Context: an optimization exercise on an open-source flow, tuned for small area. The choices shown serve that exercise and are no tape-out recipe.
RTL that was checked went through simulation tests only; none was proved equivalent to the original.
Some runs may be left out. An edit can pass the tests and still lose a function that they never use.
The RTL of run 1 was laid out without a check of its function.

### design/flow/flow/run.sh
#!/bin/bash
# Standard ORFS layout, with smaller port buffers, synthesis buffers removed
# at floorplan, and a clock tree of small buffers without dummy loads.
set -euo pipefail
export BUFFER_PORTS_ARGS="-buffer_cell sky130_fd_sc_hd__buf_1"
export REMOVE_ABC_BUFFERS=1
export CTS_ARGS="-sink_clustering_enable -repair_clock_nets -dont_use_dummy_load -buf_list sky130_fd_sc_hd__clkbuf_8"
bash standard.sh > flow_make.log 2>&1
### design/flow/standard.sh
#!/bin/bash
# synth_recipe.tcl (not shown) runs the flow's synth.tcl, then flattens the netlist and writes it again
# the make line also repeats each setting of config.mk as NAME=value (left out here)
make -C /OpenROAD-flow-scripts/flow DESIGN_CONFIG=/design/flow/config.mk WORK_HOME=/design/flow/orfs CLKGATE_MAP_FILE= SYNTH_SCRIPT=/design/flow/synth_recipe.tcl "${@:-finish}"
### design/flow/config.mk
export PLATFORM = sky130hd
export DESIGN_NAME = processing_element
export DESIGN_NICKNAME = processing_element
export VERILOG_FILES = /design/flow/design.v
export SDC_FILE = /design/flow/constraint.sdc
export NUM_CORES = 4
export LEC_CHECK = 0
export CAP_MARGIN = 0
export CORE_MARGIN = 2
export CORE_UTILIZATION = 40
export GPL_TIMING_DRIVEN = 0
export SLEW_MARGIN = 0
export SYNTH_HIERARCHICAL = 1
### design/flow/constraint.sdc
create_clock -name core_clock -period 8.0 [get_ports {clk}]
set_input_delay 1.6000 -clock core_clock [delete_from_list [all_inputs] [get_ports {clk}]]
set_output_delay 1.6000 -clock core_clock [all_outputs]
set_load 0.01 [all_outputs]
### design/flow/design.v
module processing_element (
    input clk, reset,
    input [15:0] in_a, in_b,
    output reg [15:0] out_a, out_b,
    output reg [31:0] acc
);
  wire [15:0] na, nb;
  pe_inv16 u_ia (.a(in_a), .y(na));
  pe_inv16 u_ib (.a(in_b), .y(nb));
  wire pp_0_0 = ~(na[0] | nb[0]);
  wire pp_0_1 = ~(na[0] | nb[1]);
  wire pp_0_2 = ~(na[0] | nb[2]);
  wire pp_0_3 = ~(na[0] | nb[3]);
  wire pp_0_4 = ~(na[0] | nb[4]);
  wire pp_0_5 = ~(na[0] | nb[5]);
  wire pp_0_6 = ~(na[0] | nb[6]);
  wire pp_0_7 = ~(na[0] | nb[7]);
  wire pp_0_8 = ~(na[0] | nb[8]);
  wire pp_0_9 = ~(na[0] | nb[9]);
  wire pp_0_10 = ~(na[0] | nb[10]);
  wire pp_0_11 = ~(na[0] | nb[11]);
  wire pp_0_12 = ~(na[0] | nb[12]);
  wire pp_0_13 = ~(na[0] | nb[13]);
  wire pp_0_14 = ~(na[0] | nb[14]);
  wire pp_0_15 = ~(na[0] | nb[15]);
  wire pp_1_0 = ~(na[1] | nb[0]);
  wire pp_1_1 = ~(na[1] | nb[1]);
  wire pp_1_2 = ~(na[1] | nb[2]);
  wire pp_1_3 = ~(na[1] | nb[3]);
  wire pp_1_4 = ~(na[1] | nb[4]);
  wire pp_1_5 = ~(na[1] | nb[5]);
  wire pp_1_6 = ~(na[1] | nb[6]);
  wire pp_1_7 = ~(na[1] | nb[7]);
  wire pp_1_8 = ~(na[1] | nb[8]);
  wire pp_1_9 = ~(na[1] | nb[9]);
  wire pp_1_10 = ~(na[1] | nb[10]);
  wire pp_1_11 = ~(na[1] | nb[11]);
  wire pp_1_12 = ~(na[1] | nb[12]);
  wire pp_1_13 = ~(na[1] | nb[13]);
  wire pp_1_14 = ~(na[1] | nb[14]);
  wire pp_1_15 = ~(na[1] | nb[15]);
  wire pp_2_0 = ~(na[2] | nb[0]);
  wire pp_2_1 = ~(na[2] | nb[1]);
  wire pp_2_2 = ~(na[2] | nb[2]);
  wire pp_2_3 = ~(na[2] | nb[3]);
  wire pp_2_4 = ~(na[2] | nb[4]);
  wire pp_2_5 = ~(na[2] | nb[5]);
  wire pp_2_6 = ~(na[2] | nb[6]);
  wire pp_2_7 = ~(na[2] | nb[7]);
  wire pp_2_8 = ~(na[2] | nb[8]);
  wire pp_2_9 = ~(na[2] | nb[9]);
  wire pp_2_10 = ~(na[2] | nb[10]);
  wire pp_2_11 = ~(na[2] | nb[11]);
  wire pp_2_12 = ~(na[2] | nb[12]);
  wire pp_2_13 = ~(na[2] | nb[13]);
  wire pp_2_14 = ~(na[2] | nb[14]);
  wire pp_2_15 = ~(na[2] | nb[15]);
  wire pp_3_0 = ~(na[3] | nb[0]);
  wire pp_3_1 = ~(na[3] | nb[1]);
  wire pp_3_2 = ~(na[3] | nb[2]);
  wire pp_3_3 = ~(na[3] | nb[3]);
  wire pp_3_4 = ~(na[3] | nb[4]);
  wire pp_3_5 = ~(na[3] | nb[5]);
  wire pp_3_6 = ~(na[3] | nb[6]);
  wire pp_3_7 = ~(na[3] | nb[7]);
  wire pp_3_8 = ~(na[3] | nb[8]);
  wire pp_3_9 = ~(na[3] | nb[9]);
  wire pp_3_10 = ~(na[3] | nb[10]);
  wire pp_3_11 = ~(na[3] | nb[11]);
  wire pp_3_12 = ~(na[3] | nb[12]);
  wire pp_3_13 = ~(na[3] | nb[13]);
  wire pp_3_14 = ~(na[3] | nb[14]);
  wire pp_3_15 = ~(na[3] | nb[15]);
  wire pp_4_0 = ~(na[4] | nb[0]);
  wire pp_4_1 = ~(na[4] | nb[1]);
  wire pp_4_2 = ~(na[4] | nb[2]);
  wire pp_4_3 = ~(na[4] | nb[3]);
  wire pp_4_4 = ~(na[4] | nb[4]);
  wire pp_4_5 = ~(na[4] | nb[5]);
  wire pp_4_6 = ~(na[4] | nb[6]);
  wire pp_4_7 = ~(na[4] | nb[7]);
  wire pp_4_8 = ~(na[4] | nb[8]);
  wire pp_4_9 = ~(na[4] | nb[9]);
  wire pp_4_10 = ~(na[4] | nb[10]);
  wire pp_4_11 = ~(na[4] | nb[11]);
  wire pp_4_12 = ~(na[4] | nb[12]);
  wire pp_4_13 = ~(na[4] | nb[13]);
  wire pp_4_14 = ~(na[4] | nb[14]);
  wire pp_4_15 = ~(na[4] | nb[15]);
  wire pp_5_0 = ~(na[5] | nb[0]);
  wire pp_5_1 = ~(na[5] | nb[1]);
  wire pp_5_2 = ~(na[5] | nb[2]);
  wire pp_5_3 = ~(na[5] | nb[3]);
  wire pp_5_4 = ~(na[5] | nb[4]);
  wire pp_5_5 = ~(na[5] | nb[5]);
  wire pp_5_6 = ~(na[5] | nb[6]);
  wire pp_5_7 = ~(na[5] | nb[7]);
  wire pp_5_8 = ~(na[5] | nb[8]);
  wire pp_5_9 = ~(na[5] | nb[9]);
  wire pp_5_10 = ~(na[5] | nb[10]);
  wire pp_5_11 = ~(na[5] | nb[11]);
  wire pp_5_12 = ~(na[5] | nb[12]);
  wire pp_5_13 = ~(na[5] | nb[13]);
  wire pp_5_14 = ~(na[5] | nb[14]);
  wire pp_5_15 = ~(na[5] | nb[15]);
  wire pp_6_0 = ~(na[6] | nb[0]);
  wire pp_6_1 = ~(na[6] | nb[1]);
  wire pp_6_2 = ~(na[6] | nb[2]);
  wire pp_6_3 = ~(na[6] | nb[3]);
  wire pp_6_4 = ~(na[6] | nb[4]);
  wire pp_6_5 = ~(na[6] | nb[5]);
  wire pp_6_6 = ~(na[6] | nb[6]);
  wire pp_6_7 = ~(na[6] | nb[7]);
  wire pp_6_8 = ~(na[6] | nb[8]);
  wire pp_6_9 = ~(na[6] | nb[9]);
  wire pp_6_10 = ~(na[6] | nb[10]);
  wire pp_6_11 = ~(na[6] | nb[11]);
  wire pp_6_12 = ~(na[6] | nb[12]);
  wire pp_6_13 = ~(na[6] | nb[13]);
  wire pp_6_14 = ~(na[6] | nb[14]);
  wire pp_6_15 = ~(na[6] | nb[15]);
  wire pp_7_0 = ~(na[7] | nb[0]);
  wire pp_7_1 = ~(na[7] | nb[1]);
  wire pp_7_2 = ~(na[7] | nb[2]);
  wire pp_7_3 = ~(na[7] | nb[3]);
  wire pp_7_4 = ~(na[7] | nb[4]);
  wire pp_7_5 = ~(na[7] | nb[5]);
  wire pp_7_6 = ~(na[7] | nb[6]);
  wire pp_7_7 = ~(na[7] | nb[7]);
  wire pp_7_8 = ~(na[7] | nb[8]);
  wire pp_7_9 = ~(na[7] | nb[9]);
  wire pp_7_10 = ~(na[7] | nb[10]);
  wire pp_7_11 = ~(na[7] | nb[11]);
  wire pp_7_12 = ~(na[7] | nb[12]);
  wire pp_7_13 = ~(na[7] | nb[13]);
  wire pp_7_14 = ~(na[7] | nb[14]);
  wire pp_7_15 = ~(na[7] | nb[15]);
  wire pp_8_0 = ~(na[8] | nb[0]);
  wire pp_8_1 = ~(na[8] | nb[1]);
  wire pp_8_2 = ~(na[8] | nb[2]);
  wire pp_8_3 = ~(na[8] | nb[3]);
  wire pp_8_4 = ~(na[8] | nb[4]);
  wire pp_8_5 = ~(na[8] | nb[5]);
  wire pp_8_6 = ~(na[8] | nb[6]);
  wire pp_8_7 = ~(na[8] | nb[7]);
  wire pp_8_8 = ~(na[8] | nb[8]);
  wire pp_8_9 = ~(na[8] | nb[9]);
  wire pp_8_10 = ~(na[8] | nb[10]);
  wire pp_8_11 = ~(na[8] | nb[11]);
  wire pp_8_12 = ~(na[8] | nb[12]);
  wire pp_8_13 = ~(na[8] | nb[13]);
  wire pp_8_14 = ~(na[8] | nb[14]);
  wire pp_8_15 = ~(na[8] | nb[15]);
  wire pp_9_0 = ~(na[9] | nb[0]);
  wire pp_9_1 = ~(na[9] | nb[1]);
  wire pp_9_2 = ~(na[9] | nb[2]);
  wire pp_9_3 = ~(na[9] | nb[3]);
  wire pp_9_4 = ~(na[9] | nb[4]);
  wire pp_9_5 = ~(na[9] | nb[5]);
  wire pp_9_6 = ~(na[9] | nb[6]);
  wire pp_9_7 = ~(na[9] | nb[7]);
  wire pp_9_8 = ~(na[9] | nb[8]);
  wire pp_9_9 = ~(na[9] | nb[9]);
  wire pp_9_10 = ~(na[9] | nb[10]);
  wire pp_9_11 = ~(na[9] | nb[11]);
  wire pp_9_12 = ~(na[9] | nb[12]);
  wire pp_9_13 = ~(na[9] | nb[13]);
  wire pp_9_14 = ~(na[9] | nb[14]);
  wire pp_9_15 = ~(na[9] | nb[15]);
  wire pp_10_0 = ~(na[10] | nb[0]);
  wire pp_10_1 = ~(na[10] | nb[1]);
  wire pp_10_2 = ~(na[10] | nb[2]);
  wire pp_10_3 = ~(na[10] | nb[3]);
  wire pp_10_4 = ~(na[10] | nb[4]);
  wire pp_10_5 = ~(na[10] | nb[5]);
  wire pp_10_6 = ~(na[10] | nb[6]);
  wire pp_10_7 = ~(na[10] | nb[7]);
  wire pp_10_8 = ~(na[10] | nb[8]);
  wire pp_10_9 = ~(na[10] | nb[9]);
  wire pp_10_10 = ~(na[10] | nb[10]);
  wire pp_10_11 = ~(na[10] | nb[11]);
  wire pp_10_12 = ~(na[10] | nb[12]);
  wire pp_10_13 = ~(na[10] | nb[13]);
  wire pp_10_14 = ~(na[10] | nb[14]);
  wire pp_10_15 = ~(na[10] | nb[15]);
  wire pp_11_0 = ~(na[11] | nb[0]);
  wire pp_11_1 = ~(na[11] | nb[1]);
  wire pp_11_2 = ~(na[11] | nb[2]);
  wire pp_11_3 = ~(na[11] | nb[3]);
  wire pp_11_4 = ~(na[11] | nb[4]);
  wire pp_11_5 = ~(na[11] | nb[5]);
  wire pp_11_6 = ~(na[11] | nb[6]);
  wire pp_11_7 = ~(na[11] | nb[7]);
  wire pp_11_8 = ~(na[11] | nb[8]);
  wire pp_11_9 = ~(na[11] | nb[9]);
  wire pp_11_10 = ~(na[11] | nb[10]);
  wire pp_11_11 = ~(na[11] | nb[11]);
  wire pp_11_12 = ~(na[11] | nb[12]);
  wire pp_11_13 = ~(na[11] | nb[13]);
  wire pp_11_14 = ~(na[11] | nb[14]);
  wire pp_11_15 = ~(na[11] | nb[15]);
  wire pp_12_0 = ~(na[12] | nb[0]);
  wire pp_12_1 = ~(na[12] | nb[1]);
  wire pp_12_2 = ~(na[12] | nb[2]);
  wire pp_12_3 = ~(na[12] | nb[3]);
  wire pp_12_4 = ~(na[12] | nb[4]);
  wire pp_12_5 = ~(na[12] | nb[5]);
  wire pp_12_6 = ~(na[12] | nb[6]);
  wire pp_12_7 = ~(na[12] | nb[7]);
  wire pp_12_8 = ~(na[12] | nb[8]);
  wire pp_12_9 = ~(na[12] | nb[9]);
  wire pp_12_10 = ~(na[12] | nb[10]);
  wire pp_12_11 = ~(na[12] | nb[11]);
  wire pp_12_12 = ~(na[12] | nb[12]);
  wire pp_12_13 = ~(na[12] | nb[13]);
  wire pp_12_14 = ~(na[12] | nb[14]);
  wire pp_12_15 = ~(na[12] | nb[15]);
  wire pp_13_0 = ~(na[13] | nb[0]);
  wire pp_13_1 = ~(na[13] | nb[1]);
  wire pp_13_2 = ~(na[13] | nb[2]);
  wire pp_13_3 = ~(na[13] | nb[3]);
  wire pp_13_4 = ~(na[13] | nb[4]);
  wire pp_13_5 = ~(na[13] | nb[5]);
  wire pp_13_6 = ~(na[13] | nb[6]);
  wire pp_13_7 = ~(na[13] | nb[7]);
  wire pp_13_8 = ~(na[13] | nb[8]);
  wire pp_13_9 = ~(na[13] | nb[9]);
  wire pp_13_10 = ~(na[13] | nb[10]);
  wire pp_13_11 = ~(na[13] | nb[11]);
  wire pp_13_12 = ~(na[13] | nb[12]);
  wire pp_13_13 = ~(na[13] | nb[13]);
  wire pp_13_14 = ~(na[13] | nb[14]);
  wire pp_13_15 = ~(na[13] | nb[15]);
  wire pp_14_0 = ~(na[14] | nb[0]);
  wire pp_14_1 = ~(na[14] | nb[1]);
  wire pp_14_2 = ~(na[14] | nb[2]);
  wire pp_14_3 = ~(na[14] | nb[3]);
  wire pp_14_4 = ~(na[14] | nb[4]);
  wire pp_14_5 = ~(na[14] | nb[5]);
  wire pp_14_6 = ~(na[14] | nb[6]);
  wire pp_14_7 = ~(na[14] | nb[7]);
  wire pp_14_8 = ~(na[14] | nb[8]);
  wire pp_14_9 = ~(na[14] | nb[9]);
  wire pp_14_10 = ~(na[14] | nb[10]);
  wire pp_14_11 = ~(na[14] | nb[11]);
  wire pp_14_12 = ~(na[14] | nb[12]);
  wire pp_14_13 = ~(na[14] | nb[13]);
  wire pp_14_14 = ~(na[14] | nb[14]);
  wire pp_14_15 = ~(na[14] | nb[15]);
  wire pp_15_0 = ~(na[15] | nb[0]);
  wire pp_15_1 = ~(na[15] | nb[1]);
  wire pp_15_2 = ~(na[15] | nb[2]);
  wire pp_15_3 = ~(na[15] | nb[3]);
  wire pp_15_4 = ~(na[15] | nb[4]);
  wire pp_15_5 = ~(na[15] | nb[5]);
  wire pp_15_6 = ~(na[15] | nb[6]);
  wire pp_15_7 = ~(na[15] | nb[7]);
  wire pp_15_8 = ~(na[15] | nb[8]);
  wire pp_15_9 = ~(na[15] | nb[9]);
  wire pp_15_10 = ~(na[15] | nb[10]);
  wire pp_15_11 = ~(na[15] | nb[11]);
  wire pp_15_12 = ~(na[15] | nb[12]);
  wire pp_15_13 = ~(na[15] | nb[13]);
  wire pp_15_14 = ~(na[15] | nb[14]);
  wire pp_15_15 = ~(na[15] | nb[15]);
  wire s1, c2;
  pe_ha u_s1 (.a(acc[12]), .b(pp_0_12), .s(s1), .co(c2));
  wire s3, c4;
  pe_fa u_s3 (.a(acc[13]), .b(pp_0_13), .c(pp_1_12), .s(s3), .co(c4));
  wire s5, c6;
  pe_ha u_s5 (.a(pp_2_11), .b(pp_3_10), .s(s5), .co(c6));
  wire s7, c8;
  pe_fa u_s7 (.a(acc[14]), .b(pp_0_14), .c(pp_1_13), .s(s7), .co(c8));
  wire s9, c10;
  pe_fa u_s9 (.a(pp_2_12), .b(pp_3_11), .c(pp_4_10), .s(s9), .co(c10));
  wire s11, c12;
  pe_ha u_s11 (.a(pp_5_9), .b(pp_6_8), .s(s11), .co(c12));
  wire s13, c14;
  pe_fa u_s13 (.a(acc[15]), .b(pp_0_15), .c(pp_1_14), .s(s13), .co(c14));
  wire s15, c16;
  pe_fa u_s15 (.a(pp_2_13), .b(pp_3_12), .c(pp_4_11), .s(s15), .co(c16));
  wire s17, c18;
  pe_fa u_s17 (.a(pp_5_10), .b(pp_6_9), .c(pp_7_8), .s(s17), .co(c18));
  wire s19, c20;
  pe_ha u_s19 (.a(pp_8_7), .b(pp_9_6), .s(s19), .co(c20));
  wire s21, c22;
  pe_fa u_s21 (.a(acc[16]), .b(pp_1_15), .c(pp_2_14), .s(s21), .co(c22));
  wire s23, c24;
  pe_fa u_s23 (.a(pp_3_13), .b(pp_4_12), .c(pp_5_11), .s(s23), .co(c24));
  wire s25, c26;
  pe_fa u_s25 (.a(pp_6_10), .b(pp_7_9), .c(pp_8_8), .s(s25), .co(c26));
  wire s27, c28;
  pe_ha u_s27 (.a(pp_9_7), .b(pp_10_6), .s(s27), .co(c28));
  wire s29, c30;
  pe_fa u_s29 (.a(acc[17]), .b(pp_2_15), .c(pp_3_14), .s(s29), .co(c30));
  wire s31, c32;
  pe_fa u_s31 (.a(pp_4_13), .b(pp_5_12), .c(pp_6_11), .s(s31), .co(c32));
  wire s33, c34;
  pe_fa u_s33 (.a(pp_7_10), .b(pp_8_9), .c(pp_9_8), .s(s33), .co(c34));
  wire s35, c36;
  pe_fa u_s35 (.a(acc[18]), .b(pp_3_15), .c(pp_4_14), .s(s35), .co(c36));
  wire s37, c38;
  pe_fa u_s37 (.a(pp_5_13), .b(pp_6_12), .c(pp_7_11), .s(s37), .co(c38));
  wire s39, c40;
  pe_fa u_s39 (.a(acc[19]), .b(pp_4_15), .c(pp_5_14), .s(s39), .co(c40));
  wire s41, c42;
  pe_ha u_s41 (.a(acc[8]), .b(pp_0_8), .s(s41), .co(c42));
  wire s43, c44;
  pe_fa u_s43 (.a(acc[9]), .b(pp_0_9), .c(pp_1_8), .s(s43), .co(c44));
  wire s45, c46;
  pe_ha u_s45 (.a(pp_2_7), .b(pp_3_6), .s(s45), .co(c46));
  wire s47, c48;
  pe_fa u_s47 (.a(acc[10]), .b(pp_0_10), .c(pp_1_9), .s(s47), .co(c48));
  wire s49, c50;
  pe_fa u_s49 (.a(pp_2_8), .b(pp_3_7), .c(pp_4_6), .s(s49), .co(c50));
  wire s51, c52;
  pe_ha u_s51 (.a(pp_5_5), .b(pp_6_4), .s(s51), .co(c52));
  wire s53, c54;
  pe_fa u_s53 (.a(acc[11]), .b(pp_0_11), .c(pp_1_10), .s(s53), .co(c54));
  wire s55, c56;
  pe_fa u_s55 (.a(pp_2_9), .b(pp_3_8), .c(pp_4_7), .s(s55), .co(c56));
  wire s57, c58;
  pe_fa u_s57 (.a(pp_5_6), .b(pp_6_5), .c(pp_7_4), .s(s57), .co(c58));
  wire s59, c60;
  pe_ha u_s59 (.a(pp_8_3), .b(pp_9_2), .s(s59), .co(c60));
  wire s61, c62;
  pe_fa u_s61 (.a(pp_1_11), .b(pp_2_10), .c(pp_3_9), .s(s61), .co(c62));
  wire s63, c64;
  pe_fa u_s63 (.a(pp_4_8), .b(pp_5_7), .c(pp_6_6), .s(s63), .co(c64));
  wire s65, c66;
  pe_fa u_s65 (.a(pp_7_5), .b(pp_8_4), .c(pp_9_3), .s(s65), .co(c66));
  wire s67, c68;
  pe_fa u_s67 (.a(pp_10_2), .b(pp_11_1), .c(pp_12_0), .s(s67), .co(c68));
  wire s69, c70;
  pe_fa u_s69 (.a(pp_4_9), .b(pp_5_8), .c(pp_6_7), .s(s69), .co(c70));
  wire s71, c72;
  pe_fa u_s71 (.a(pp_7_6), .b(pp_8_5), .c(pp_9_4), .s(s71), .co(c72));
  wire s73, c74;
  pe_fa u_s73 (.a(pp_10_3), .b(pp_11_2), .c(pp_12_1), .s(s73), .co(c74));
  wire s75, c76;
  pe_fa u_s75 (.a(pp_13_0), .b(c2), .c(s5), .s(s75), .co(c76));
  wire s77, c78;
  pe_fa u_s77 (.a(pp_7_7), .b(pp_8_6), .c(pp_9_5), .s(s77), .co(c78));
  wire s79, c80;
  pe_fa u_s79 (.a(pp_10_4), .b(pp_11_3), .c(pp_12_2), .s(s79), .co(c80));
  wire s81, c82;
  pe_fa u_s81 (.a(pp_13_1), .b(pp_14_0), .c(c6), .s(s81), .co(c82));
  wire s83, c84;
  pe_fa u_s83 (.a(s11), .b(c4), .c(c70), .s(s83), .co(c84));
  wire s85, c86;
  pe_fa u_s85 (.a(pp_10_5), .b(pp_11_4), .c(pp_12_3), .s(s85), .co(c86));
  wire s87, c88;
  pe_fa u_s87 (.a(pp_13_2), .b(pp_14_1), .c(pp_15_0), .s(s87), .co(c88));
  wire s89, c90;
  pe_fa u_s89 (.a(c12), .b(s19), .c(c8), .s(s89), .co(c90));
  wire s91, c92;
  pe_fa u_s91 (.a(c10), .b(c78), .c(c80), .s(s91), .co(c92));
  wire s93, c94;
  pe_fa u_s93 (.a(pp_11_5), .b(pp_12_4), .c(pp_13_3), .s(s93), .co(c94));
  wire s95, c96;
  pe_fa u_s95 (.a(pp_14_2), .b(pp_15_1), .c(c20), .s(s95), .co(c96));
  wire s97, c98;
  pe_fa u_s97 (.a(s27), .b(c14), .c(c16), .s(s97), .co(c98));
  wire s99, c100;
  pe_fa u_s99 (.a(c18), .b(c86), .c(c88), .s(s99), .co(c100));
  wire s101, c102;
  pe_fa u_s101 (.a(pp_10_7), .b(pp_11_6), .c(pp_12_5), .s(s101), .co(c102));
  wire s103, c104;
  pe_fa u_s103 (.a(pp_13_4), .b(pp_14_3), .c(pp_15_2), .s(s103), .co(c104));
  wire s105, c106;
  pe_fa u_s105 (.a(c28), .b(c22), .c(c24), .s(s105), .co(c106));
  wire s107, c108;
  pe_fa u_s107 (.a(c26), .b(c94), .c(s29), .s(s107), .co(c108));
  wire s109, c110;
  pe_fa u_s109 (.a(pp_8_10), .b(pp_9_9), .c(pp_10_8), .s(s109), .co(c110));
  wire s111, c112;
  pe_fa u_s111 (.a(pp_11_7), .b(pp_12_6), .c(pp_13_5), .s(s111), .co(c112));
  wire s113, c114;
  pe_fa u_s113 (.a(pp_14_4), .b(pp_15_3), .c(c30), .s(s113), .co(c114));
  wire s115, c116;
  pe_fa u_s115 (.a(c32), .b(c34), .c(c102), .s(s115), .co(c116));
  wire s117, c118;
  pe_fa u_s117 (.a(pp_6_13), .b(pp_7_12), .c(pp_8_11), .s(s117), .co(c118));
  wire s119, c120;
  pe_fa u_s119 (.a(pp_9_10), .b(pp_10_9), .c(pp_11_8), .s(s119), .co(c120));
  wire s121, c122;
  pe_fa u_s121 (.a(pp_12_7), .b(pp_13_6), .c(pp_14_5), .s(s121), .co(c122));
  wire s123, c124;
  pe_fa u_s123 (.a(pp_15_4), .b(c36), .c(c38), .s(s123), .co(c124));
  wire s125, c126;
  pe_fa u_s125 (.a(acc[20]), .b(pp_5_15), .c(pp_6_14), .s(s125), .co(c126));
  wire s127, c128;
  pe_fa u_s127 (.a(pp_7_13), .b(pp_8_12), .c(pp_9_11), .s(s127), .co(c128));
  wire s129, c130;
  pe_fa u_s129 (.a(pp_10_10), .b(pp_11_9), .c(pp_12_8), .s(s129), .co(c130));
  wire s131, c132;
  pe_fa u_s131 (.a(pp_13_7), .b(pp_14_6), .c(pp_15_5), .s(s131), .co(c132));
  wire s133, c134;
  pe_fa u_s133 (.a(acc[21]), .b(pp_6_15), .c(pp_7_14), .s(s133), .co(c134));
  wire s135, c136;
  pe_fa u_s135 (.a(pp_8_13), .b(pp_9_12), .c(pp_10_11), .s(s135), .co(c136));
  wire s137, c138;
  pe_fa u_s137 (.a(pp_11_10), .b(pp_12_9), .c(pp_13_8), .s(s137), .co(c138));
  wire s139, c140;
  pe_fa u_s139 (.a(acc[22]), .b(pp_7_15), .c(pp_8_14), .s(s139), .co(c140));
  wire s141, c142;
  pe_fa u_s141 (.a(pp_9_13), .b(pp_10_12), .c(pp_11_11), .s(s141), .co(c142));
  wire s143, c144;
  pe_fa u_s143 (.a(acc[23]), .b(pp_8_15), .c(pp_9_14), .s(s143), .co(c144));
  wire s145, c146;
  pe_ha u_s145 (.a(acc[5]), .b(pp_0_5), .s(s145), .co(c146));
  wire s147, c148;
  pe_fa u_s147 (.a(acc[6]), .b(pp_0_6), .c(pp_1_5), .s(s147), .co(c148));
  wire s149, c150;
  pe_ha u_s149 (.a(pp_2_4), .b(pp_3_3), .s(s149), .co(c150));
  wire s151, c152;
  pe_fa u_s151 (.a(acc[7]), .b(pp_0_7), .c(pp_1_6), .s(s151), .co(c152));
  wire s153, c154;
  pe_fa u_s153 (.a(pp_2_5), .b(pp_3_4), .c(pp_4_3), .s(s153), .co(c154));
  wire s155, c156;
  pe_ha u_s155 (.a(pp_5_2), .b(pp_6_1), .s(s155), .co(c156));
  wire s157, c158;
  pe_fa u_s157 (.a(pp_1_7), .b(pp_2_6), .c(pp_3_5), .s(s157), .co(c158));
  wire s159, c160;
  pe_fa u_s159 (.a(pp_4_4), .b(pp_5_3), .c(pp_6_2), .s(s159), .co(c160));
  wire s161, c162;
  pe_fa u_s161 (.a(pp_7_1), .b(pp_8_0), .c(c156), .s(s161), .co(c162));
  wire s163, c164;
  pe_fa u_s163 (.a(pp_4_5), .b(pp_5_4), .c(pp_6_3), .s(s163), .co(c164));
  wire s165, c166;
  pe_fa u_s165 (.a(pp_7_2), .b(pp_8_1), .c(pp_9_0), .s(s165), .co(c166));
  wire s167, c168;
  pe_fa u_s167 (.a(c42), .b(s45), .c(c158), .s(s167), .co(c168));
  wire s169, c170;
  pe_fa u_s169 (.a(pp_7_3), .b(pp_8_2), .c(pp_9_1), .s(s169), .co(c170));
  wire s171, c172;
  pe_fa u_s171 (.a(pp_10_0), .b(c46), .c(s51), .s(s171), .co(c172));
  wire s173, c174;
  pe_fa u_s173 (.a(c44), .b(c164), .c(c166), .s(s173), .co(c174));
  wire s175, c176;
  pe_fa u_s175 (.a(pp_10_1), .b(pp_11_0), .c(c52), .s(s175), .co(c176));
  wire s177, c178;
  pe_fa u_s177 (.a(s59), .b(c48), .c(c50), .s(s177), .co(c178));
  wire s179, c180;
  pe_fa u_s179 (.a(c170), .b(s53), .c(s55), .s(s179), .co(c180));
  wire s181, c182;
  pe_fa u_s181 (.a(c60), .b(s1), .c(c54), .s(s181), .co(c182));
  wire s183, c184;
  pe_fa u_s183 (.a(c56), .b(c58), .c(s61), .s(s183), .co(c184));
  wire s185, c186;
  pe_fa u_s185 (.a(s63), .b(s65), .c(s67), .s(s185), .co(c186));
  wire s187, c188;
  pe_fa u_s187 (.a(c62), .b(c64), .c(c66), .s(s187), .co(c188));
  wire s189, c190;
  pe_fa u_s189 (.a(c68), .b(s3), .c(s69), .s(s189), .co(c190));
  wire s191, c192;
  pe_fa u_s191 (.a(s71), .b(s73), .c(s75), .s(s191), .co(c192));
  wire s193, c194;
  pe_fa u_s193 (.a(c72), .b(c74), .c(s7), .s(s193), .co(c194));
  wire s195, c196;
  pe_fa u_s195 (.a(s9), .b(s77), .c(s79), .s(s195), .co(c196));
  wire s197, c198;
  pe_fa u_s197 (.a(s81), .b(c76), .c(c188), .s(s197), .co(c198));
  wire s199, c200;
  pe_fa u_s199 (.a(s13), .b(s15), .c(s17), .s(s199), .co(c200));
  wire s201, c202;
  pe_fa u_s201 (.a(s85), .b(s87), .c(c82), .s(s201), .co(c202));
  wire s203, c204;
  pe_fa u_s203 (.a(c84), .b(s89), .c(s91), .s(s203), .co(c204));
  wire s205, c206;
  pe_fa u_s205 (.a(s21), .b(s23), .c(s25), .s(s205), .co(c206));
  wire s207, c208;
  pe_fa u_s207 (.a(s93), .b(s95), .c(c90), .s(s207), .co(c208));
  wire s209, c210;
  pe_fa u_s209 (.a(c92), .b(s97), .c(s99), .s(s209), .co(c210));
  wire s211, c212;
  pe_fa u_s211 (.a(s31), .b(s33), .c(s101), .s(s211), .co(c212));
  wire s213, c214;
  pe_fa u_s213 (.a(s103), .b(c96), .c(c98), .s(s213), .co(c214));
  wire s215, c216;
  pe_fa u_s215 (.a(c100), .b(s105), .c(c206), .s(s215), .co(c216));
  wire s217, c218;
  pe_fa u_s217 (.a(c104), .b(s35), .c(s37), .s(s217), .co(c218));
  wire s219, c220;
  pe_fa u_s219 (.a(s109), .b(s111), .c(c106), .s(s219), .co(c220));
  wire s221, c222;
  pe_fa u_s221 (.a(c108), .b(s113), .c(s115), .s(s221), .co(c222));
  wire s223, c224;
  pe_fa u_s223 (.a(c110), .b(c112), .c(s39), .s(s223), .co(c224));
  wire s225, c226;
  pe_fa u_s225 (.a(s117), .b(s119), .c(s121), .s(s225), .co(c226));
  wire s227, c228;
  pe_fa u_s227 (.a(c114), .b(c116), .c(s123), .s(s227), .co(c228));
  wire s229, c230;
  pe_fa u_s229 (.a(c40), .b(c118), .c(c120), .s(s229), .co(c230));
  wire s231, c232;
  pe_fa u_s231 (.a(c122), .b(s125), .c(s127), .s(s231), .co(c232));
  wire s233, c234;
  pe_fa u_s233 (.a(s129), .b(s131), .c(c124), .s(s233), .co(c234));
  wire s235, c236;
  pe_fa u_s235 (.a(pp_14_7), .b(pp_15_6), .c(c126), .s(s235), .co(c236));
  wire s237, c238;
  pe_fa u_s237 (.a(c128), .b(c130), .c(c132), .s(s237), .co(c238));
  wire s239, c240;
  pe_fa u_s239 (.a(s133), .b(s135), .c(s137), .s(s239), .co(c240));
  wire s241, c242;
  pe_fa u_s241 (.a(pp_12_10), .b(pp_13_9), .c(pp_14_8), .s(s241), .co(c242));
  wire s243, c244;
  pe_fa u_s243 (.a(pp_15_7), .b(c134), .c(c136), .s(s243), .co(c244));
  wire s245, c246;
  pe_fa u_s245 (.a(c138), .b(s139), .c(s141), .s(s245), .co(c246));
  wire s247, c248;
  pe_fa u_s247 (.a(pp_10_13), .b(pp_11_12), .c(pp_12_11), .s(s247), .co(c248));
  wire s249, c250;
  pe_fa u_s249 (.a(pp_13_10), .b(pp_14_9), .c(pp_15_8), .s(s249), .co(c250));
  wire s251, c252;
  pe_fa u_s251 (.a(c140), .b(c142), .c(c242), .s(s251), .co(c252));
  wire s253, c254;
  pe_fa u_s253 (.a(acc[24]), .b(pp_9_15), .c(pp_10_14), .s(s253), .co(c254));
  wire s255, c256;
  pe_fa u_s255 (.a(pp_11_13), .b(pp_12_12), .c(pp_13_11), .s(s255), .co(c256));
  wire s257, c258;
  pe_fa u_s257 (.a(pp_14_10), .b(pp_15_9), .c(c144), .s(s257), .co(c258));
  wire s259, c260;
  pe_fa u_s259 (.a(acc[25]), .b(pp_10_15), .c(pp_11_14), .s(s259), .co(c260));
  wire s261, c262;
  pe_fa u_s261 (.a(pp_12_13), .b(pp_13_12), .c(pp_14_11), .s(s261), .co(c262));
  wire s263, c264;
  pe_fa u_s263 (.a(acc[26]), .b(pp_11_15), .c(pp_12_14), .s(s263), .co(c264));
  wire s265, c266;
  pe_ha u_s265 (.a(acc[3]), .b(pp_0_3), .s(s265), .co(c266));
  wire s267, c268;
  pe_fa u_s267 (.a(acc[4]), .b(pp_0_4), .c(pp_1_3), .s(s267), .co(c268));
  wire s269, c270;
  pe_ha u_s269 (.a(pp_2_2), .b(pp_3_1), .s(s269), .co(c270));
  wire s271, c272;
  pe_fa u_s271 (.a(pp_1_4), .b(pp_2_3), .c(pp_3_2), .s(s271), .co(c272));
  wire s273, c274;
  pe_fa u_s273 (.a(pp_4_1), .b(pp_5_0), .c(c270), .s(s273), .co(c274));
  wire s275, c276;
  pe_fa u_s275 (.a(pp_4_2), .b(pp_5_1), .c(pp_6_0), .s(s275), .co(c276));
  wire s277, c278;
  pe_fa u_s277 (.a(c146), .b(s149), .c(c272), .s(s277), .co(c278));
  wire s279, c280;
  pe_fa u_s279 (.a(pp_7_0), .b(c150), .c(s155), .s(s279), .co(c280));
  wire s281, c282;
  pe_fa u_s281 (.a(c148), .b(c276), .c(s151), .s(s281), .co(c282));
  wire s283, c284;
  pe_fa u_s283 (.a(s41), .b(c152), .c(c154), .s(s283), .co(c284));
  wire s285, c286;
  pe_fa u_s285 (.a(s157), .b(s159), .c(s161), .s(s285), .co(c286));
  wire s287, c288;
  pe_fa u_s287 (.a(c160), .b(s43), .c(s163), .s(s287), .co(c288));
  wire s289, c290;
  pe_fa u_s289 (.a(s165), .b(c162), .c(c284), .s(s289), .co(c290));
  wire s291, c292;
  pe_fa u_s291 (.a(s47), .b(s49), .c(s169), .s(s291), .co(c292));
  wire s293, c294;
  pe_fa u_s293 (.a(s171), .b(c168), .c(s173), .s(s293), .co(c294));
  wire s295, c296;
  pe_fa u_s295 (.a(s57), .b(s175), .c(c172), .s(s295), .co(c296));
  wire s297, c298;
  pe_fa u_s297 (.a(c174), .b(s177), .c(c292), .s(s297), .co(c298));
  wire s299, c300;
  pe_fa u_s299 (.a(c176), .b(c178), .c(c180), .s(s299), .co(c300));
  wire s301, c302;
  pe_fa u_s301 (.a(s181), .b(s183), .c(s185), .s(s301), .co(c302));
  wire s303, c304;
  pe_fa u_s303 (.a(c182), .b(c184), .c(c186), .s(s303), .co(c304));
  wire s305, c306;
  pe_fa u_s305 (.a(s187), .b(s189), .c(s191), .s(s305), .co(c306));
  wire s307, c308;
  pe_fa u_s307 (.a(s83), .b(c190), .c(s193), .s(s307), .co(c308));
  wire s309, c310;
  pe_fa u_s309 (.a(s195), .b(c192), .c(s197), .s(s309), .co(c310));
  wire s311, c312;
  pe_fa u_s311 (.a(c194), .b(c196), .c(s199), .s(s311), .co(c312));
  wire s313, c314;
  pe_fa u_s313 (.a(s201), .b(c198), .c(s203), .s(s313), .co(c314));
  wire s315, c316;
  pe_fa u_s315 (.a(c200), .b(s205), .c(c202), .s(s315), .co(c316));
  wire s317, c318;
  pe_fa u_s317 (.a(c204), .b(s207), .c(s209), .s(s317), .co(c318));
  wire s319, c320;
  pe_fa u_s319 (.a(s107), .b(s211), .c(c208), .s(s319), .co(c320));
  wire s321, c322;
  pe_fa u_s321 (.a(c210), .b(s213), .c(s215), .s(s321), .co(c322));
  wire s323, c324;
  pe_fa u_s323 (.a(c212), .b(s217), .c(c214), .s(s323), .co(c324));
  wire s325, c326;
  pe_fa u_s325 (.a(c216), .b(s219), .c(s221), .s(s325), .co(c326));
  wire s327, c328;
  pe_fa u_s327 (.a(c218), .b(s223), .c(s225), .s(s327), .co(c328));
  wire s329, c330;
  pe_fa u_s329 (.a(c220), .b(c222), .c(s227), .s(s329), .co(c330));
  wire s331, c332;
  pe_fa u_s331 (.a(c224), .b(c226), .c(s229), .s(s331), .co(c332));
  wire s333, c334;
  pe_fa u_s333 (.a(s231), .b(c228), .c(s233), .s(s333), .co(c334));
  wire s335, c336;
  pe_fa u_s335 (.a(c230), .b(c232), .c(s235), .s(s335), .co(c336));
  wire s337, c338;
  pe_fa u_s337 (.a(s237), .b(s239), .c(c234), .s(s337), .co(c338));
  wire s339, c340;
  pe_fa u_s339 (.a(s241), .b(c236), .c(c238), .s(s339), .co(c340));
  wire s341, c342;
  pe_fa u_s341 (.a(c240), .b(s243), .c(s245), .s(s341), .co(c342));
  wire s343, c344;
  pe_fa u_s343 (.a(s143), .b(s247), .c(s249), .s(s343), .co(c344));
  wire s345, c346;
  pe_fa u_s345 (.a(c244), .b(c246), .c(s251), .s(s345), .co(c346));
  wire s347, c348;
  pe_fa u_s347 (.a(c248), .b(c250), .c(s253), .s(s347), .co(c348));
  wire s349, c350;
  pe_fa u_s349 (.a(s255), .b(c252), .c(s257), .s(s349), .co(c350));
  wire s351, c352;
  pe_fa u_s351 (.a(pp_15_10), .b(c254), .c(c256), .s(s351), .co(c352));
  wire s353, c354;
  pe_fa u_s353 (.a(s259), .b(s261), .c(c258), .s(s353), .co(c354));
  wire s355, c356;
  pe_fa u_s355 (.a(pp_13_13), .b(pp_14_12), .c(pp_15_11), .s(s355), .co(c356));
  wire s357, c358;
  pe_fa u_s357 (.a(c260), .b(c262), .c(s263), .s(s357), .co(c358));
  wire s359, c360;
  pe_fa u_s359 (.a(acc[27]), .b(pp_12_15), .c(pp_13_14), .s(s359), .co(c360));
  wire s361, c362;
  pe_fa u_s361 (.a(pp_14_13), .b(pp_15_12), .c(c264), .s(s361), .co(c362));
  wire s363, c364;
  pe_fa u_s363 (.a(acc[28]), .b(pp_13_15), .c(pp_14_14), .s(s363), .co(c364));
  wire s365, c366;
  pe_ha u_s365 (.a(acc[2]), .b(pp_0_2), .s(s365), .co(c366));
  wire s367, c368;
  pe_fa u_s367 (.a(pp_1_2), .b(pp_2_1), .c(pp_3_0), .s(s367), .co(c368));
  wire s369, c370;
  pe_fa u_s369 (.a(pp_4_0), .b(c266), .c(s269), .s(s369), .co(c370));
  wire s371, c372;
  pe_fa u_s371 (.a(s145), .b(c268), .c(s271), .s(s371), .co(c372));
  wire s373, c374;
  pe_fa u_s373 (.a(s147), .b(s275), .c(c274), .s(s373), .co(c374));
  wire s375, c376;
  pe_fa u_s375 (.a(s153), .b(s279), .c(c278), .s(s375), .co(c376));
  wire s377, c378;
  pe_fa u_s377 (.a(c280), .b(c282), .c(s283), .s(s377), .co(c378));
  wire s379, c380;
  pe_fa u_s379 (.a(s167), .b(s287), .c(c286), .s(s379), .co(c380));
  wire s381, c382;
  pe_fa u_s381 (.a(c288), .b(s291), .c(c290), .s(s381), .co(c382));
  wire s383, c384;
  pe_fa u_s383 (.a(s179), .b(s295), .c(c294), .s(s383), .co(c384));
  wire s385, c386;
  pe_fa u_s385 (.a(c296), .b(c298), .c(s299), .s(s385), .co(c386));
  wire s387, c388;
  pe_fa u_s387 (.a(c300), .b(c302), .c(s303), .s(s387), .co(c388));
  wire s389, c390;
  pe_fa u_s389 (.a(c304), .b(s307), .c(c306), .s(s389), .co(c390));
  wire s391, c392;
  pe_fa u_s391 (.a(c308), .b(s311), .c(c310), .s(s391), .co(c392));
  wire s393, c394;
  pe_fa u_s393 (.a(c312), .b(s315), .c(c314), .s(s393), .co(c394));
  wire s395, c396;
  pe_fa u_s395 (.a(c316), .b(s319), .c(c318), .s(s395), .co(c396));
  wire s397, c398;
  pe_fa u_s397 (.a(c320), .b(s323), .c(c322), .s(s397), .co(c398));
  wire s399, c400;
  pe_fa u_s399 (.a(s327), .b(c324), .c(c326), .s(s399), .co(c400));
  wire s401, c402;
  pe_fa u_s401 (.a(c328), .b(s331), .c(c330), .s(s401), .co(c402));
  wire s403, c404;
  pe_fa u_s403 (.a(c332), .b(s335), .c(c334), .s(s403), .co(c404));
  wire s405, c406;
  pe_fa u_s405 (.a(c336), .b(s339), .c(s341), .s(s405), .co(c406));
  wire s407, c408;
  pe_fa u_s407 (.a(s343), .b(c340), .c(c342), .s(s407), .co(c408));
  wire s409, c410;
  pe_fa u_s409 (.a(c344), .b(s347), .c(c346), .s(s409), .co(c410));
  wire s411, c412;
  pe_fa u_s411 (.a(c348), .b(s351), .c(c350), .s(s411), .co(c412));
  wire s413, c414;
  pe_fa u_s413 (.a(s355), .b(c352), .c(s357), .s(s413), .co(c414));
  wire s415, c416;
  pe_fa u_s415 (.a(c356), .b(s359), .c(c358), .s(s415), .co(c416));
  wire s417, c418;
  pe_fa u_s417 (.a(pp_15_13), .b(c360), .c(s363), .s(s417), .co(c418));
  wire s419, c420;
  pe_fa u_s419 (.a(acc[29]), .b(pp_14_15), .c(pp_15_14), .s(s419), .co(c420));
  wire s421, c422;
  pe_ha u_s421 (.a(acc[1]), .b(pp_0_1), .s(s421), .co(c422));
  wire s423, c424;
  pe_fa u_s423 (.a(pp_1_1), .b(pp_2_0), .c(c422), .s(s423), .co(c424));
  wire s425, c426;
  pe_fa u_s425 (.a(c366), .b(s265), .c(s367), .s(s425), .co(c426));
  wire s427, c428;
  pe_fa u_s427 (.a(c368), .b(s267), .c(s369), .s(s427), .co(c428));
  wire s429, c430;
  pe_fa u_s429 (.a(s273), .b(c370), .c(s371), .s(s429), .co(c430));
  wire s431, c432;
  pe_fa u_s431 (.a(s277), .b(c372), .c(s373), .s(s431), .co(c432));
  wire s433, c434;
  pe_fa u_s433 (.a(s281), .b(c374), .c(s375), .s(s433), .co(c434));
  wire s435, c436;
  pe_fa u_s435 (.a(s285), .b(c376), .c(s377), .s(s435), .co(c436));
  wire s437, c438;
  pe_fa u_s437 (.a(s289), .b(c378), .c(s379), .s(s437), .co(c438));
  wire s439, c440;
  pe_fa u_s439 (.a(s293), .b(c380), .c(s381), .s(s439), .co(c440));
  wire s441, c442;
  pe_fa u_s441 (.a(s297), .b(c382), .c(s383), .s(s441), .co(c442));
  wire s443, c444;
  pe_fa u_s443 (.a(s301), .b(c384), .c(s385), .s(s443), .co(c444));
  wire s445, c446;
  pe_fa u_s445 (.a(s305), .b(c386), .c(s387), .s(s445), .co(c446));
  wire s447, c448;
  pe_fa u_s447 (.a(s309), .b(c388), .c(s389), .s(s447), .co(c448));
  wire s449, c450;
  pe_fa u_s449 (.a(s313), .b(c390), .c(s391), .s(s449), .co(c450));
  wire s451, c452;
  pe_fa u_s451 (.a(s317), .b(c392), .c(s393), .s(s451), .co(c452));
  wire s453, c454;
  pe_fa u_s453 (.a(s321), .b(c394), .c(s395), .s(s453), .co(c454));
  wire s455, c456;
  pe_fa u_s455 (.a(s325), .b(c396), .c(s397), .s(s455), .co(c456));
  wire s457, c458;
  pe_fa u_s457 (.a(s329), .b(c398), .c(s399), .s(s457), .co(c458));
  wire s459, c460;
  pe_fa u_s459 (.a(s333), .b(c400), .c(s401), .s(s459), .co(c460));
  wire s461, c462;
  pe_fa u_s461 (.a(s337), .b(c402), .c(s403), .s(s461), .co(c462));
  wire s463, c464;
  pe_fa u_s463 (.a(c338), .b(s405), .c(c404), .s(s463), .co(c464));
  wire s465, c466;
  pe_fa u_s465 (.a(s345), .b(c406), .c(s407), .s(s465), .co(c466));
  wire s467, c468;
  pe_fa u_s467 (.a(s349), .b(c408), .c(s409), .s(s467), .co(c468));
  wire s469, c470;
  pe_fa u_s469 (.a(s353), .b(c410), .c(s411), .s(s469), .co(c470));
  wire s471, c472;
  pe_fa u_s471 (.a(c354), .b(s413), .c(c412), .s(s471), .co(c472));
  wire s473, c474;
  pe_fa u_s473 (.a(s361), .b(c414), .c(s415), .s(s473), .co(c474));
  wire s475, c476;
  pe_fa u_s475 (.a(c362), .b(s417), .c(c416), .s(s475), .co(c476));
  wire s477, c478;
  pe_fa u_s477 (.a(c364), .b(s419), .c(c418), .s(s477), .co(c478));
  wire s479, c480;
  pe_fa u_s479 (.a(acc[30]), .b(pp_15_15), .c(c420), .s(s479), .co(c480));
  wire s481;
  assign s481 = acc[31] ^ c480;
  wire s482, c483;
  pe_ha u_s482 (.a(pp_0_0), .b(acc[0]), .s(s482), .co(c483));
  wire s484, c485;
  pe_fa u_s484 (.a(pp_1_0), .b(s421), .c(c483), .s(s484), .co(c485));
  wire s486, c487;
  pe_fa u_s486 (.a(s365), .b(s423), .c(c485), .s(s486), .co(c487));
  wire s488, c489;
  pe_fa u_s488 (.a(c424), .b(s425), .c(c487), .s(s488), .co(c489));
  wire s490, c491;
  pe_fa u_s490 (.a(c426), .b(s427), .c(c489), .s(s490), .co(c491));
  wire s492, c493;
  pe_fa u_s492 (.a(c428), .b(s429), .c(c491), .s(s492), .co(c493));
  wire s494, c495;
  pe_fa u_s494 (.a(c430), .b(s431), .c(c493), .s(s494), .co(c495));
  wire s496, c497;
  pe_fa u_s496 (.a(c432), .b(s433), .c(c495), .s(s496), .co(c497));
  wire s498, c499;
  pe_fa u_s498 (.a(c434), .b(s435), .c(c497), .s(s498), .co(c499));
  wire s500, c501;
  pe_fa u_s500 (.a(c436), .b(s437), .c(c499), .s(s500), .co(c501));
  wire g502, p503;
  pe_ha u_p503 (.a(c438), .b(s439), .s(p503), .co(g502));
  wire g504, p505;
  pe_ha u_p505 (.a(c440), .b(s441), .s(p505), .co(g504));
  wire g506, p507;
  pe_ha u_p507 (.a(c442), .b(s443), .s(p507), .co(g506));
  wire g508, p509;
  pe_ha u_p509 (.a(c444), .b(s445), .s(p509), .co(g508));
  wire g510, p511;
  pe_ha u_p511 (.a(c446), .b(s447), .s(p511), .co(g510));
  wire g512, p513;
  pe_ha u_p513 (.a(c448), .b(s449), .s(p513), .co(g512));
  wire g514, p515;
  pe_ha u_p515 (.a(c450), .b(s451), .s(p515), .co(g514));
  wire g516, p517;
  pe_ha u_p517 (.a(c452), .b(s453), .s(p517), .co(g516));
  wire g518, p519;
  pe_ha u_p519 (.a(c454), .b(s455), .s(p519), .co(g518));
  wire g520, p521;
  pe_ha u_p521 (.a(c456), .b(s457), .s(p521), .co(g520));
  wire g522, p523;
  pe_ha u_p523 (.a(c458), .b(s459), .s(p523), .co(g522));
  wire g524, p525;
  pe_ha u_p525 (.a(c460), .b(s461), .s(p525), .co(g524));
  wire g526, p527;
  pe_ha u_p527 (.a(c462), .b(s463), .s(p527), .co(g526));
  wire g528, p529;
  pe_ha u_p529 (.a(c464), .b(s465), .s(p529), .co(g528));
  wire g530, p531;
  pe_ha u_p531 (.a(c466), .b(s467), .s(p531), .co(g530));
  wire g532, p533;
  pe_ha u_p533 (.a(c468), .b(s469), .s(p533), .co(g532));
  wire g534, p535;
  pe_ha u_p535 (.a(c470), .b(s471), .s(p535), .co(g534));
  wire g536, p537;
  pe_ha u_p537 (.a(c472), .b(s473), .s(p537), .co(g536));
  wire g538, p539;
  pe_ha u_p539 (.a(c474), .b(s475), .s(p539), .co(g538));
  wire g540, p541;
  pe_ha u_p541 (.a(c476), .b(s477), .s(p541), .co(g540));
  wire g542, p543;
  pe_ha u_p543 (.a(c478), .b(s479), .s(p543), .co(g542));
  wire G544 = g504 | (p505 & g502);
  wire P545 = p505 & p503;
  wire G546 = g508 | (p509 & g506);
  wire P547 = p509 & p507;
  wire G548 = g512 | (p513 & g510);
  wire P549 = p513 & p511;
  wire G550 = g516 | (p517 & g514);
  wire P551 = p517 & p515;
  wire G552 = g520 | (p521 & g518);
  wire P553 = p521 & p519;
  wire G554 = g524 | (p525 & g522);
  wire P555 = p525 & p523;
  wire G556 = g528 | (p529 & g526);
  wire P557 = p529 & p527;
  wire G558 = g532 | (p533 & g530);
  wire P559 = p533 & p531;
  wire G560 = g536 | (p537 & g534);
  wire P561 = p537 & p535;
  wire G562 = g540 | (p541 & g538);
  wire P563 = p541 & p539;
  wire G564 = G546 | (P547 & G544);
  wire P565 = P547 & P545;
  wire G566 = G550 | (P551 & G548);
  wire P567 = P551 & P549;
  wire G568 = G554 | (P555 & G552);
  wire P569 = P555 & P553;
  wire G570 = G558 | (P559 & G556);
  wire P571 = P559 & P557;
  wire G572 = G562 | (P563 & G560);
  wire P573 = P563 & P561;
  wire G574 = G566 | (P567 & G564);
  wire P575 = P567 & P565;
  wire G576 = G570 | (P571 & G568);
  wire P577 = P571 & P569;
  wire G578 = G576 | (P577 & G574);
  wire P579 = P577 & P575;
  wire G580 = G568 | (P569 & G574);
  wire P581 = P569 & P575;
  wire G582 = G572 | (P573 & G578);
  wire P583 = P573 & P579;
  wire G584 = G548 | (P549 & G564);
  wire P585 = P549 & P565;
  wire G586 = G552 | (P553 & G574);
  wire P587 = P553 & P575;
  wire G588 = G556 | (P557 & G580);
  wire P589 = P557 & P581;
  wire G590 = G560 | (P561 & G578);
  wire P591 = P561 & P579;
  wire G592 = g506 | (p507 & G544);
  wire P593 = p507 & P545;
  wire G594 = g510 | (p511 & G564);
  wire P595 = p511 & P565;
  wire G596 = g514 | (p515 & G584);
  wire P597 = p515 & P585;
  wire G598 = g518 | (p519 & G574);
  wire P599 = p519 & P575;
  wire G600 = g522 | (p523 & G586);
  wire P601 = p523 & P587;
  wire G602 = g526 | (p527 & G580);
  wire P603 = p527 & P581;
  wire G604 = g530 | (p531 & G588);
  wire P605 = p531 & P589;
  wire G606 = g534 | (p535 & G578);
  wire P607 = p535 & P579;
  wire G608 = g538 | (p539 & G590);
  wire P609 = p539 & P591;
  wire G610 = g542 | (p543 & G582);
  wire P611 = p543 & P583;
  wire G612 = g502 | (p503 & c501);
  wire G613 = G544 | (P545 & c501);
  wire G614 = G592 | (P593 & c501);
  wire G615 = G564 | (P565 & c501);
  wire G616 = G594 | (P595 & c501);
  wire G617 = G584 | (P585 & c501);
  wire G618 = G596 | (P597 & c501);
  wire G619 = G574 | (P575 & c501);
  wire G620 = G598 | (P599 & c501);
  wire G621 = G586 | (P587 & c501);
  wire G622 = G600 | (P601 & c501);
  wire G623 = G580 | (P581 & c501);
  wire G624 = G602 | (P603 & c501);
  wire G625 = G588 | (P589 & c501);
  wire G626 = G604 | (P605 & c501);
  wire G627 = G578 | (P579 & c501);
  wire G628 = G606 | (P607 & c501);
  wire G629 = G590 | (P591 & c501);
  wire G630 = G608 | (P609 & c501);
  wire G631 = G582 | (P583 & c501);
  wire G632 = G610 | (P611 & c501);
  wire o633 = p503 ^ c501;
  wire o634 = p505 ^ G612;
  wire o635 = p507 ^ G613;
  wire o636 = p509 ^ G614;
  wire o637 = p511 ^ G615;
  wire o638 = p513 ^ G616;
  wire o639 = p515 ^ G617;
  wire o640 = p517 ^ G618;
  wire o641 = p519 ^ G619;
  wire o642 = p521 ^ G620;
  wire o643 = p523 ^ G621;
  wire o644 = p525 ^ G622;
  wire o645 = p527 ^ G623;
  wire o646 = p529 ^ G624;
  wire o647 = p531 ^ G625;
  wire o648 = p533 ^ G626;
  wire o649 = p535 ^ G627;
  wire o650 = p537 ^ G628;
  wire o651 = p539 ^ G629;
  wire o652 = p541 ^ G630;
  wire o653 = p543 ^ G631;
  wire s654;
  assign s654 = s481 ^ G632;
  wire [31:0] nxt;
  assign nxt[0] = s482;
  assign nxt[1] = s484;
  assign nxt[2] = s486;
  assign nxt[3] = s488;
  assign nxt[4] = s490;
  assign nxt[5] = s492;
  assign nxt[6] = s494;
  assign nxt[7] = s496;
  assign nxt[8] = s498;
  assign nxt[9] = s500;
  assign nxt[10] = o633;
  assign nxt[11] = o634;
  assign nxt[12] = o635;
  assign nxt[13] = o636;
  assign nxt[14] = o637;
  assign nxt[15] = o638;
  assign nxt[16] = o639;
  assign nxt[17] = o640;
  assign nxt[18] = o641;
  assign nxt[19] = o642;
  assign nxt[20] = o643;
  assign nxt[21] = o644;
  assign nxt[22] = o645;
  assign nxt[23] = o646;
  assign nxt[24] = o647;
  assign nxt[25] = o648;
  assign nxt[26] = o649;
  assign nxt[27] = o650;
  assign nxt[28] = o651;
  assign nxt[29] = o652;
  assign nxt[30] = o653;
  assign nxt[31] = s654;
  always @(posedge clk or posedge reset) begin
    if (reset) begin
      acc <= 32'b0; out_a <= 16'b0; out_b <= 16'b0;
    end else begin
      acc <= nxt;
      out_a <= in_a; out_b <= in_b;
    end
  end
endmodule
module pe_fa (input a, b, c, output s, co);
  assign s = a ^ b ^ c;
  assign co = (a & b) | (a & c) | (b & c);
endmodule
module pe_ha (input a, b, output s, co);
  assign s = a ^ b;
  assign co = a & b;
endmodule
module pe_inv16 (input [15:0] a, output [15:0] y);
  assign y = ~a;
endmodule
==> summary.md, run 1 <==
| Metric | Value |
|---|---|
| HPWL Detailed | 16800 um |
| Cell count after synthesis | 791 |
| Worst path slowest cell | fa_1 |
| Wire length per cell | 20.4 um |
| CP most frequent cell | fa_1 |
| Post-synthesis adder-cell area fraction | 58.7% |
| First-pass detailed-route iteration total | 5 |
| Final ANT Viol Nets | 0 |
| Mapped Area | 8780 um^2 |
| Initial core utilization | 40.5% |
| Status | timing/DRC/antenna clean |
| CTS tree | done |
| Die Area | 23200 um^2 |
| Clock root buffer | clkbuf_8 |
| CP Class | in2reg |
| Total CTS buffers | 9 |
| Post-CTS Hold Buffers | 0 |
| F_max | 132 MHz |
| Sum Neg Setup Slack | 0 ns |
| GRT Total Usage | 21.2% |
| RSZ-0062 raised after global routing | no |
| Top delay family on crit path | adder cells |
| WP data required | 8.25 ns |
| Maxcap violations | 0 |
| Vias in the first global route | 6753 |
| Grt ovf | 0 |
| Slowest cell delay on critical path | 0.59 ns |
| Post-synthesis compound-gate area fraction | 3.60% |
| Final hold slack | 0.508 ns |
| Vias per cell | 5.31 |
| Gpl congestion | 0.807 |
| Post-Route WL | 22700 um |
| Largest net degree at the start of global routing | 65 |
| Clk sink count | 64 |
| Synth warnings | 7 |
| CP max FO | 16 |
| Diodes inserted | 0 |
| Antenna violations before repair | 0 |
| Tmin final | 7.55 ns |
| Worst path cell trace | buf_1 > inv_1 > nor2_1 > fa_1 > fa_1 > fa_1 > fa_1 > fa_1 > fa_1 > fa_1 > fa_1 > fa_1 > a211oi_2 > o21ai_1 > a211o_1 > nand3_2 > nand2_2 > a311oi_1 |
| Number of synthesized register bits | 64 |
| Post-CTS sizing | 0 |
| Post-layout nets | 1141 |
| Max-slew violations | 0 |
| Initial DRC count | 332 |
| Worst-skew pair later-pin latency | 0.37 ns |
| Post-place setup slack | 0.0756 ns |
| Setup violators final | 0 |
| Class of the worst hold path | reg2reg |
| P&R area growth vs syn | 6.84% |
| First-pass GRT wire length | 37300 um |
| CTS clk-pin slew, worst paths | 0.07 ns |
| Number of cells on the critical path | 18 |
| Netlist cell types | 42 |
| Final Hold Viols | 0 |
| EDFF count, synth | 0 |
| Post-Synth XOR/XNOR Area | 1.79% |
| CP Data Arrival Time | 7.80 ns |
| Slew HR | 46.3% |
| Async SR Flop Fraction | 100% |
| Sequential element share of the synthesized area | 18.2% |
| H-tree Lvls | 3 |
| Worst R2R Path Depth | 16 |
| Slew @ Worst Pin | 0.806 ns |
| CP Launch Type | input pin |
| Crit. End Element | register |
| Layout cell share with drive strength beyond 1 | 3.00% |
| Setup repair bufs after CTS | 0 |
| Drc violations | 0 |
| Clk_skew | 0.0147 ns |
| Main combinational cell family by area after synthesis | adder cells |
| Routed vias | 5905 |
| Combined buffer and inverter count along the critical path | 2 |
| # IOs | 98 |
| Post-synth top flop | dfrtp_1 |
| Hold depth | 1 |
| Multiplexer share of the synthesized area | 0.228% |
| Simple-gate share of the synthesized area | 13.0% |
| Final setup margin | 0.452 ns |
| Clock Tree Buf Depth | 2 |
| Syn_area_per_cell | 11.1 um^2 |
| Final worst-path cycle share | 94.4% |
==> run 1: Yosys cell counts, types with 4 or more instances <==
| library cell | count | area [um^2] |
|---|---|---|
| nor2_1 | 265 | 995 |
| fa_1 | 233 | 4660 |
| clkbuf_1 | 64 | 240 |
| dfrtp_1 | 64 | 1600 |
| inv_1 | 40 | 150 |
| ha_1 | 39 | 488 |
| xnor2_1 | 13 | 114 |
| a21oi_1 | 10 | 50.1 |
| nand2_1 | 8 | 30.0 |
| xor2_1 | 5 | 43.8 |
| a211o_1 | 4 | 35.0 |
| nor3_1 | 4 | 20.0 |
==> run 1: worst reg2reg max path, stage by stage, from the launching register on <==
cell      delay, ns
dfrtp_1        0.39
ha_1           0.32
fa_1           0.44
fa_1           0.40
fa_1           0.39
fa_1           0.39
fa_1           0.40
fa_1           0.39
fa_1           0.43
fa_1           0.42
fa_1           0.45
a211oi_2       0.30
o21ai_1        0.19
a211o_1        0.41
nand3_2        0.16
nand2_2        0.09
a311oi_1       0.31
==> run 1: metrics by stage <==
stage          cell area [um^2]  utilization, %  std cells
2_1_floorplan              8540               -        727
3_3_place_gp               9260            42.7       1104
3_5_place_dp               9260            42.7       1104
4_1_cts                    9390            43.3       1113
5_1_grt                    9390            43.3       1113
6_report                   9390            43.3       1113
==> run 1: state kept, by name (all words and copies together) (netlist names) <==
name / cells
acc: 32
out_a: 16
out_b: 16
==> run 1: Yosys stat by module (local to each module, per instance) <==
module              cells  flops+latches
processing_element    488             64
pe_ha                   1              0
pe_fa                   1              0
pe_inv16               16              0
==> run 1: layer usage <==
metal | GRT usage (%) | part of all wire [%] | vias to the layer above
li1 | - | - | 2481
met1 | 26.5 | 39 | 3118
met2 | 36.1 | 51 | 240
met3 | 4.01 | 6.2 | 66
met4 | 9.08 | 4.4 | 0
met5 | 0 | 0 | -
==> run 1: placed cells by master (no fill, tap or decap), types with 2 or more instances in the layout <==
master      n
a211o_1     4
fa_1      233
nand2_1     8
o21bai_1    2
a21oi_1    10
nor2_1    265
nor3_1      4
inv_1      39
dfrtp_1    64
clkbuf_8    9
and3_1      2
mux2i_1     2
a21o_1      3
ha_1       39
a21oi_2     3
a31oi_1     2
buf_1      97
o21ai_0     3
xnor2_1    13
xor2_1      5
o21ai_1     3
==> run 1: area by class of cell <==
class | instances | area, um^2 | share of cell area, %
Multi-Input combinational cell | 623 | 6790 | 72.4
Sequential cell | 64 | 1600 | 17.1
Inverter | 40 | 153 | 1.63
Tap cell | 280 | 350 | 3.73
Clock buffer | 9 | 124 | 1.32
Timing Repair Buffer | 97 | 364 | 3.88
==> run 1: logic make-up after synthesis <==
| family | after synthesis |
|---|---|
| buffers and inverters | 104 |
| AND/OR/NAND/NOR | 290 |
| multiplexers | 2 |
| XOR/XNOR | 18 |
| AO/OA/AOI/OAI | 41 |
| flip-flops | 64 |
| adder cells (fa/ha/maj) | 272 |
==> run 1: final timing paths <==
check | startpoint | end | slack [ns]
hold reg to reg | acc[0] | acc[0] | 0.51
min in group asynchronous | reset | out_b[1] | 1.38
hold / removal | acc[0] | acc[0] | 0.51
max in group asynchronous | reset | acc[25] | 6.08
setup reg to reg | acc[1] | acc[30] | 1.99
setup / recovery | in_b[2] | acc[30] | 0.45
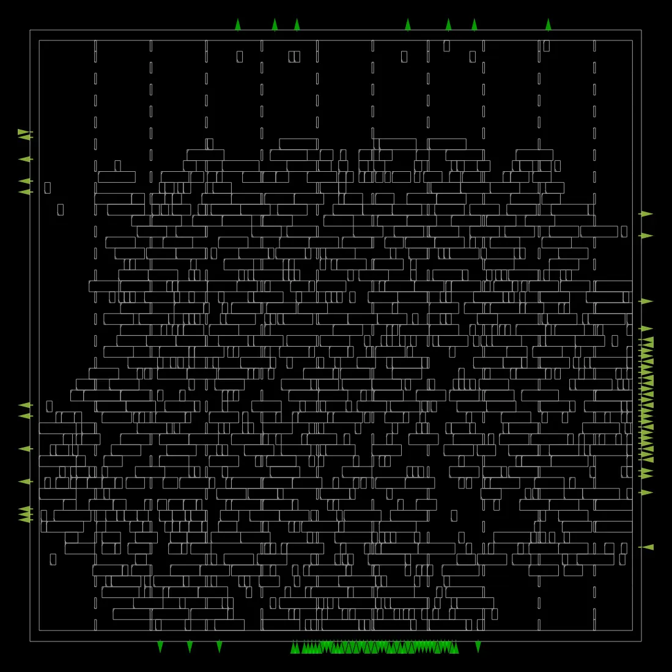
run_1/final_placement.png
Site Rows: 54
Fillers: 2070
Final Non-Filler Cells: 1113
Final Util: 43.3%
core area: 21700 um^2

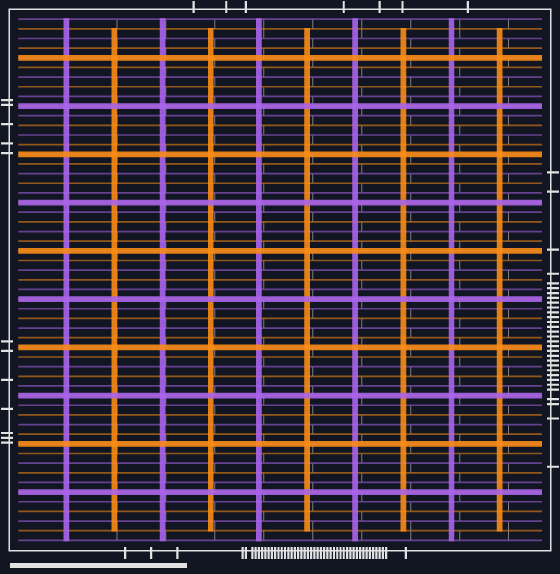
run_1/pdn.png
Scale bar: 50 um. Pins as bars on the die edge. Tap cells in gray.
[VSS] purple
[VDD] orange
met4 straps: 10
signal pins: 98
met5 straps: 10
tap cells: 280

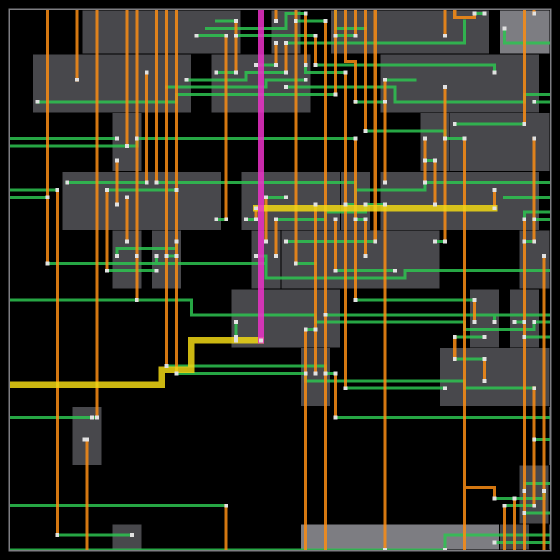
run_1/zoom.png
Region (102, 26) to (127, 51) um. Cells in gray, sequential cells in the stronger gray; small squares are vias.
[met3] yellow
[met2] orange
[met1] green
[met4] magenta
most frequent: nor2_1 (11), fa_1 (9), ha_1 (2)
cells with their middle in the window: 24
sequential cells in the window: 0

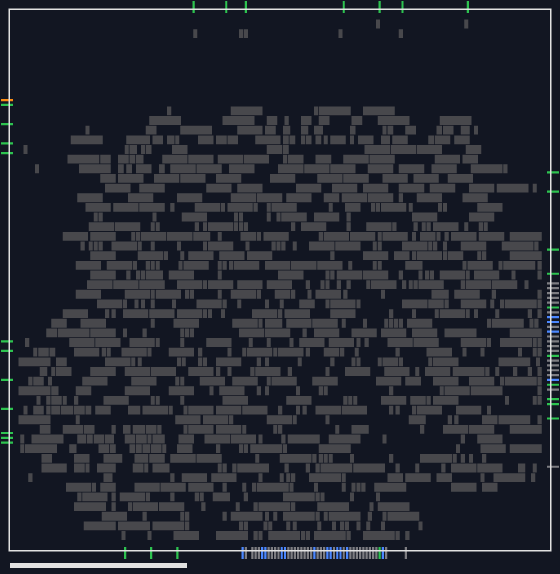
run_1/pins.png
Scale bar: 50 um. Pins as bars across the die edge, other pins in gray.
[acc] green | pins: 32 | direction: output | edge: 11 west, 10 east, 7 north, 4 south
[in_b] blue | pins: 16 | direction: input | edge: 12 south, 4 east
[clk] orange | pins: 1 | direction: input | edge: west
die width: 152 um
I/O Buffers: 97

==> run 2: changes to the inputs <==
--- a/design/flow/design.v
+++ b/design/flow/design.v
@@ -761,8 +761,8 @@
   pe_fa u_s494 (.a(c430), .b(s431), .c(c493), .s(s494), .co(c495));
-  wire s496, c497;
-  pe_fa u_s496 (.a(c432), .b(s433), .c(c495), .s(s496), .co(c497));
-  wire s498, c499;
-  pe_fa u_s498 (.a(c434), .b(s435), .c(c497), .s(s498), .co(c499));
-  wire s500, c501;
-  pe_fa u_s500 (.a(c436), .b(s437), .c(c499), .s(s500), .co(c501));
+  wire g496, p497;
+  pe_ha u_p497 (.a(c432), .b(s433), .s(p497), .co(g496));
+  wire g498, p499;
+  pe_ha u_p499 (.a(c434), .b(s435), .s(p499), .co(g498));
+  wire g500, p501;
+  pe_ha u_p501 (.a(c436), .b(s437), .s(p501), .co(g500));
   wire g502, p503;
@@ -809,114 +809,134 @@
   pe_ha u_p543 (.a(c478), .b(s479), .s(p543), .co(g542));
-  wire G544 = g504 | (p505 & g502);
-  wire P545 = p505 & p503;
-  wire G546 = g508 | (p509 & g506);
-  wire P547 = p509 & p507;
-  wire G548 = g512 | (p513 & g510);
-  wire P549 = p513 & p511;
-  wire G550 = g516 | (p517 & g514);
-  wire P551 = p517 & p515;
-  wire G552 = g520 | (p521 & g518);
-  wire P553 = p521 & p519;
-  wire G554 = g524 | (p525 & g522);
-  wire P555 = p525 & p523;
-  wire G556 = g528 | (p529 & g526);
-  wire P557 = p529 & p527;
-  wire G558 = g532 | (p533 & g530);
-  wire P559 = p533 & p531;
-  wire G560 = g536 | (p537 & g534);
-  wire P561 = p537 & p535;
-  wire G562 = g540 | (p541 & g538);
-  wire P563 = p541 & p539;
-  wire G564 = G546 | (P547 & G544);
-  wire P565 = P547 & P545;
-  wire G566 = G550 | (P551 & G548);
-  wire P567 = P551 & P549;
-  wire G568 = G554 | (P555 & G552);
-  wire P569 = P555 & P553;
-  wire G570 = G558 | (P559 & G556);
-  wire P571 = P559 & P557;
-  wire G572 = G562 | (P563 & G560);
-  wire P573 = P563 & P561;
-  wire G574 = G566 | (P567 & G564);
-  wire P575 = P567 & P565;
-  wire G576 = G570 | (P571 & G568);
-  wire P577 = P571 & P569;
-  wire G578 = G576 | (P577 & G574);
-  wire P579 = P577 & P575;
-  wire G580 = G568 | (P569 & G574);
-  wire P581 = P569 & P575;
-  wire G582 = G572 | (P573 & G578);
-  wire P583 = P573 & P579;
-  wire G584 = G548 | (P549 & G564);
-  wire P585 = P549 & P565;
-  wire G586 = G552 | (P553 & G574);
-  wire P587 = P553 & P575;
-  wire G588 = G556 | (P557 & G580);
-  wire P589 = P557 & P581;
-  wire G590 = G560 | (P561 & G578);
-  wire P591 = P561 & P579;
-  wire G592 = g506 | (p507 & G544);
-  wire P593 = p507 & P545;
-  wire G594 = g510 | (p511 & G564);
-  wire P595 = p511 & P565;
-  wire G596 = g514 | (p515 & G584);
-  wire P597 = p515 & P585;
-  wire G598 = g518 | (p519 & G574);
-  wire P599 = p519 & P575;
-  wire G600 = g522 | (p523 & G586);
-  wire P601 = p523 & P587;
-  wire G602 = g526 | (p527 & G580);
-  wire P603 = p527 & P581;
-  wire G604 = g530 | (p531 & G588);
-  wire P605 = p531 & P589;
-  wire G606 = g534 | (p535 & G578);
-  wire P607 = p535 & P579;
-  wire G608 = g538 | (p539 & G590);
-  wire P609 = p539 & P591;
-  wire G610 = g542 | (p543 & G582);
-  wire P611 = p543 & P583;
-  wire G612 = g502 | (p503 & c501);
-  wire G613 = G544 | (P545 & c501);
-  wire G614 = G592 | (P593 & c501);
-  wire G615 = G564 | (P565 & c501);
-  wire G616 = G594 | (P595 & c501);
-  wire G617 = G584 | (P585 & c501);
-  wire G618 = G596 | (P597 & c501);
-  wire G619 = G574 | (P575 & c501);
-  wire G620 = G598 | (P599 & c501);
-  wire G621 = G586 | (P587 & c501);
-  wire G622 = G600 | (P601 & c501);
-  wire G623 = G580 | (P581 & c501);
-  wire G624 = G602 | (P603 & c501);
-  wire G625 = G588 | (P589 & c501);
-  wire G626 = G604 | (P605 & c501);
-  wire G627 = G578 | (P579 & c501);
-  wire G628 = G606 | (P607 & c501);
-  wire G629 = G590 | (P591 & c501);
-  wire G630 = G608 | (P609 & c501);
-  wire G631 = G582 | (P583 & c501);
-  wire G632 = G610 | (P611 & c501);
-  wire o633 = p503 ^ c501;
-  wire o634 = p505 ^ G612;
-  wire o635 = p507 ^ G613;
-  wire o636 = p509 ^ G614;
-  wire o637 = p511 ^ G615;
-  wire o638 = p513 ^ G616;
-  wire o639 = p515 ^ G617;
-  wire o640 = p517 ^ G618;
-  wire o641 = p519 ^ G619;
-  wire o642 = p521 ^ G620;
-  wire o643 = p523 ^ G621;
-  wire o644 = p525 ^ G622;
-  wire o645 = p527 ^ G623;
-  wire o646 = p529 ^ G624;
-  wire o647 = p531 ^ G625;
-  wire o648 = p533 ^ G626;
-  wire o649 = p535 ^ G627;
-  wire o650 = p537 ^ G628;
-  wire o651 = p539 ^ G629;
-  wire o652 = p541 ^ G630;
-  wire o653 = p543 ^ G631;
-  wire s654;
-  assign s654 = s481 ^ G632;
+  wire G544 = g498 | (p499 & g496);
+  wire P545 = p499 & p497;
+  wire G546 = g502 | (p503 & g500);
+  wire P547 = p503 & p501;
+  wire G548 = g506 | (p507 & g504);
+  wire P549 = p507 & p505;
+  wire G550 = g510 | (p511 & g508);
+  wire P551 = p511 & p509;
+  wire G552 = g514 | (p515 & g512);
+  wire P553 = p515 & p513;
+  wire G554 = g518 | (p519 & g516);
+  wire P555 = p519 & p517;
+  wire G556 = g522 | (p523 & g520);
+  wire P557 = p523 & p521;
+  wire G558 = g526 | (p527 & g524);
+  wire P559 = p527 & p525;
+  wire G560 = g530 | (p531 & g528);
+  wire P561 = p531 & p529;
+  wire G562 = g534 | (p535 & g532);
+  wire P563 = p535 & p533;
+  wire G564 = g538 | (p539 & g536);
+  wire P565 = p539 & p537;
+  wire G566 = g542 | (p543 & g540);
+  wire P567 = p543 & p541;
+  wire G568 = G546 | (P547 & G544);
+  wire P569 = P547 & P545;
+  wire G570 = G550 | (P551 & G548);
+  wire P571 = P551 & P549;
+  wire G572 = G554 | (P555 & G552);
+  wire P573 = P555 & P553;
+  wire G574 = G558 | (P559 & G556);
+  wire P575 = P559 & P557;
+  wire G576 = G562 | (P563 & G560);
+  wire P577 = P563 & P561;
+  wire G578 = G566 | (P567 & G564);
+  wire P579 = P567 & P565;
+  wire G580 = G570 | (P571 & G568);
+  wire P581 = P571 & P569;
+  wire G582 = G574 | (P575 & G572);
+  wire P583 = P575 & P573;
+  wire G584 = G578 | (P579 & G576);
+  wire P585 = P579 & P577;
+  wire G586 = G582 | (P583 & G580);
+  wire P587 = P583 & P581;
+  wire G588 = G584 | (P585 & G586);
+  wire P589 = P585 & P587;
+  wire G590 = G572 | (P573 & G580);
+  wire P591 = P573 & P581;
+  wire G592 = G576 | (P577 & G586);
+  wire P593 = P577 & P587;
+  wire G594 = G548 | (P549 & G568);
+  wire P595 = P549 & P569;
+  wire G596 = G552 | (P553 & G580);
+  wire P597 = P553 & P581;
+  wire G598 = G556 | (P557 & G590);
+  wire P599 = P557 & P591;
+  wire G600 = G560 | (P561 & G586);
+  wire P601 = P561 & P587;
+  wire G602 = G564 | (P565 & G592);
+  wire P603 = P565 & P593;
+  wire G604 = g500 | (p501 & G544);
+  wire P605 = p501 & P545;
+  wire G606 = g504 | (p505 & G568);
+  wire P607 = p505 & P569;
+  wire G608 = g508 | (p509 & G594);
+  wire P609 = p509 & P595;
+  wire G610 = g512 | (p513 & G580);
+  wire P611 = p513 & P581;
+  wire G612 = g516 | (p517 & G596);
+  wire P613 = p517 & P597;
+  wire G614 = g520 | (p521 & G590);
+  wire P615 = p521 & P591;
+  wire G616 = g524 | (p525 & G598);
+  wire P617 = p525 & P599;
+  wire G618 = g528 | (p529 & G586);
+  wire P619 = p529 & P587;
+  wire G620 = g532 | (p533 & G600);
+  wire P621 = p533 & P601;
+  wire G622 = g536 | (p537 & G592);
+  wire P623 = p537 & P593;
+  wire G624 = g540 | (p541 & G602);
+  wire P625 = p541 & P603;
+  wire G626 = g496 | (p497 & c495);
+  wire G627 = G544 | (P545 & c495);
+  wire G628 = G604 | (P605 & c495);
+  wire G629 = G568 | (P569 & c495);
+  wire G630 = G606 | (P607 & c495);
+  wire G631 = G594 | (P595 & c495);
+  wire G632 = G608 | (P609 & c495);
+  wire G633 = G580 | (P581 & c495);
+  wire G634 = G610 | (P611 & c495);
+  wire G635 = G596 | (P597 & c495);
+  wire G636 = G612 | (P613 & c495);
+  wire G637 = G590 | (P591 & c495);
+  wire G638 = G614 | (P615 & c495);
+  wire G639 = G598 | (P599 & c495);
+  wire G640 = G616 | (P617 & c495);
+  wire G641 = G586 | (P587 & c495);
+  wire G642 = G618 | (P619 & c495);
+  wire G643 = G600 | (P601 & c495);
+  wire G644 = G620 | (P621 & c495);
+  wire G645 = G592 | (P593 & c495);
+  wire G646 = G622 | (P623 & c495);
+  wire G647 = G602 | (P603 & c495);
+  wire G648 = G624 | (P625 & c495);
+  wire G649 = G588 | (P589 & c495);
+  wire o650 = p497 ^ c495;
+  wire o651 = p499 ^ G626;
+  wire o652 = p501 ^ G627;
+  wire o653 = p503 ^ G628;
+  wire o654 = p505 ^ G629;
+  wire o655 = p507 ^ G630;
+  wire o656 = p509 ^ G631;
+  wire o657 = p511 ^ G632;
+  wire o658 = p513 ^ G633;
+  wire o659 = p515 ^ G634;
+  wire o660 = p517 ^ G635;
+  wire o661 = p519 ^ G636;
+  wire o662 = p521 ^ G637;
+  wire o663 = p523 ^ G638;
+  wire o664 = p525 ^ G639;
+  wire o665 = p527 ^ G640;
+  wire o666 = p529 ^ G641;
+  wire o667 = p531 ^ G642;
+  wire o668 = p533 ^ G643;
+  wire o669 = p535 ^ G644;
+  wire o670 = p537 ^ G645;
+  wire o671 = p539 ^ G646;
+  wire o672 = p541 ^ G647;
+  wire o673 = p543 ^ G648;
+  wire s674;
+  assign s674 = s481 ^ G649;
   wire [31:0] nxt;
@@ -929,27 +949,27 @@
   assign nxt[6] = s494;
-  assign nxt[7] = s496;
-  assign nxt[8] = s498;
-  assign nxt[9] = s500;
-  assign nxt[10] = o633;
-  assign nxt[11] = o634;
-  assign nxt[12] = o635;
-  assign nxt[13] = o636;
-  assign nxt[14] = o637;
-  assign nxt[15] = o638;
-  assign nxt[16] = o639;
-  assign nxt[17] = o640;
-  assign nxt[18] = o641;
-  assign nxt[19] = o642;
-  assign nxt[20] = o643;
-  assign nxt[21] = o644;
-  assign nxt[22] = o645;
-  assign nxt[23] = o646;
-  assign nxt[24] = o647;
-  assign nxt[25] = o648;
-  assign nxt[26] = o649;
-  assign nxt[27] = o650;
-  assign nxt[28] = o651;
-  assign nxt[29] = o652;
-  assign nxt[30] = o653;
-  assign nxt[31] = s654;
+  assign nxt[7] = o650;
+  assign nxt[8] = o651;
+  assign nxt[9] = o652;
+  assign nxt[10] = o653;
+  assign nxt[11] = o654;
+  assign nxt[12] = o655;
+  assign nxt[13] = o656;
+  assign nxt[14] = o657;
+  assign nxt[15] = o658;
+  assign nxt[16] = o659;
+  assign nxt[17] = o660;
+  assign nxt[18] = o661;
+  assign nxt[19] = o662;
+  assign nxt[20] = o663;
+  assign nxt[21] = o664;
+  assign nxt[22] = o665;
+  assign nxt[23] = o666;
+  assign nxt[24] = o667;
+  assign nxt[25] = o668;
+  assign nxt[26] = o669;
+  assign nxt[27] = o670;
+  assign nxt[28] = o671;
+  assign nxt[29] = o672;
+  assign nxt[30] = o673;
+  assign nxt[31] = s674;
   always @(posedge clk or posedge reset) begin
--- a/design/flow/config.mk
+++ b/design/flow/config.mk
@@ -7,2 +7,3 @@
 export LEC_CHECK = 0
+export ABC_AREA = 1
 export CAP_MARGIN = 0
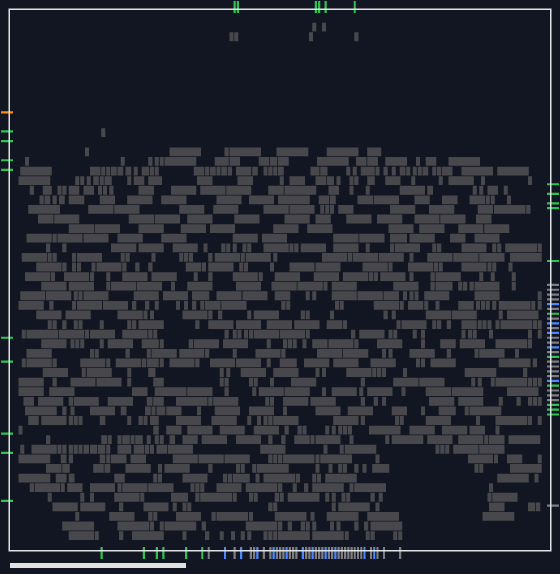
run_2/pins.png
Scale bar: 50 um. Pins as bars across the die edge, other pins in gray.
[in_b] blue | pins: 16 | direction: input | edge: 11 south, 5 east
[acc] green | pins: 32 | direction: output | edge: 11 east, 9 west, 6 north, 6 south
[clk] orange | pins: 1 | direction: input | edge: west
all pins by edge: 48 south, 34 east, 10 west, 6 north
Die Y: 153 um
die width: 153 um

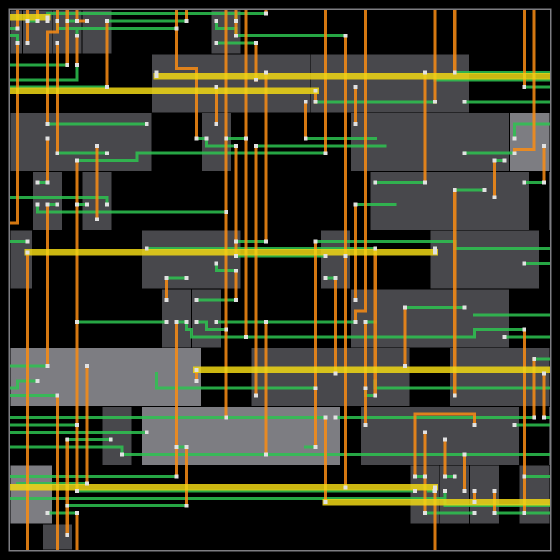
run_2/zoom.png
Region (102, 26) to (127, 51) um. Cells in gray, sequential cells in the stronger gray; small squares are vias.
[met2] orange
[met3] yellow
[met1] green
most frequent: nor2_1 (13), fa_1 (9), dfrtp_1 (2)
sequential cells in the window: 2
netlist names of flops here include: out_a (1), out_b (1)
cells with their middle in the window: 27

==> summary.md, run 2 <==
| Metric | Value |
|---|---|
| Clock Tree Buf Depth | 2 (unchanged) |
| Setup violators final | 0 (unchanged) |
| Antenna violations before repair | 0 (unchanged) |
| CP Data Arrival Time | 6.78 ns (-1.02 ns) |
| Mapped Area | 8890 um^2 (+1.2%) |
| Setup repair bufs after CTS | 0 (unchanged) |
| First-pass detailed-route iteration total | 4 (-1) |
| Gpl congestion | 0.806 (-0.11%) |
| Post-layout nets | 1190 (+4.3%) |
| H-tree Lvls | 3 (unchanged) |
| Syn_area_per_cell | 10.6 um^2 (-4.7%) |
| Drc violations | 0 (unchanged) |
| Site Rows | 54 (unchanged) |
| WP data required | 8.24 ns (about the same) |
| Final Hold Viols | 0 (unchanged) |
| Sequential element share of the synthesized area | 18.0% (-0.22 points) |
| Hold depth | 1 (unchanged) |
| Largest net degree at the start of global routing | 65 (unchanged) |
| Status | timing/DRC/antenna clean |
| P&R area growth vs syn | 6.75% (about the same) |
| Largest register by flop count | acc |
| Async SR Flop Fraction | 100% (unchanged) |
| Initial core utilization | 40.7% (+0.24 points) |
| Vias per cell | 5.23 (-1.5%) |
| CTS tree | done |
| Total CTS buffers | 9 (unchanged) |
| I/O Buffers | 97 (unchanged) |
| # IOs | 98 (unchanged) |
| CP max FO | 16 (unchanged) |
| Reg-to-reg critical path endpoint | acc[30] |
| Vias in the first global route | 6601 (-2.3%) |
| Post-CTS sizing | 0 (unchanged) |
| GRT Total Usage | 21.2% (about the same) |
| Hold path start | acc[0] |
| Class of the worst hold path | reg2reg |
| Worst-skew pair later-pin latency | 0.37 ns (about the same) |
| Top-count cell post-synth | nor2_1 |
| Post-place setup slack | 1.11 ns (+1.04 ns) |
| Wire length per cell | 19.5 um (-4.3%) |
| Max-slew violations | 0 (unchanged) |
| Final setup margin | 1.46 ns (+1.01 ns) |
| Routed vias | 6073 (+2.8%) |
| Sum Neg Setup Slack | 0 ns (unchanged) |
| Clk sink count | 64 (unchanged) |
| EDFF count, synth | 0 (unchanged) |
| Worst R2R Setup Slack | 3.09 ns (+1.10 ns) |
| Commonest non-fill, non-tap cell in the layout | nor2_1 |
| Post-synth top cells | nor2_1, fa_1, clkbuf_1, dfrtp_1, inv_1 |
| Layout cell share with drive strength beyond 1 | 3.63% (+0.63 points) |
| RSZ-0062 raised after global routing | no |
| Netlist cell types | 28 (-33%) |
| Cell count after synthesis | 840 (+6.2%) |
| Post-CTS Hold Buffers | 0 (unchanged) |
| Post-synth top area cell | fa_1 |
| Initial DRC count | 362 (+9.0%) |
| Crit path launch | in_a[10] |
| Post-synth top flop | dfrtp_1 |
| CP Launch Type | input pin |
| Final ANT Viol Nets | 0 (unchanged) |
| Grt ovf | 0 (unchanged) |
| Reg2reg start | acc[15] |
| Most frequent cells in the layout | nor2_1, fa_1, buf_1 |
| Number of synthesized register bits | 64 (unchanged) |
| Crit path to | acc[30] |
| CTS clk-pin slew, worst paths | 0.07 ns (about the same) |
| CP Class | in2reg |
| First-pass GRT wire length | 37400 um (+0.30%) |
| Final hold slack | 0.510 ns (+0.00186 ns) |
| Fillers | 2128 (+2.8%) |
| Maxcap violations | 0 (unchanged) |
| Largest regs | acc (32), out_a (16), out_b (16) |
| Worst R2R Path Depth | 19 (+3) |
| HPWL Detailed | 16800 um (+0.41%) |
| Synth warnings | 7 (unchanged) |
| Max FFs per register | 32 (unchanged) |
| F_max | 153 MHz (+15%) |
| Crit. End Element | register |
| Slew HR | 44.3% (-2.0 points) |
| Area share of the largest cell type after synthesis | 51.8% (-1.3 points) |
| Die Area | 23400 um^2 (+1.2%) |
| Clk_skew | 0.0178 ns (+0.00305 ns) |
| Synth area leaders | fa_1, dfrtp_1, nor2_1 |
| Final worst-path cycle share | 81.7% (-13 points) |
| Slew @ Worst Pin | 0.834 ns (+0.0283 ns) |
| Post-Route WL | 22600 um (-0.13%) |
| Diodes inserted | 0 (unchanged) |
| Clock root buffer | clkbuf_8 |
| Tmin final | 6.54 ns (-1.01 ns) |
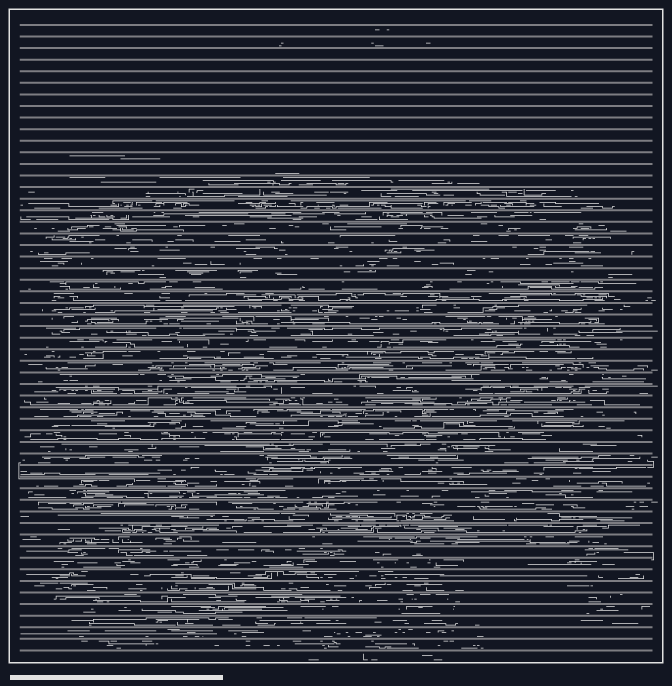
run_2/met1.png
Scale bar: 50 um. Supply wires on this layer in gray.
nets with wire on the layer: 1024
share of all routed wire: 39%
main direction: horizontal
wire length on this layer: 8890 um
longest straight run: 48.8 um

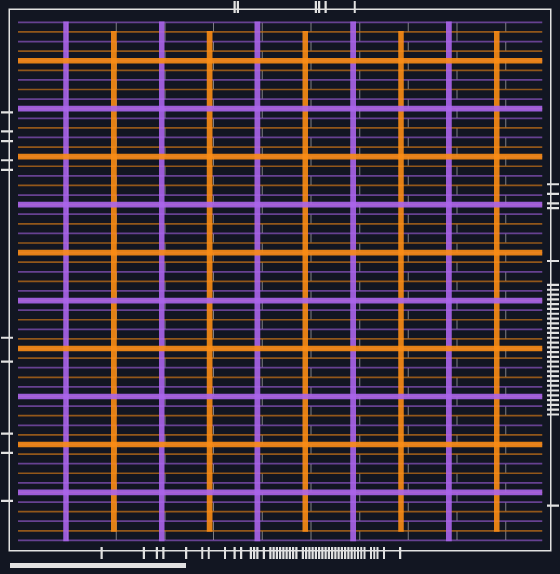
run_2/pdn.png
Scale bar: 50 um. Pins as bars on the die edge. Tap cells in gray.
[VSS] purple
[VDD] orange
met1 rails: 55
rows: 54
signal pins: 98
met5 straps: 10
core area: 21800 um^2

[run 2: changes by cell type after synthesis, sizes merged, moves of 3 or more]
cell    before  now
nor3         4    1
nor2       265  268
a21oi       13   19
o21ai        7    1
inv         40   57
nand3        1    9
ha          39   42
xor2         5   13
a211o        4    0
o21bai       4    1
nand2        9   54
xnor2       13   10
fa         233  230
[run 2: modules after synthesis (local to each module, per instance)]
| module | times used | flops+latches | cells | cell area, um^2 |
|---|---|---|---|---|
| pe_ha | 41 | 0 | 1 | 12.5 |
| pe_fa | 230 | 0 | 1 | 20.0 |
| processing_element | 1 | 64 | 537 | 3650 |
| pe_inv16 | 2 | 0 | 16 | 60.1 |
[run 2: worst min-delay path by stage]
| stage | end | slack, ns |
|---|---|---|
| 5_1_grt | acc[0] | 0.53 |
| 6_report | acc[0] | 0.51 |
| 3_3_place_gp | acc[0] | 0.48 |
| 4_1_cts | acc[0] | 0.52 |
| 3_5_place_dp | acc[0] | 0.50 |
| 2_1_floorplan | acc[0] | 0.53 |
[run 2: cell families after synthesis]
logic type,share of synthesized area (%)
xor gates and xnor gates,2.27
and+or+nand+nor,15.2
adders and majority gates,57.7
AOI/OAI and AO/OA,1.73
buffers and inverters,5.11
DFF,18.0
[run 2: routing by layer]
metal	vias to the layer above	track usage (%)	part of all wire, %
li1	2571	-	-
met1	3200	27.4	39
met3	49	5.05	7.0
met2	253	34.9	50
met4	0	7.76	3.3
met5	-	0	0
[run 2: area by class of cell]
class	instances	area (um^2)	share of cell area (%)
multi-input combinational	655	6840	72.0
sequential	64	1600	16.9
timing repair buffer	97	364	3.84
inverter	57	216	2.28
tap	280	350	3.69
clock buffer	9	124	1.30
[run 2: worst max-delay path: stages]
cell     delay (ns)
buf_1          0.08
inv_1          0.60
nor2_1         0.14
fa_1           0.48
fa_1           0.55
fa_1           0.43
fa_1           0.41
fa_1           0.51
fa_1           0.41
ha_1           0.33
nand2_1        0.14
inv_1          0.06
nand2_1        0.06
nand2_1        0.09
a21oi_2        0.23
nand3_2        0.16
nand2_2        0.10
nand2_4        0.06
nand2_2        0.05
nand2_2        0.06
a21oi_1        0.14
nor2_1         0.06
[run 2: per-stage QoR]
stage,utilization (%),cells,cell area (um^2)
floorplan,-,776,8650
global placement,42.9,1153,9370
detailed placement,42.9,1153,9370
CTS,43.5,1162,9490
global route,43.5,1162,9490
finish,43.5,1162,9490
run_2/final_placement.png
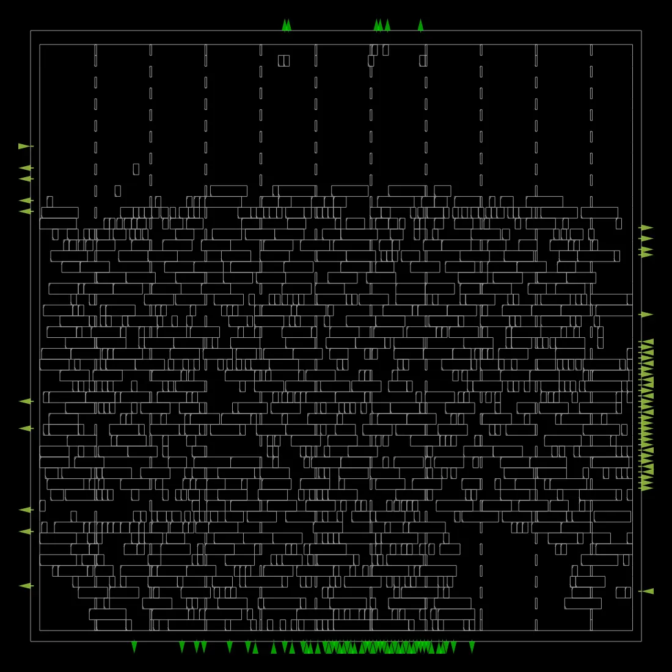

==> run 3: changes to the inputs <==
--- a/design/flow/flow/run.sh
+++ b/design/flow/flow/run.sh
@@ -6,2 +6,3 @@
 export REMOVE_ABC_BUFFERS=1
+export RECOVER_POWER=100
 export CTS_ARGS="-sink_clustering_enable -repair_clock_nets -dont_use_dummy_load -buf_list sky130_fd_sc_hd__clkbuf_8"
--- a/design/flow/config.mk
+++ b/design/flow/config.mk
@@ -7,3 +7,2 @@
 export LEC_CHECK = 0
-export ABC_AREA = 1
 export CAP_MARGIN = 0
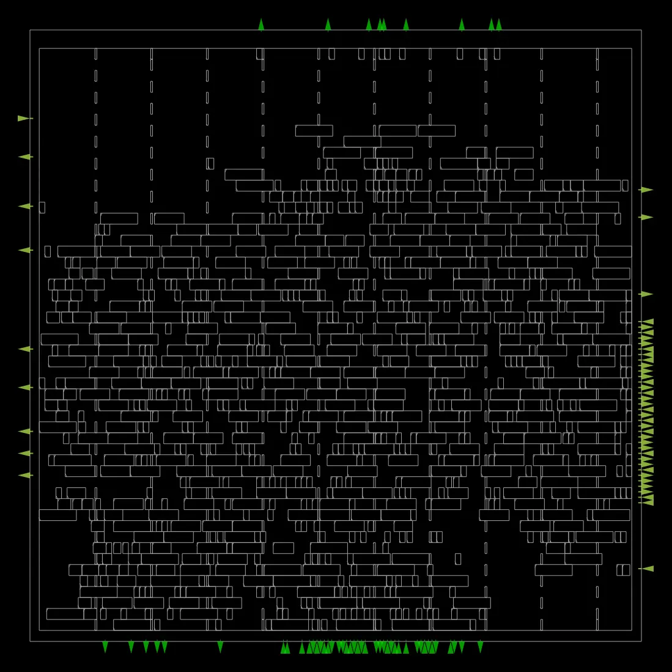
run_3/final_placement.png
Final Util: 43.8%
core area: 21200 um^2
Tap Cells: 275

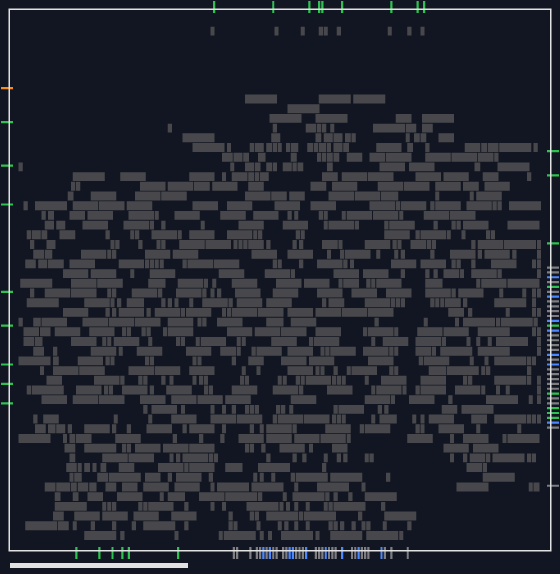
run_3/pins.png
Scale bar: 50 um. Pins as bars across the die edge, other pins in gray.
[clk] orange | pins: 1 | direction: input | edge: west
[in_b] blue | pins: 16 | direction: input | edge: 9 south, 7 east
[acc] green | pins: 32 | direction: output | edge: 9 east, 9 north, 8 west, 6 south
all pins by edge: 42 south, 38 east, 9 north, 9 west
die width: 151 um
Die Y: 151 um

==> summary.md, run 3 <==
| Metric | Value |
|---|---|
| Clk sink count | 64 (unchanged) |
| Synth warnings | 7 (unchanged) |
| Top-count cell post-synth | nor2_1 |
| Class of the worst hold path | reg2reg |
| Sum Neg Setup Slack | 0 ns (unchanged) |
| Post-Synth XOR/XNOR Area | 1.51% (-0.75 points) |
| Layout cell share with drive strength beyond 1 | 1.43% (-2.2 points) |
| Die Area | 22900 um^2 (-2.2%) |
| Setup repair bufs after CTS | 0 (unchanged) |
| CP Data Arrival Time | 7.44 ns (+0.66 ns) |
| Initial core utilization | 41.1% (+0.36 points) |
| Fillers | 2016 (-5.3%) |
| Cell count after synthesis | 796 (-5.2%) |
| Vias in the first global route | 6564 (-0.56%) |
| Number of synthesized register bits | 64 (unchanged) |
| CTS tree | done |
| Crit. End Element | register |
| Final setup margin | 0.848 ns (-0.616 ns) |
| Gpl congestion | 0.823 (+2.1%) |
| Main combinational cell family by area after synthesis | adder cells |
| I/O Buffers | 97 (unchanged) |
| Commonest non-fill, non-tap cell in the layout | nor2_1 |
| Syn_area_per_cell | 10.9 um^2 (+3.2%) |
| GRT Total Usage | 21.9% (+0.70 points) |
| Status | failed layout checks |
| Diodes inserted | 0 (unchanged) |
| Drc violations | 0 (unchanged) |
| Largest net degree at the start of global routing | 65 (unchanged) |
| Post-synthesis adder-cell area fraction | 59.0% (+1.3 points) |
| Post-CTS sizing | 0 (unchanged) |
| Post-place setup slack | 0.511 ns (-0.599 ns) |
| Initial DRC count | 260 (-28%) |
| Total CTS buffers | 9 (unchanged) |
| Post-synth top area cell | fa_1 |
| Setup violators final | 0 (unchanged) |
| Tmin final | 7.15 ns (+0.616 ns) |
| WP data required | 8.28 ns (+0.04 ns) |
| Largest regs | acc (32), out_a (16), out_b (16) |
| RSZ-0062 raised after global routing | no |
| Multiplexer share of the synthesized area | 0% (unchanged) |
| Final worst-path cycle share | 89.4% (+7.7 points) |
| # IOs | 98 (unchanged) |
| P&R area growth vs syn | 6.60% |
| Layout Check Fails | capacitance limit, slew limit |
| Post-layout nets | 1146 (-3.7%) |
| CP max FO | 16 (unchanged) |
| Worst-skew pair later-pin latency | 0.38 ns (about the same) |
| Post-synth top flop | dfrtp_1 |
| Async SR Flop Fraction | 100% (unchanged) |
| Max FFs per register | 32 (unchanged) |
| Sequential element share of the synthesized area | 18.4% (+0.41 points) |
| Post-CTS Hold Buffers | 0 (unchanged) |
| First-pass GRT wire length | 36400 um (-2.6%) |
| HPWL Detailed | 16500 um (-1.9%) |
| EDFF count, synth | 0 (unchanged) |
| Final Hold Viols | 0 (unchanged) |
| Max-slew violations | 65 (+65) |
| Slew @ Worst Pin | 2.94 ns (+2.10 ns) |
| CP Launch Type | input pin |
| Clock Tree Buf Depth | 2 (unchanged) |
| First-pass detailed-route iteration total | 4 (unchanged) |
| Final instance area | 9270 um^2 (-2.3%) |
| Mapped Area | 8700 um^2 (-2.2%) |
| Maxcap violations | 1 (+1) |
| Antenna violations before repair | 0 (unchanged) |
| Netlist cell types | 30 (+7.1%) |
| DP Area | 9170 um^2 (-2.2%) |
| Largest register by flop count | acc |
| Final ANT Viol Nets | 0 (unchanged) |
| Site Rows | 53 (-1.9%) |
| Wire length per cell | 20.2 um (+3.6%) |
| CP Class | in2reg |
| Vias per cell | 5.28 (+1.1%) |
| Simple-gate share of the synthesized area | 13.9% (-1.3 points) |
| Final hold slack | 0.526 ns (+0.0165 ns) |
| F_max | 140 MHz (-8.6%) |
| Synth area leaders | fa_1, dfrtp_1, nor2_1 |
| Most frequent cells in the layout | nor2_1, fa_1, buf_1 |
| Grt ovf | 0 (unchanged) |
| Clk_skew | 0.0160 ns (-0.00180 ns) |
| CTS clk-pin slew, worst paths | 0.08 ns (about the same) |
| Area share of the largest cell type after synthesis | 52.9% (+1.2 points) |
| H-tree Lvls | 3 (unchanged) |
| Clock root buffer | clkbuf_8 |
| Post-synth top cells | nor2_1, fa_1, clkbuf_1, dfrtp_1, ha_1 |
| Slew HR | -96.8% (-140 points) |
| Post-synthesis compound-gate area fraction | 2.95% (+1.2 points) |
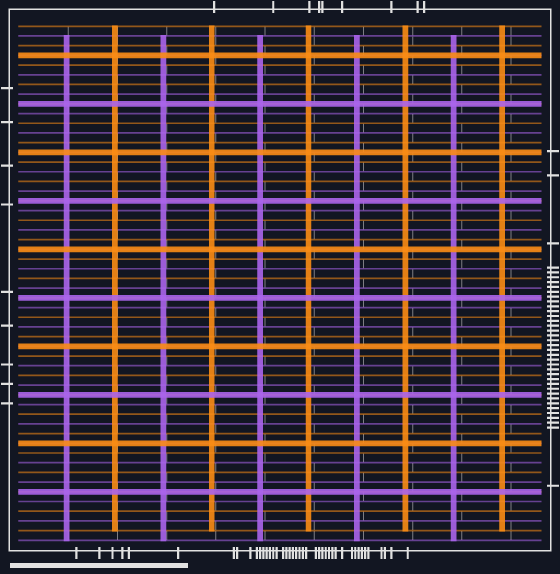
run_3/pdn.png
Scale bar: 50 um. Pins as bars on the die edge. Tap cells in gray.
[VDD] orange
[VSS] purple
rows: 53
met4 straps: 10

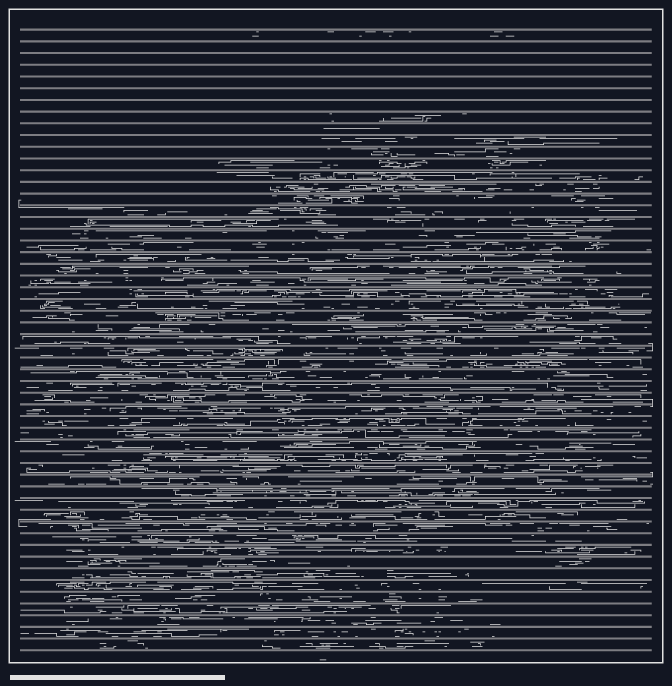
run_3/met1.png
Scale bar: 50 um. Supply wires on this layer in gray.
main direction: horizontal
share of all routed wire: 40%
wire length on this layer: 9010 um
nets with wire on the layer: 988
routed vias: 5879
Post-Route WL: 22400 um
GR Util met1: 28.1%

## run 3: final cells by class
cell class	count	area (um^2)	area share (%)
Sequential cell	64	1600	17.3
Tap cell	275	344	3.71
Inverter	35	133	1.43
Timing Repair Buffer	97	364	3.93
Multi-Input combinational cell	633	6700	72.3
Clock buffer	9	124	1.34
## run 3: cell families (layout without fill, tap and decap cells)
logic type,count (synthesis),in the layout
AND/OR/NAND/NOR,308,308
adder cells (fa/ha/maj),272,272
buffers and inverters,99,141
flip-flops,64,64
AO/OA/AOI/OAI,38,38
XOR/XNOR,15,15
## run 3: metal layers
layer	wire, um	global-route usage [%]	share of wire (%)
met1	9010	28.1	40
met2	11300	36.9	50
met3	1440	4.01	6.4
met4	699	8.36	3.1
met5	0	0	0
## run 3: worst max-delay path, stage by stage
cell and delay (ns):
buf_1 0.09, inv_1 0.55, nor2_1 0.16, fa_1 0.47, fa_1 0.57, fa_1 0.44
fa_1 0.39, fa_1 0.53, fa_1 0.42, ha_1 0.34, nand4_1 0.17, nor4_1 0.36
o31ai_1 0.21, a21oi_1 0.29, nor2_1 0.14, o31a_1 0.35, a21oi_1 0.18, xnor2_1 0.14
## run 3: path summary, 6_finish.rpt
check | from | end | slack [ns] | cells past startpoint
min in group asynchronous | reset | acc[2] | 2.03 | 2
worst max register to register | acc[14] | acc[29] | 2.47 | 15
worst max-delay path | in_b[5] | acc[31] | 0.85 | 18
max in group asynchronous | reset | acc[22] | 4.65 | 2
worst min-delay path | acc[0] | acc[0] | 0.53 | 1
worst min register to register | acc[0] | acc[0] | 0.53 | 1
## run 3: metrics by stage
stage | cells
finish | 1113
global route | 1113
CTS | 1113
detailed placement | 1104
global placement | 1104
floorplan | 732
## run 3: Yosys stat by module (local to each module, per instance)
module | area [um^2] | flops+latches
processing_element | 3460 | 64
pe_inv16 | 60.1 | 0
pe_fa | 20.0 | 0
pe_ha | 12.5 | 0
==> run 4: changes to the inputs <==
--- a/design/flow/flow/run.sh
+++ b/design/flow/flow/run.sh
@@ -6,3 +6,2 @@
 export REMOVE_ABC_BUFFERS=1
-export RECOVER_POWER=100
 export CTS_ARGS="-sink_clustering_enable -repair_clock_nets -dont_use_dummy_load -buf_list sky130_fd_sc_hd__clkbuf_8"
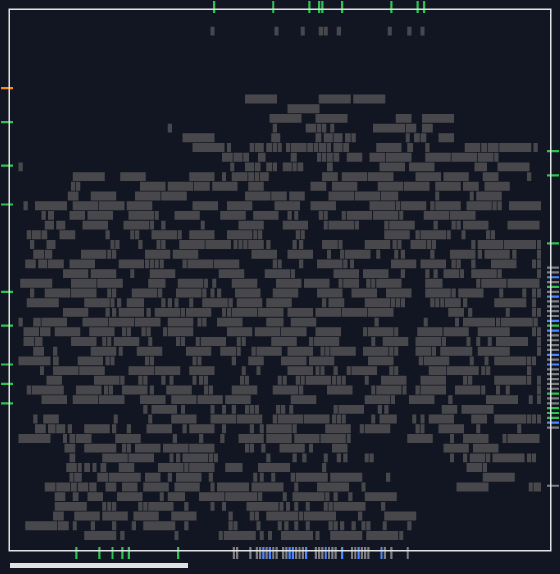
run_4/pins.png
Scale bar: 50 um. Pins as bars across the die edge, other pins in gray.
[in_b] blue | pins: 16 | direction: input | edge: 9 south, 7 east
[clk] orange | pins: 1 | direction: input | edge: west
[acc] green | pins: 32 | direction: output | edge: 9 east, 9 north, 8 west, 6 south

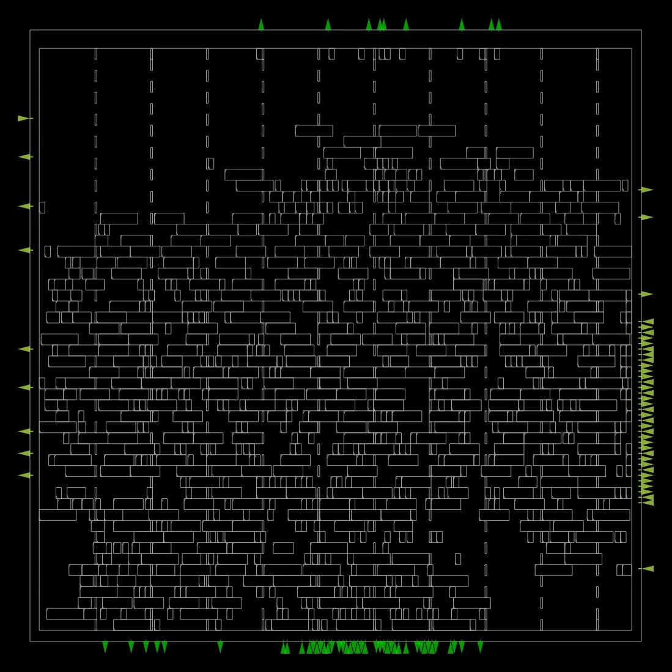
run_4/final_placement.png
Site Rows: 53
FFs & Latches: 64

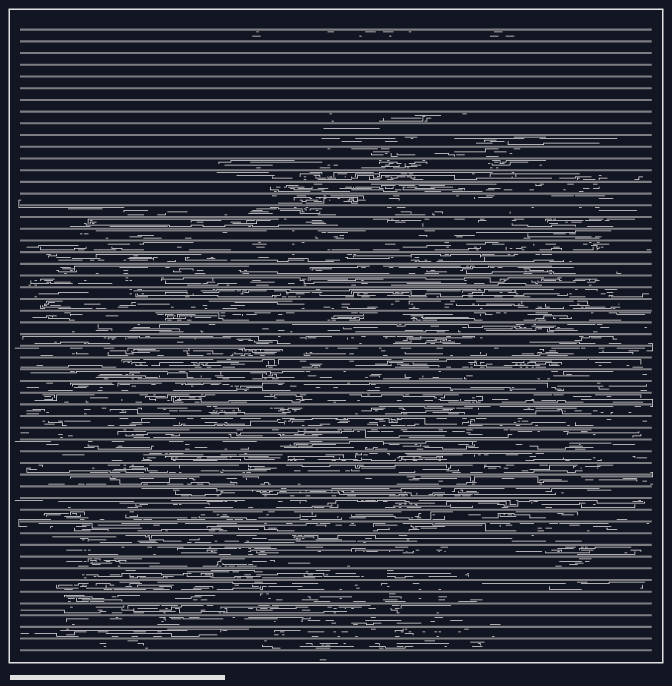
run_4/met1.png
Scale bar: 50 um. Supply wires on this layer in gray.
nets with wire on the layer: 989
wire length on this layer: 8890 um
longest straight run: 44.2 um
main direction: horizontal
share of all routed wire: 40%

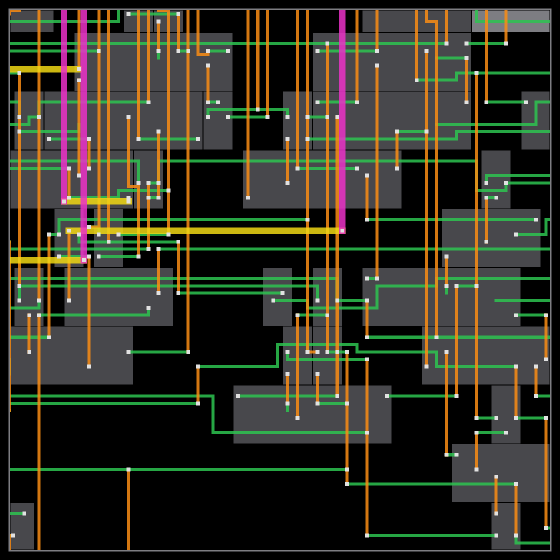
run_4/zoom.png
Region (101, 25) to (126, 50) um. Cells in gray, sequential cells in the stronger gray; small squares are vias.
[met1] green
[met2] orange
[met4] magenta
[met3] yellow
cells with their middle in the window: 28
most frequent: nor2_1 (13), fa_1 (11), inv_1 (2)
sequential cells in the window: 0

==> summary.md, run 4 <==
| Metric | Value |
|---|---|
| Post-Route WL | 22400 um (about the same) |
| Clock Tree Buf Depth | 2 (unchanged) |
| Syn_area_per_cell | 10.9 um^2 (unchanged) |
| Worst R2R Path Depth | 14 (-1) |
| Crit. End Element | register |
| Post-layout nets | 1146 (unchanged) |
| Die width | 151 um (unchanged) |
| GRT Total Usage | 21.9% (unchanged) |
| Layout cell share with drive strength beyond 1 | 1.91% (+0.48 points) |
| Number of synthesized register bits | 64 (unchanged) |
| I/O Buffers | 97 (unchanged) |
| Drc violations | 0 (unchanged) |
| Sum Neg Setup Slack | 0 ns (unchanged) |
| First-pass GRT wire length | 36400 um (unchanged) |
| Slew HR | 45.1% (+140 points) |
| Gpl congestion | 0.823 (unchanged) |
| Reg2reg start | acc[14] |
| Initial DRC count | 293 (+13%) |
| Post-synth top cells | nor2_1, fa_1, clkbuf_1, dfrtp_1, ha_1 |
| Async SR Flop Fraction | 100% (unchanged) |
| Vias in the first global route | 6564 (unchanged) |
| Slowest cell delay on critical path | 0.57 ns (about the same) |
| Post-CTS sizing | 0 (unchanged) |
| Final worst-path cycle share | 89.3% (-0.12 points) |
| Final Hold Viols | 0 (unchanged) |
| Setup repair bufs after CTS | 0 (unchanged) |
| CP Class | in2reg |
| Worst-skew pair later-pin latency | 0.38 ns (about the same) |
| Crit path launch | in_b[7] |
| First-pass detailed-route iteration total | 5 (+1) |
| F_max | 140 MHz (+0.13%) |
| HPWL Detailed | 16500 um (unchanged) |
| Max FFs per register | 32 (unchanged) |
| Post-CTS Hold Buffers | 0 (unchanged) |
| Slew @ Worst Pin | 0.824 ns (-2.11 ns) |
| Combined buffer and inverter count along the critical path | 2 (unchanged) |
| Clock root buffer | clkbuf_8 |
| Most frequent cells in the layout | nor2_1, fa_1, buf_1 |
| WP data required | 8.25 ns (-0.03 ns) |
| Area share of the largest cell type after synthesis | 52.9% (unchanged) |
| Worst path slowest cell | inv_1 |
| Die Area | 22900 um^2 (unchanged) |
| Commonest non-fill, non-tap cell in the layout | nor2_1 |
| Final setup margin | 0.857 ns (+0.00961 ns) |
| Status | timing/DRC/antenna clean |
| Diodes inserted | 0 (unchanged) |
| Post-synth top flop | dfrtp_1 |
| Hold depth | 1 (unchanged) |
| Sequential element share of the synthesized area | 18.4% (unchanged) |
| Cell count after synthesis | 796 (unchanged) |
| # IOs | 98 (unchanged) |
| Hold EP | acc[0] |
| Final Util | 43.9% (+0.095 points) |
| H-tree Lvls | 3 (unchanged) |
| Reg-to-reg critical path endpoint | acc[24] |
| Top delay family on crit path | adder cells |
| Clk sink count | 64 (unchanged) |
| Core area | 21200 um^2 (unchanged) |
| Grt ovf | 0 (unchanged) |
==> run 4: cell counts after synthesis <==
No cell type changed its count.
==> run 4: worst max path at each step <==
stage	endpoint	slack (ns)	cells after the start
after global routing	acc[24]	0.58	17
after floorplan	acc[24]	1.52	16
after global placement	acc[24]	0.51	17
after detailed placement	acc[24]	0.51	17
final	acc[24]	0.86	17
after CTS	acc[29]	0.87	18
==> run 4: cell type report <==
cell class                      count  area, um^2  area share [%]
Inverter                           35         134            1.44
Timing Repair Buffer               97         364            3.92
Clock buffer                        9         124            1.33
Sequential cell                    64        1600            17.2
Tap cell                          275         344            3.70
Multi-Input combinational cell    633        6720            72.4
==> run 4: logic make-up (layout without fill, tap and decap cells) <==
logic type	Yosys count	in the layout	share of synthesized area, %
AO/OA/AOI/OAI	38	38	2.95
XOR/XNOR	15	15	1.51
adder cells (fa/ha/maj)	272	272	59.0
buffers and inverters	99	141	4.27
flip-flops	64	64	18.4
AND/OR/NAND/NOR	308	308	13.9
==> run 4: Yosys stat by module (local to each module, per instance) <==
module	flip-flops and latches	copies in the design
pe_ha	0	41
processing_element	64	1
pe_fa	0	230
pe_inv16	0	2
==> run 4: stage by stage <==
stage	hold WS, ns	cell area (um^2)
2_1_floorplan	0.532	8460
3_3_place_gp	0.497	9160
3_5_place_dp	0.510	9170
4_1_cts	0.528	9290
5_1_grt	0.542	9290
6_report	0.526	9290
==> run 4: per-layer routing <==
metal	vias up	GRT usage [%]	wire length, um
met4	0	8.36	714
met1	3072	28.1	8890
met3	44	4.01	1570
met5	-	0	0
met2	254	36.9	11300
li1	2503	-	-
==> run 5: changes to the inputs <==
--- a/design/flow/flow/run.sh
+++ b/design/flow/flow/run.sh
@@ -6,3 +6,3 @@
 export REMOVE_ABC_BUFFERS=1
-export CTS_ARGS="-sink_clustering_enable -repair_clock_nets -dont_use_dummy_load -buf_list sky130_fd_sc_hd__clkbuf_8"
+export CTS_ARGS="-sink_clustering_enable -repair_clock_nets -dont_use_dummy_load -root_buf sky130_fd_sc_hd__clkbuf_8 -buf_list sky130_fd_sc_hd__clkbuf_4 -sink_clustering_size 6"
 bash standard.sh > flow_make.log 2>&1
==> summary.md, run 5 <==
| Metric | Value |
|---|---|
| Status | timing/DRC/antenna clean |
| Hold depth | 1 (unchanged) |
| Final instance area | 9290 um^2 (unchanged) |
| Reg2reg start | acc[14] |
| Worst R2R Path Depth | 14 (unchanged) |
| WP data required | 8.25 ns (about the same) |
| Most frequent cells in the layout | nor2_1, fa_1, buf_1 |
| Hold EP | acc[0] |
| Post-Synth XOR/XNOR Area | 1.51% (unchanged) |
| Clk sink count | 64 (unchanged) |
| Sum Neg Setup Slack | 0 ns (unchanged) |
| DP Area | 9170 um^2 (unchanged) |
| Post-CTS sizing | 0 (unchanged) |
| Die Area | 22900 um^2 (unchanged) |
| Post-synth top flop | dfrtp_1 |
| Worst-skew pair later-pin latency | 0.38 ns (about the same) |
| GR peak layer | met2 |
| Number of synthesized register bits | 64 (unchanged) |
| Setup repair bufs after CTS | 0 (unchanged) |
| Diodes inserted | 0 (unchanged) |
| Vias in the first global route | 6564 (unchanged) |
| Site Rows | 53 (unchanged) |
| Crit. End Element | register |
| Initial DRC count | 293 (unchanged) |
| Final hold slack | 0.526 ns (unchanged) |
| Grt met3 use | 4.01% (unchanged) |
| Gpl congestion | 0.823 (unchanged) |
| Clock root buffer | clkbuf_8 |
| Cell count after synthesis | 796 (unchanged) |
| First-pass detailed-route iteration total | 5 (unchanged) |
| Post-CTS Hold Buffers | 0 (unchanged) |
| Post-layout nets | 1146 (unchanged) |
| First-pass GRT wire length | 36400 um (unchanged) |
| Syn_area_per_cell | 10.9 um^2 (unchanged) |
| Layout cell share with drive strength beyond 1 | 1.91% (unchanged) |
| GR Util met1 | 28.1% (unchanged) |
| Grt ovf | 0 (unchanged) |
| HPWL Detailed | 16500 um (unchanged) |
| Final worst-path cycle share | 89.3% (unchanged) |
| Max FFs per register | 32 (unchanged) |
| Slew HR | 45.1% (unchanged) |
| Multiplexer share of the synthesized area | 0% (unchanged) |
| Core area | 21200 um^2 (unchanged) |
| Area share of the largest cell type after synthesis | 52.9% (unchanged) |
| CP Class | in2reg |
| # IOs | 98 (unchanged) |
| Post-synth top cells | nor2_1, fa_1, clkbuf_1, dfrtp_1, ha_1 |
| Met2 usage | 36.9% (unchanged) |
## run 5: cell counts after synthesis
No cell type changed its count.
## run 5: per-layer routing
layer / vias to the layer above / wire length, um / part of all wire (%)
li1: 2503 / - / -
met1: 3072 / 8890 / 40
met2: 254 / 11300 / 50
met3: 44 / 1570 / 7.0
met4: 0 / 714 / 3.2
met5: - / 0 / 0
## run 5: logic make-up after synthesis
kind of cell | after synthesis
adders and majority gates | 272
AOI/OAI and AO/OA | 38
xor gates and xnor gates | 15
DFF | 64
and+or+nand+nor | 308
buffers and inverters | 99
## run 5: Yosys stat by module, one instance, submodules excluded
module,copies in the design,cell area [um^2],flops+latches,cells inside
pe_fa,230,20.0,0,1
processing_element,1,3460,64,493
pe_inv16,2,60.1,0,16
pe_ha,41,12.5,0,1
## run 5: worst max-delay path by stage
stage	startpoint	end	slack, ns	depth (start not counted)
floorplan	in_b[12]	acc[24]	1.52	16
global placement	in_b[12]	acc[24]	0.51	17
detailed placement	in_b[11]	acc[24]	0.51	17
CTS	in_b[11]	acc[29]	0.87	18
global route	in_b[7]	acc[24]	0.58	17
finish	in_b[7]	acc[24]	0.86	17
## run 5: through the flow
step / std cells / setup WS [ns]
finish: 1113 / 0.857
global route: 1113 / 0.581
CTS: 1113 / 0.868
detailed placement: 1104 / 0.511
global placement: 1104 / 0.511
floorplan: 732 / 1.52
## run 5: final cells by class
class / count / area (um^2) / share of cell area, %
clock buffer: 9 / 124 / 1.33
multi-input combinational: 633 / 6720 / 72.4
inverter: 35 / 134 / 1.44
timing repair buffer: 97 / 364 / 3.92
tap: 275 / 344 / 3.70
sequential: 64 / 1600 / 17.2
## run 5: worst max-delay path, stage by stage
cell      delay, ns
buf_1          0.08
inv_1          0.57
nor2_1         0.16
fa_1           0.48
fa_1           0.53
fa_1           0.43
fa_1           0.40
fa_1           0.51
fa_1           0.44
ha_1           0.35
a211oi_1       0.25
nor2_1         0.09
o31ai_1        0.55
nand2_1        0.24
a41oi_1        0.38
nor2b_1        0.08
o31a_1         0.24

-- afterwards: timing with drivers on the ports --
In the flow no input, the clock included, has a driving cell. The finished layouts below were timed again as built, in two steps. Step 1: set_driving_cell puts a clkbuf_16 on clk and a buf_2 on each other input, an assumption about the parent block. Step 2 moves the port delays by t, midway between the first and last clock arrival at a register: inputs arrive t later, outputs are due t later. That takes back most of the time a late clock gives input paths. Slacks: ideal / step 1 / step 2; pairs: ideal / step 1.
| run | shift t [ns] | slack for setup (ns) | worst setup path at the end | clock arrival spread, ns | slew at the worst register clock pin (ns) |
|---|---|---|---|---|---|
| run 1 | 0.407 | 0.452 / 0.463 / 0.056 | input to register | 0.020 / 0.020 | 0.08 / 0.08 |
| run 2 | 0.408 | 1.464 / 1.487 / 1.079 | input to register | 0.023 / 0.023 | 0.08 / 0.08 |
| run 3 | 0.408 | 0.848 / 0.867 / 0.458 | input to register | 0.017 / 0.017 | 0.08 / 0.08 |
| run 4 | 0.410 | 0.857 / 0.875 / 0.465 | input to register | 0.016 / 0.016 | 0.08 / 0.08 |
| run 5 | 0.410 | 0.857 / 0.875 / 0.465 | input to register | 0.016 / 0.016 | 0.08 / 0.08 |
For run 1, which loses most, drivers alone change the setup slack by +0.011 ns; drivers and shift together by -0.396 ns.
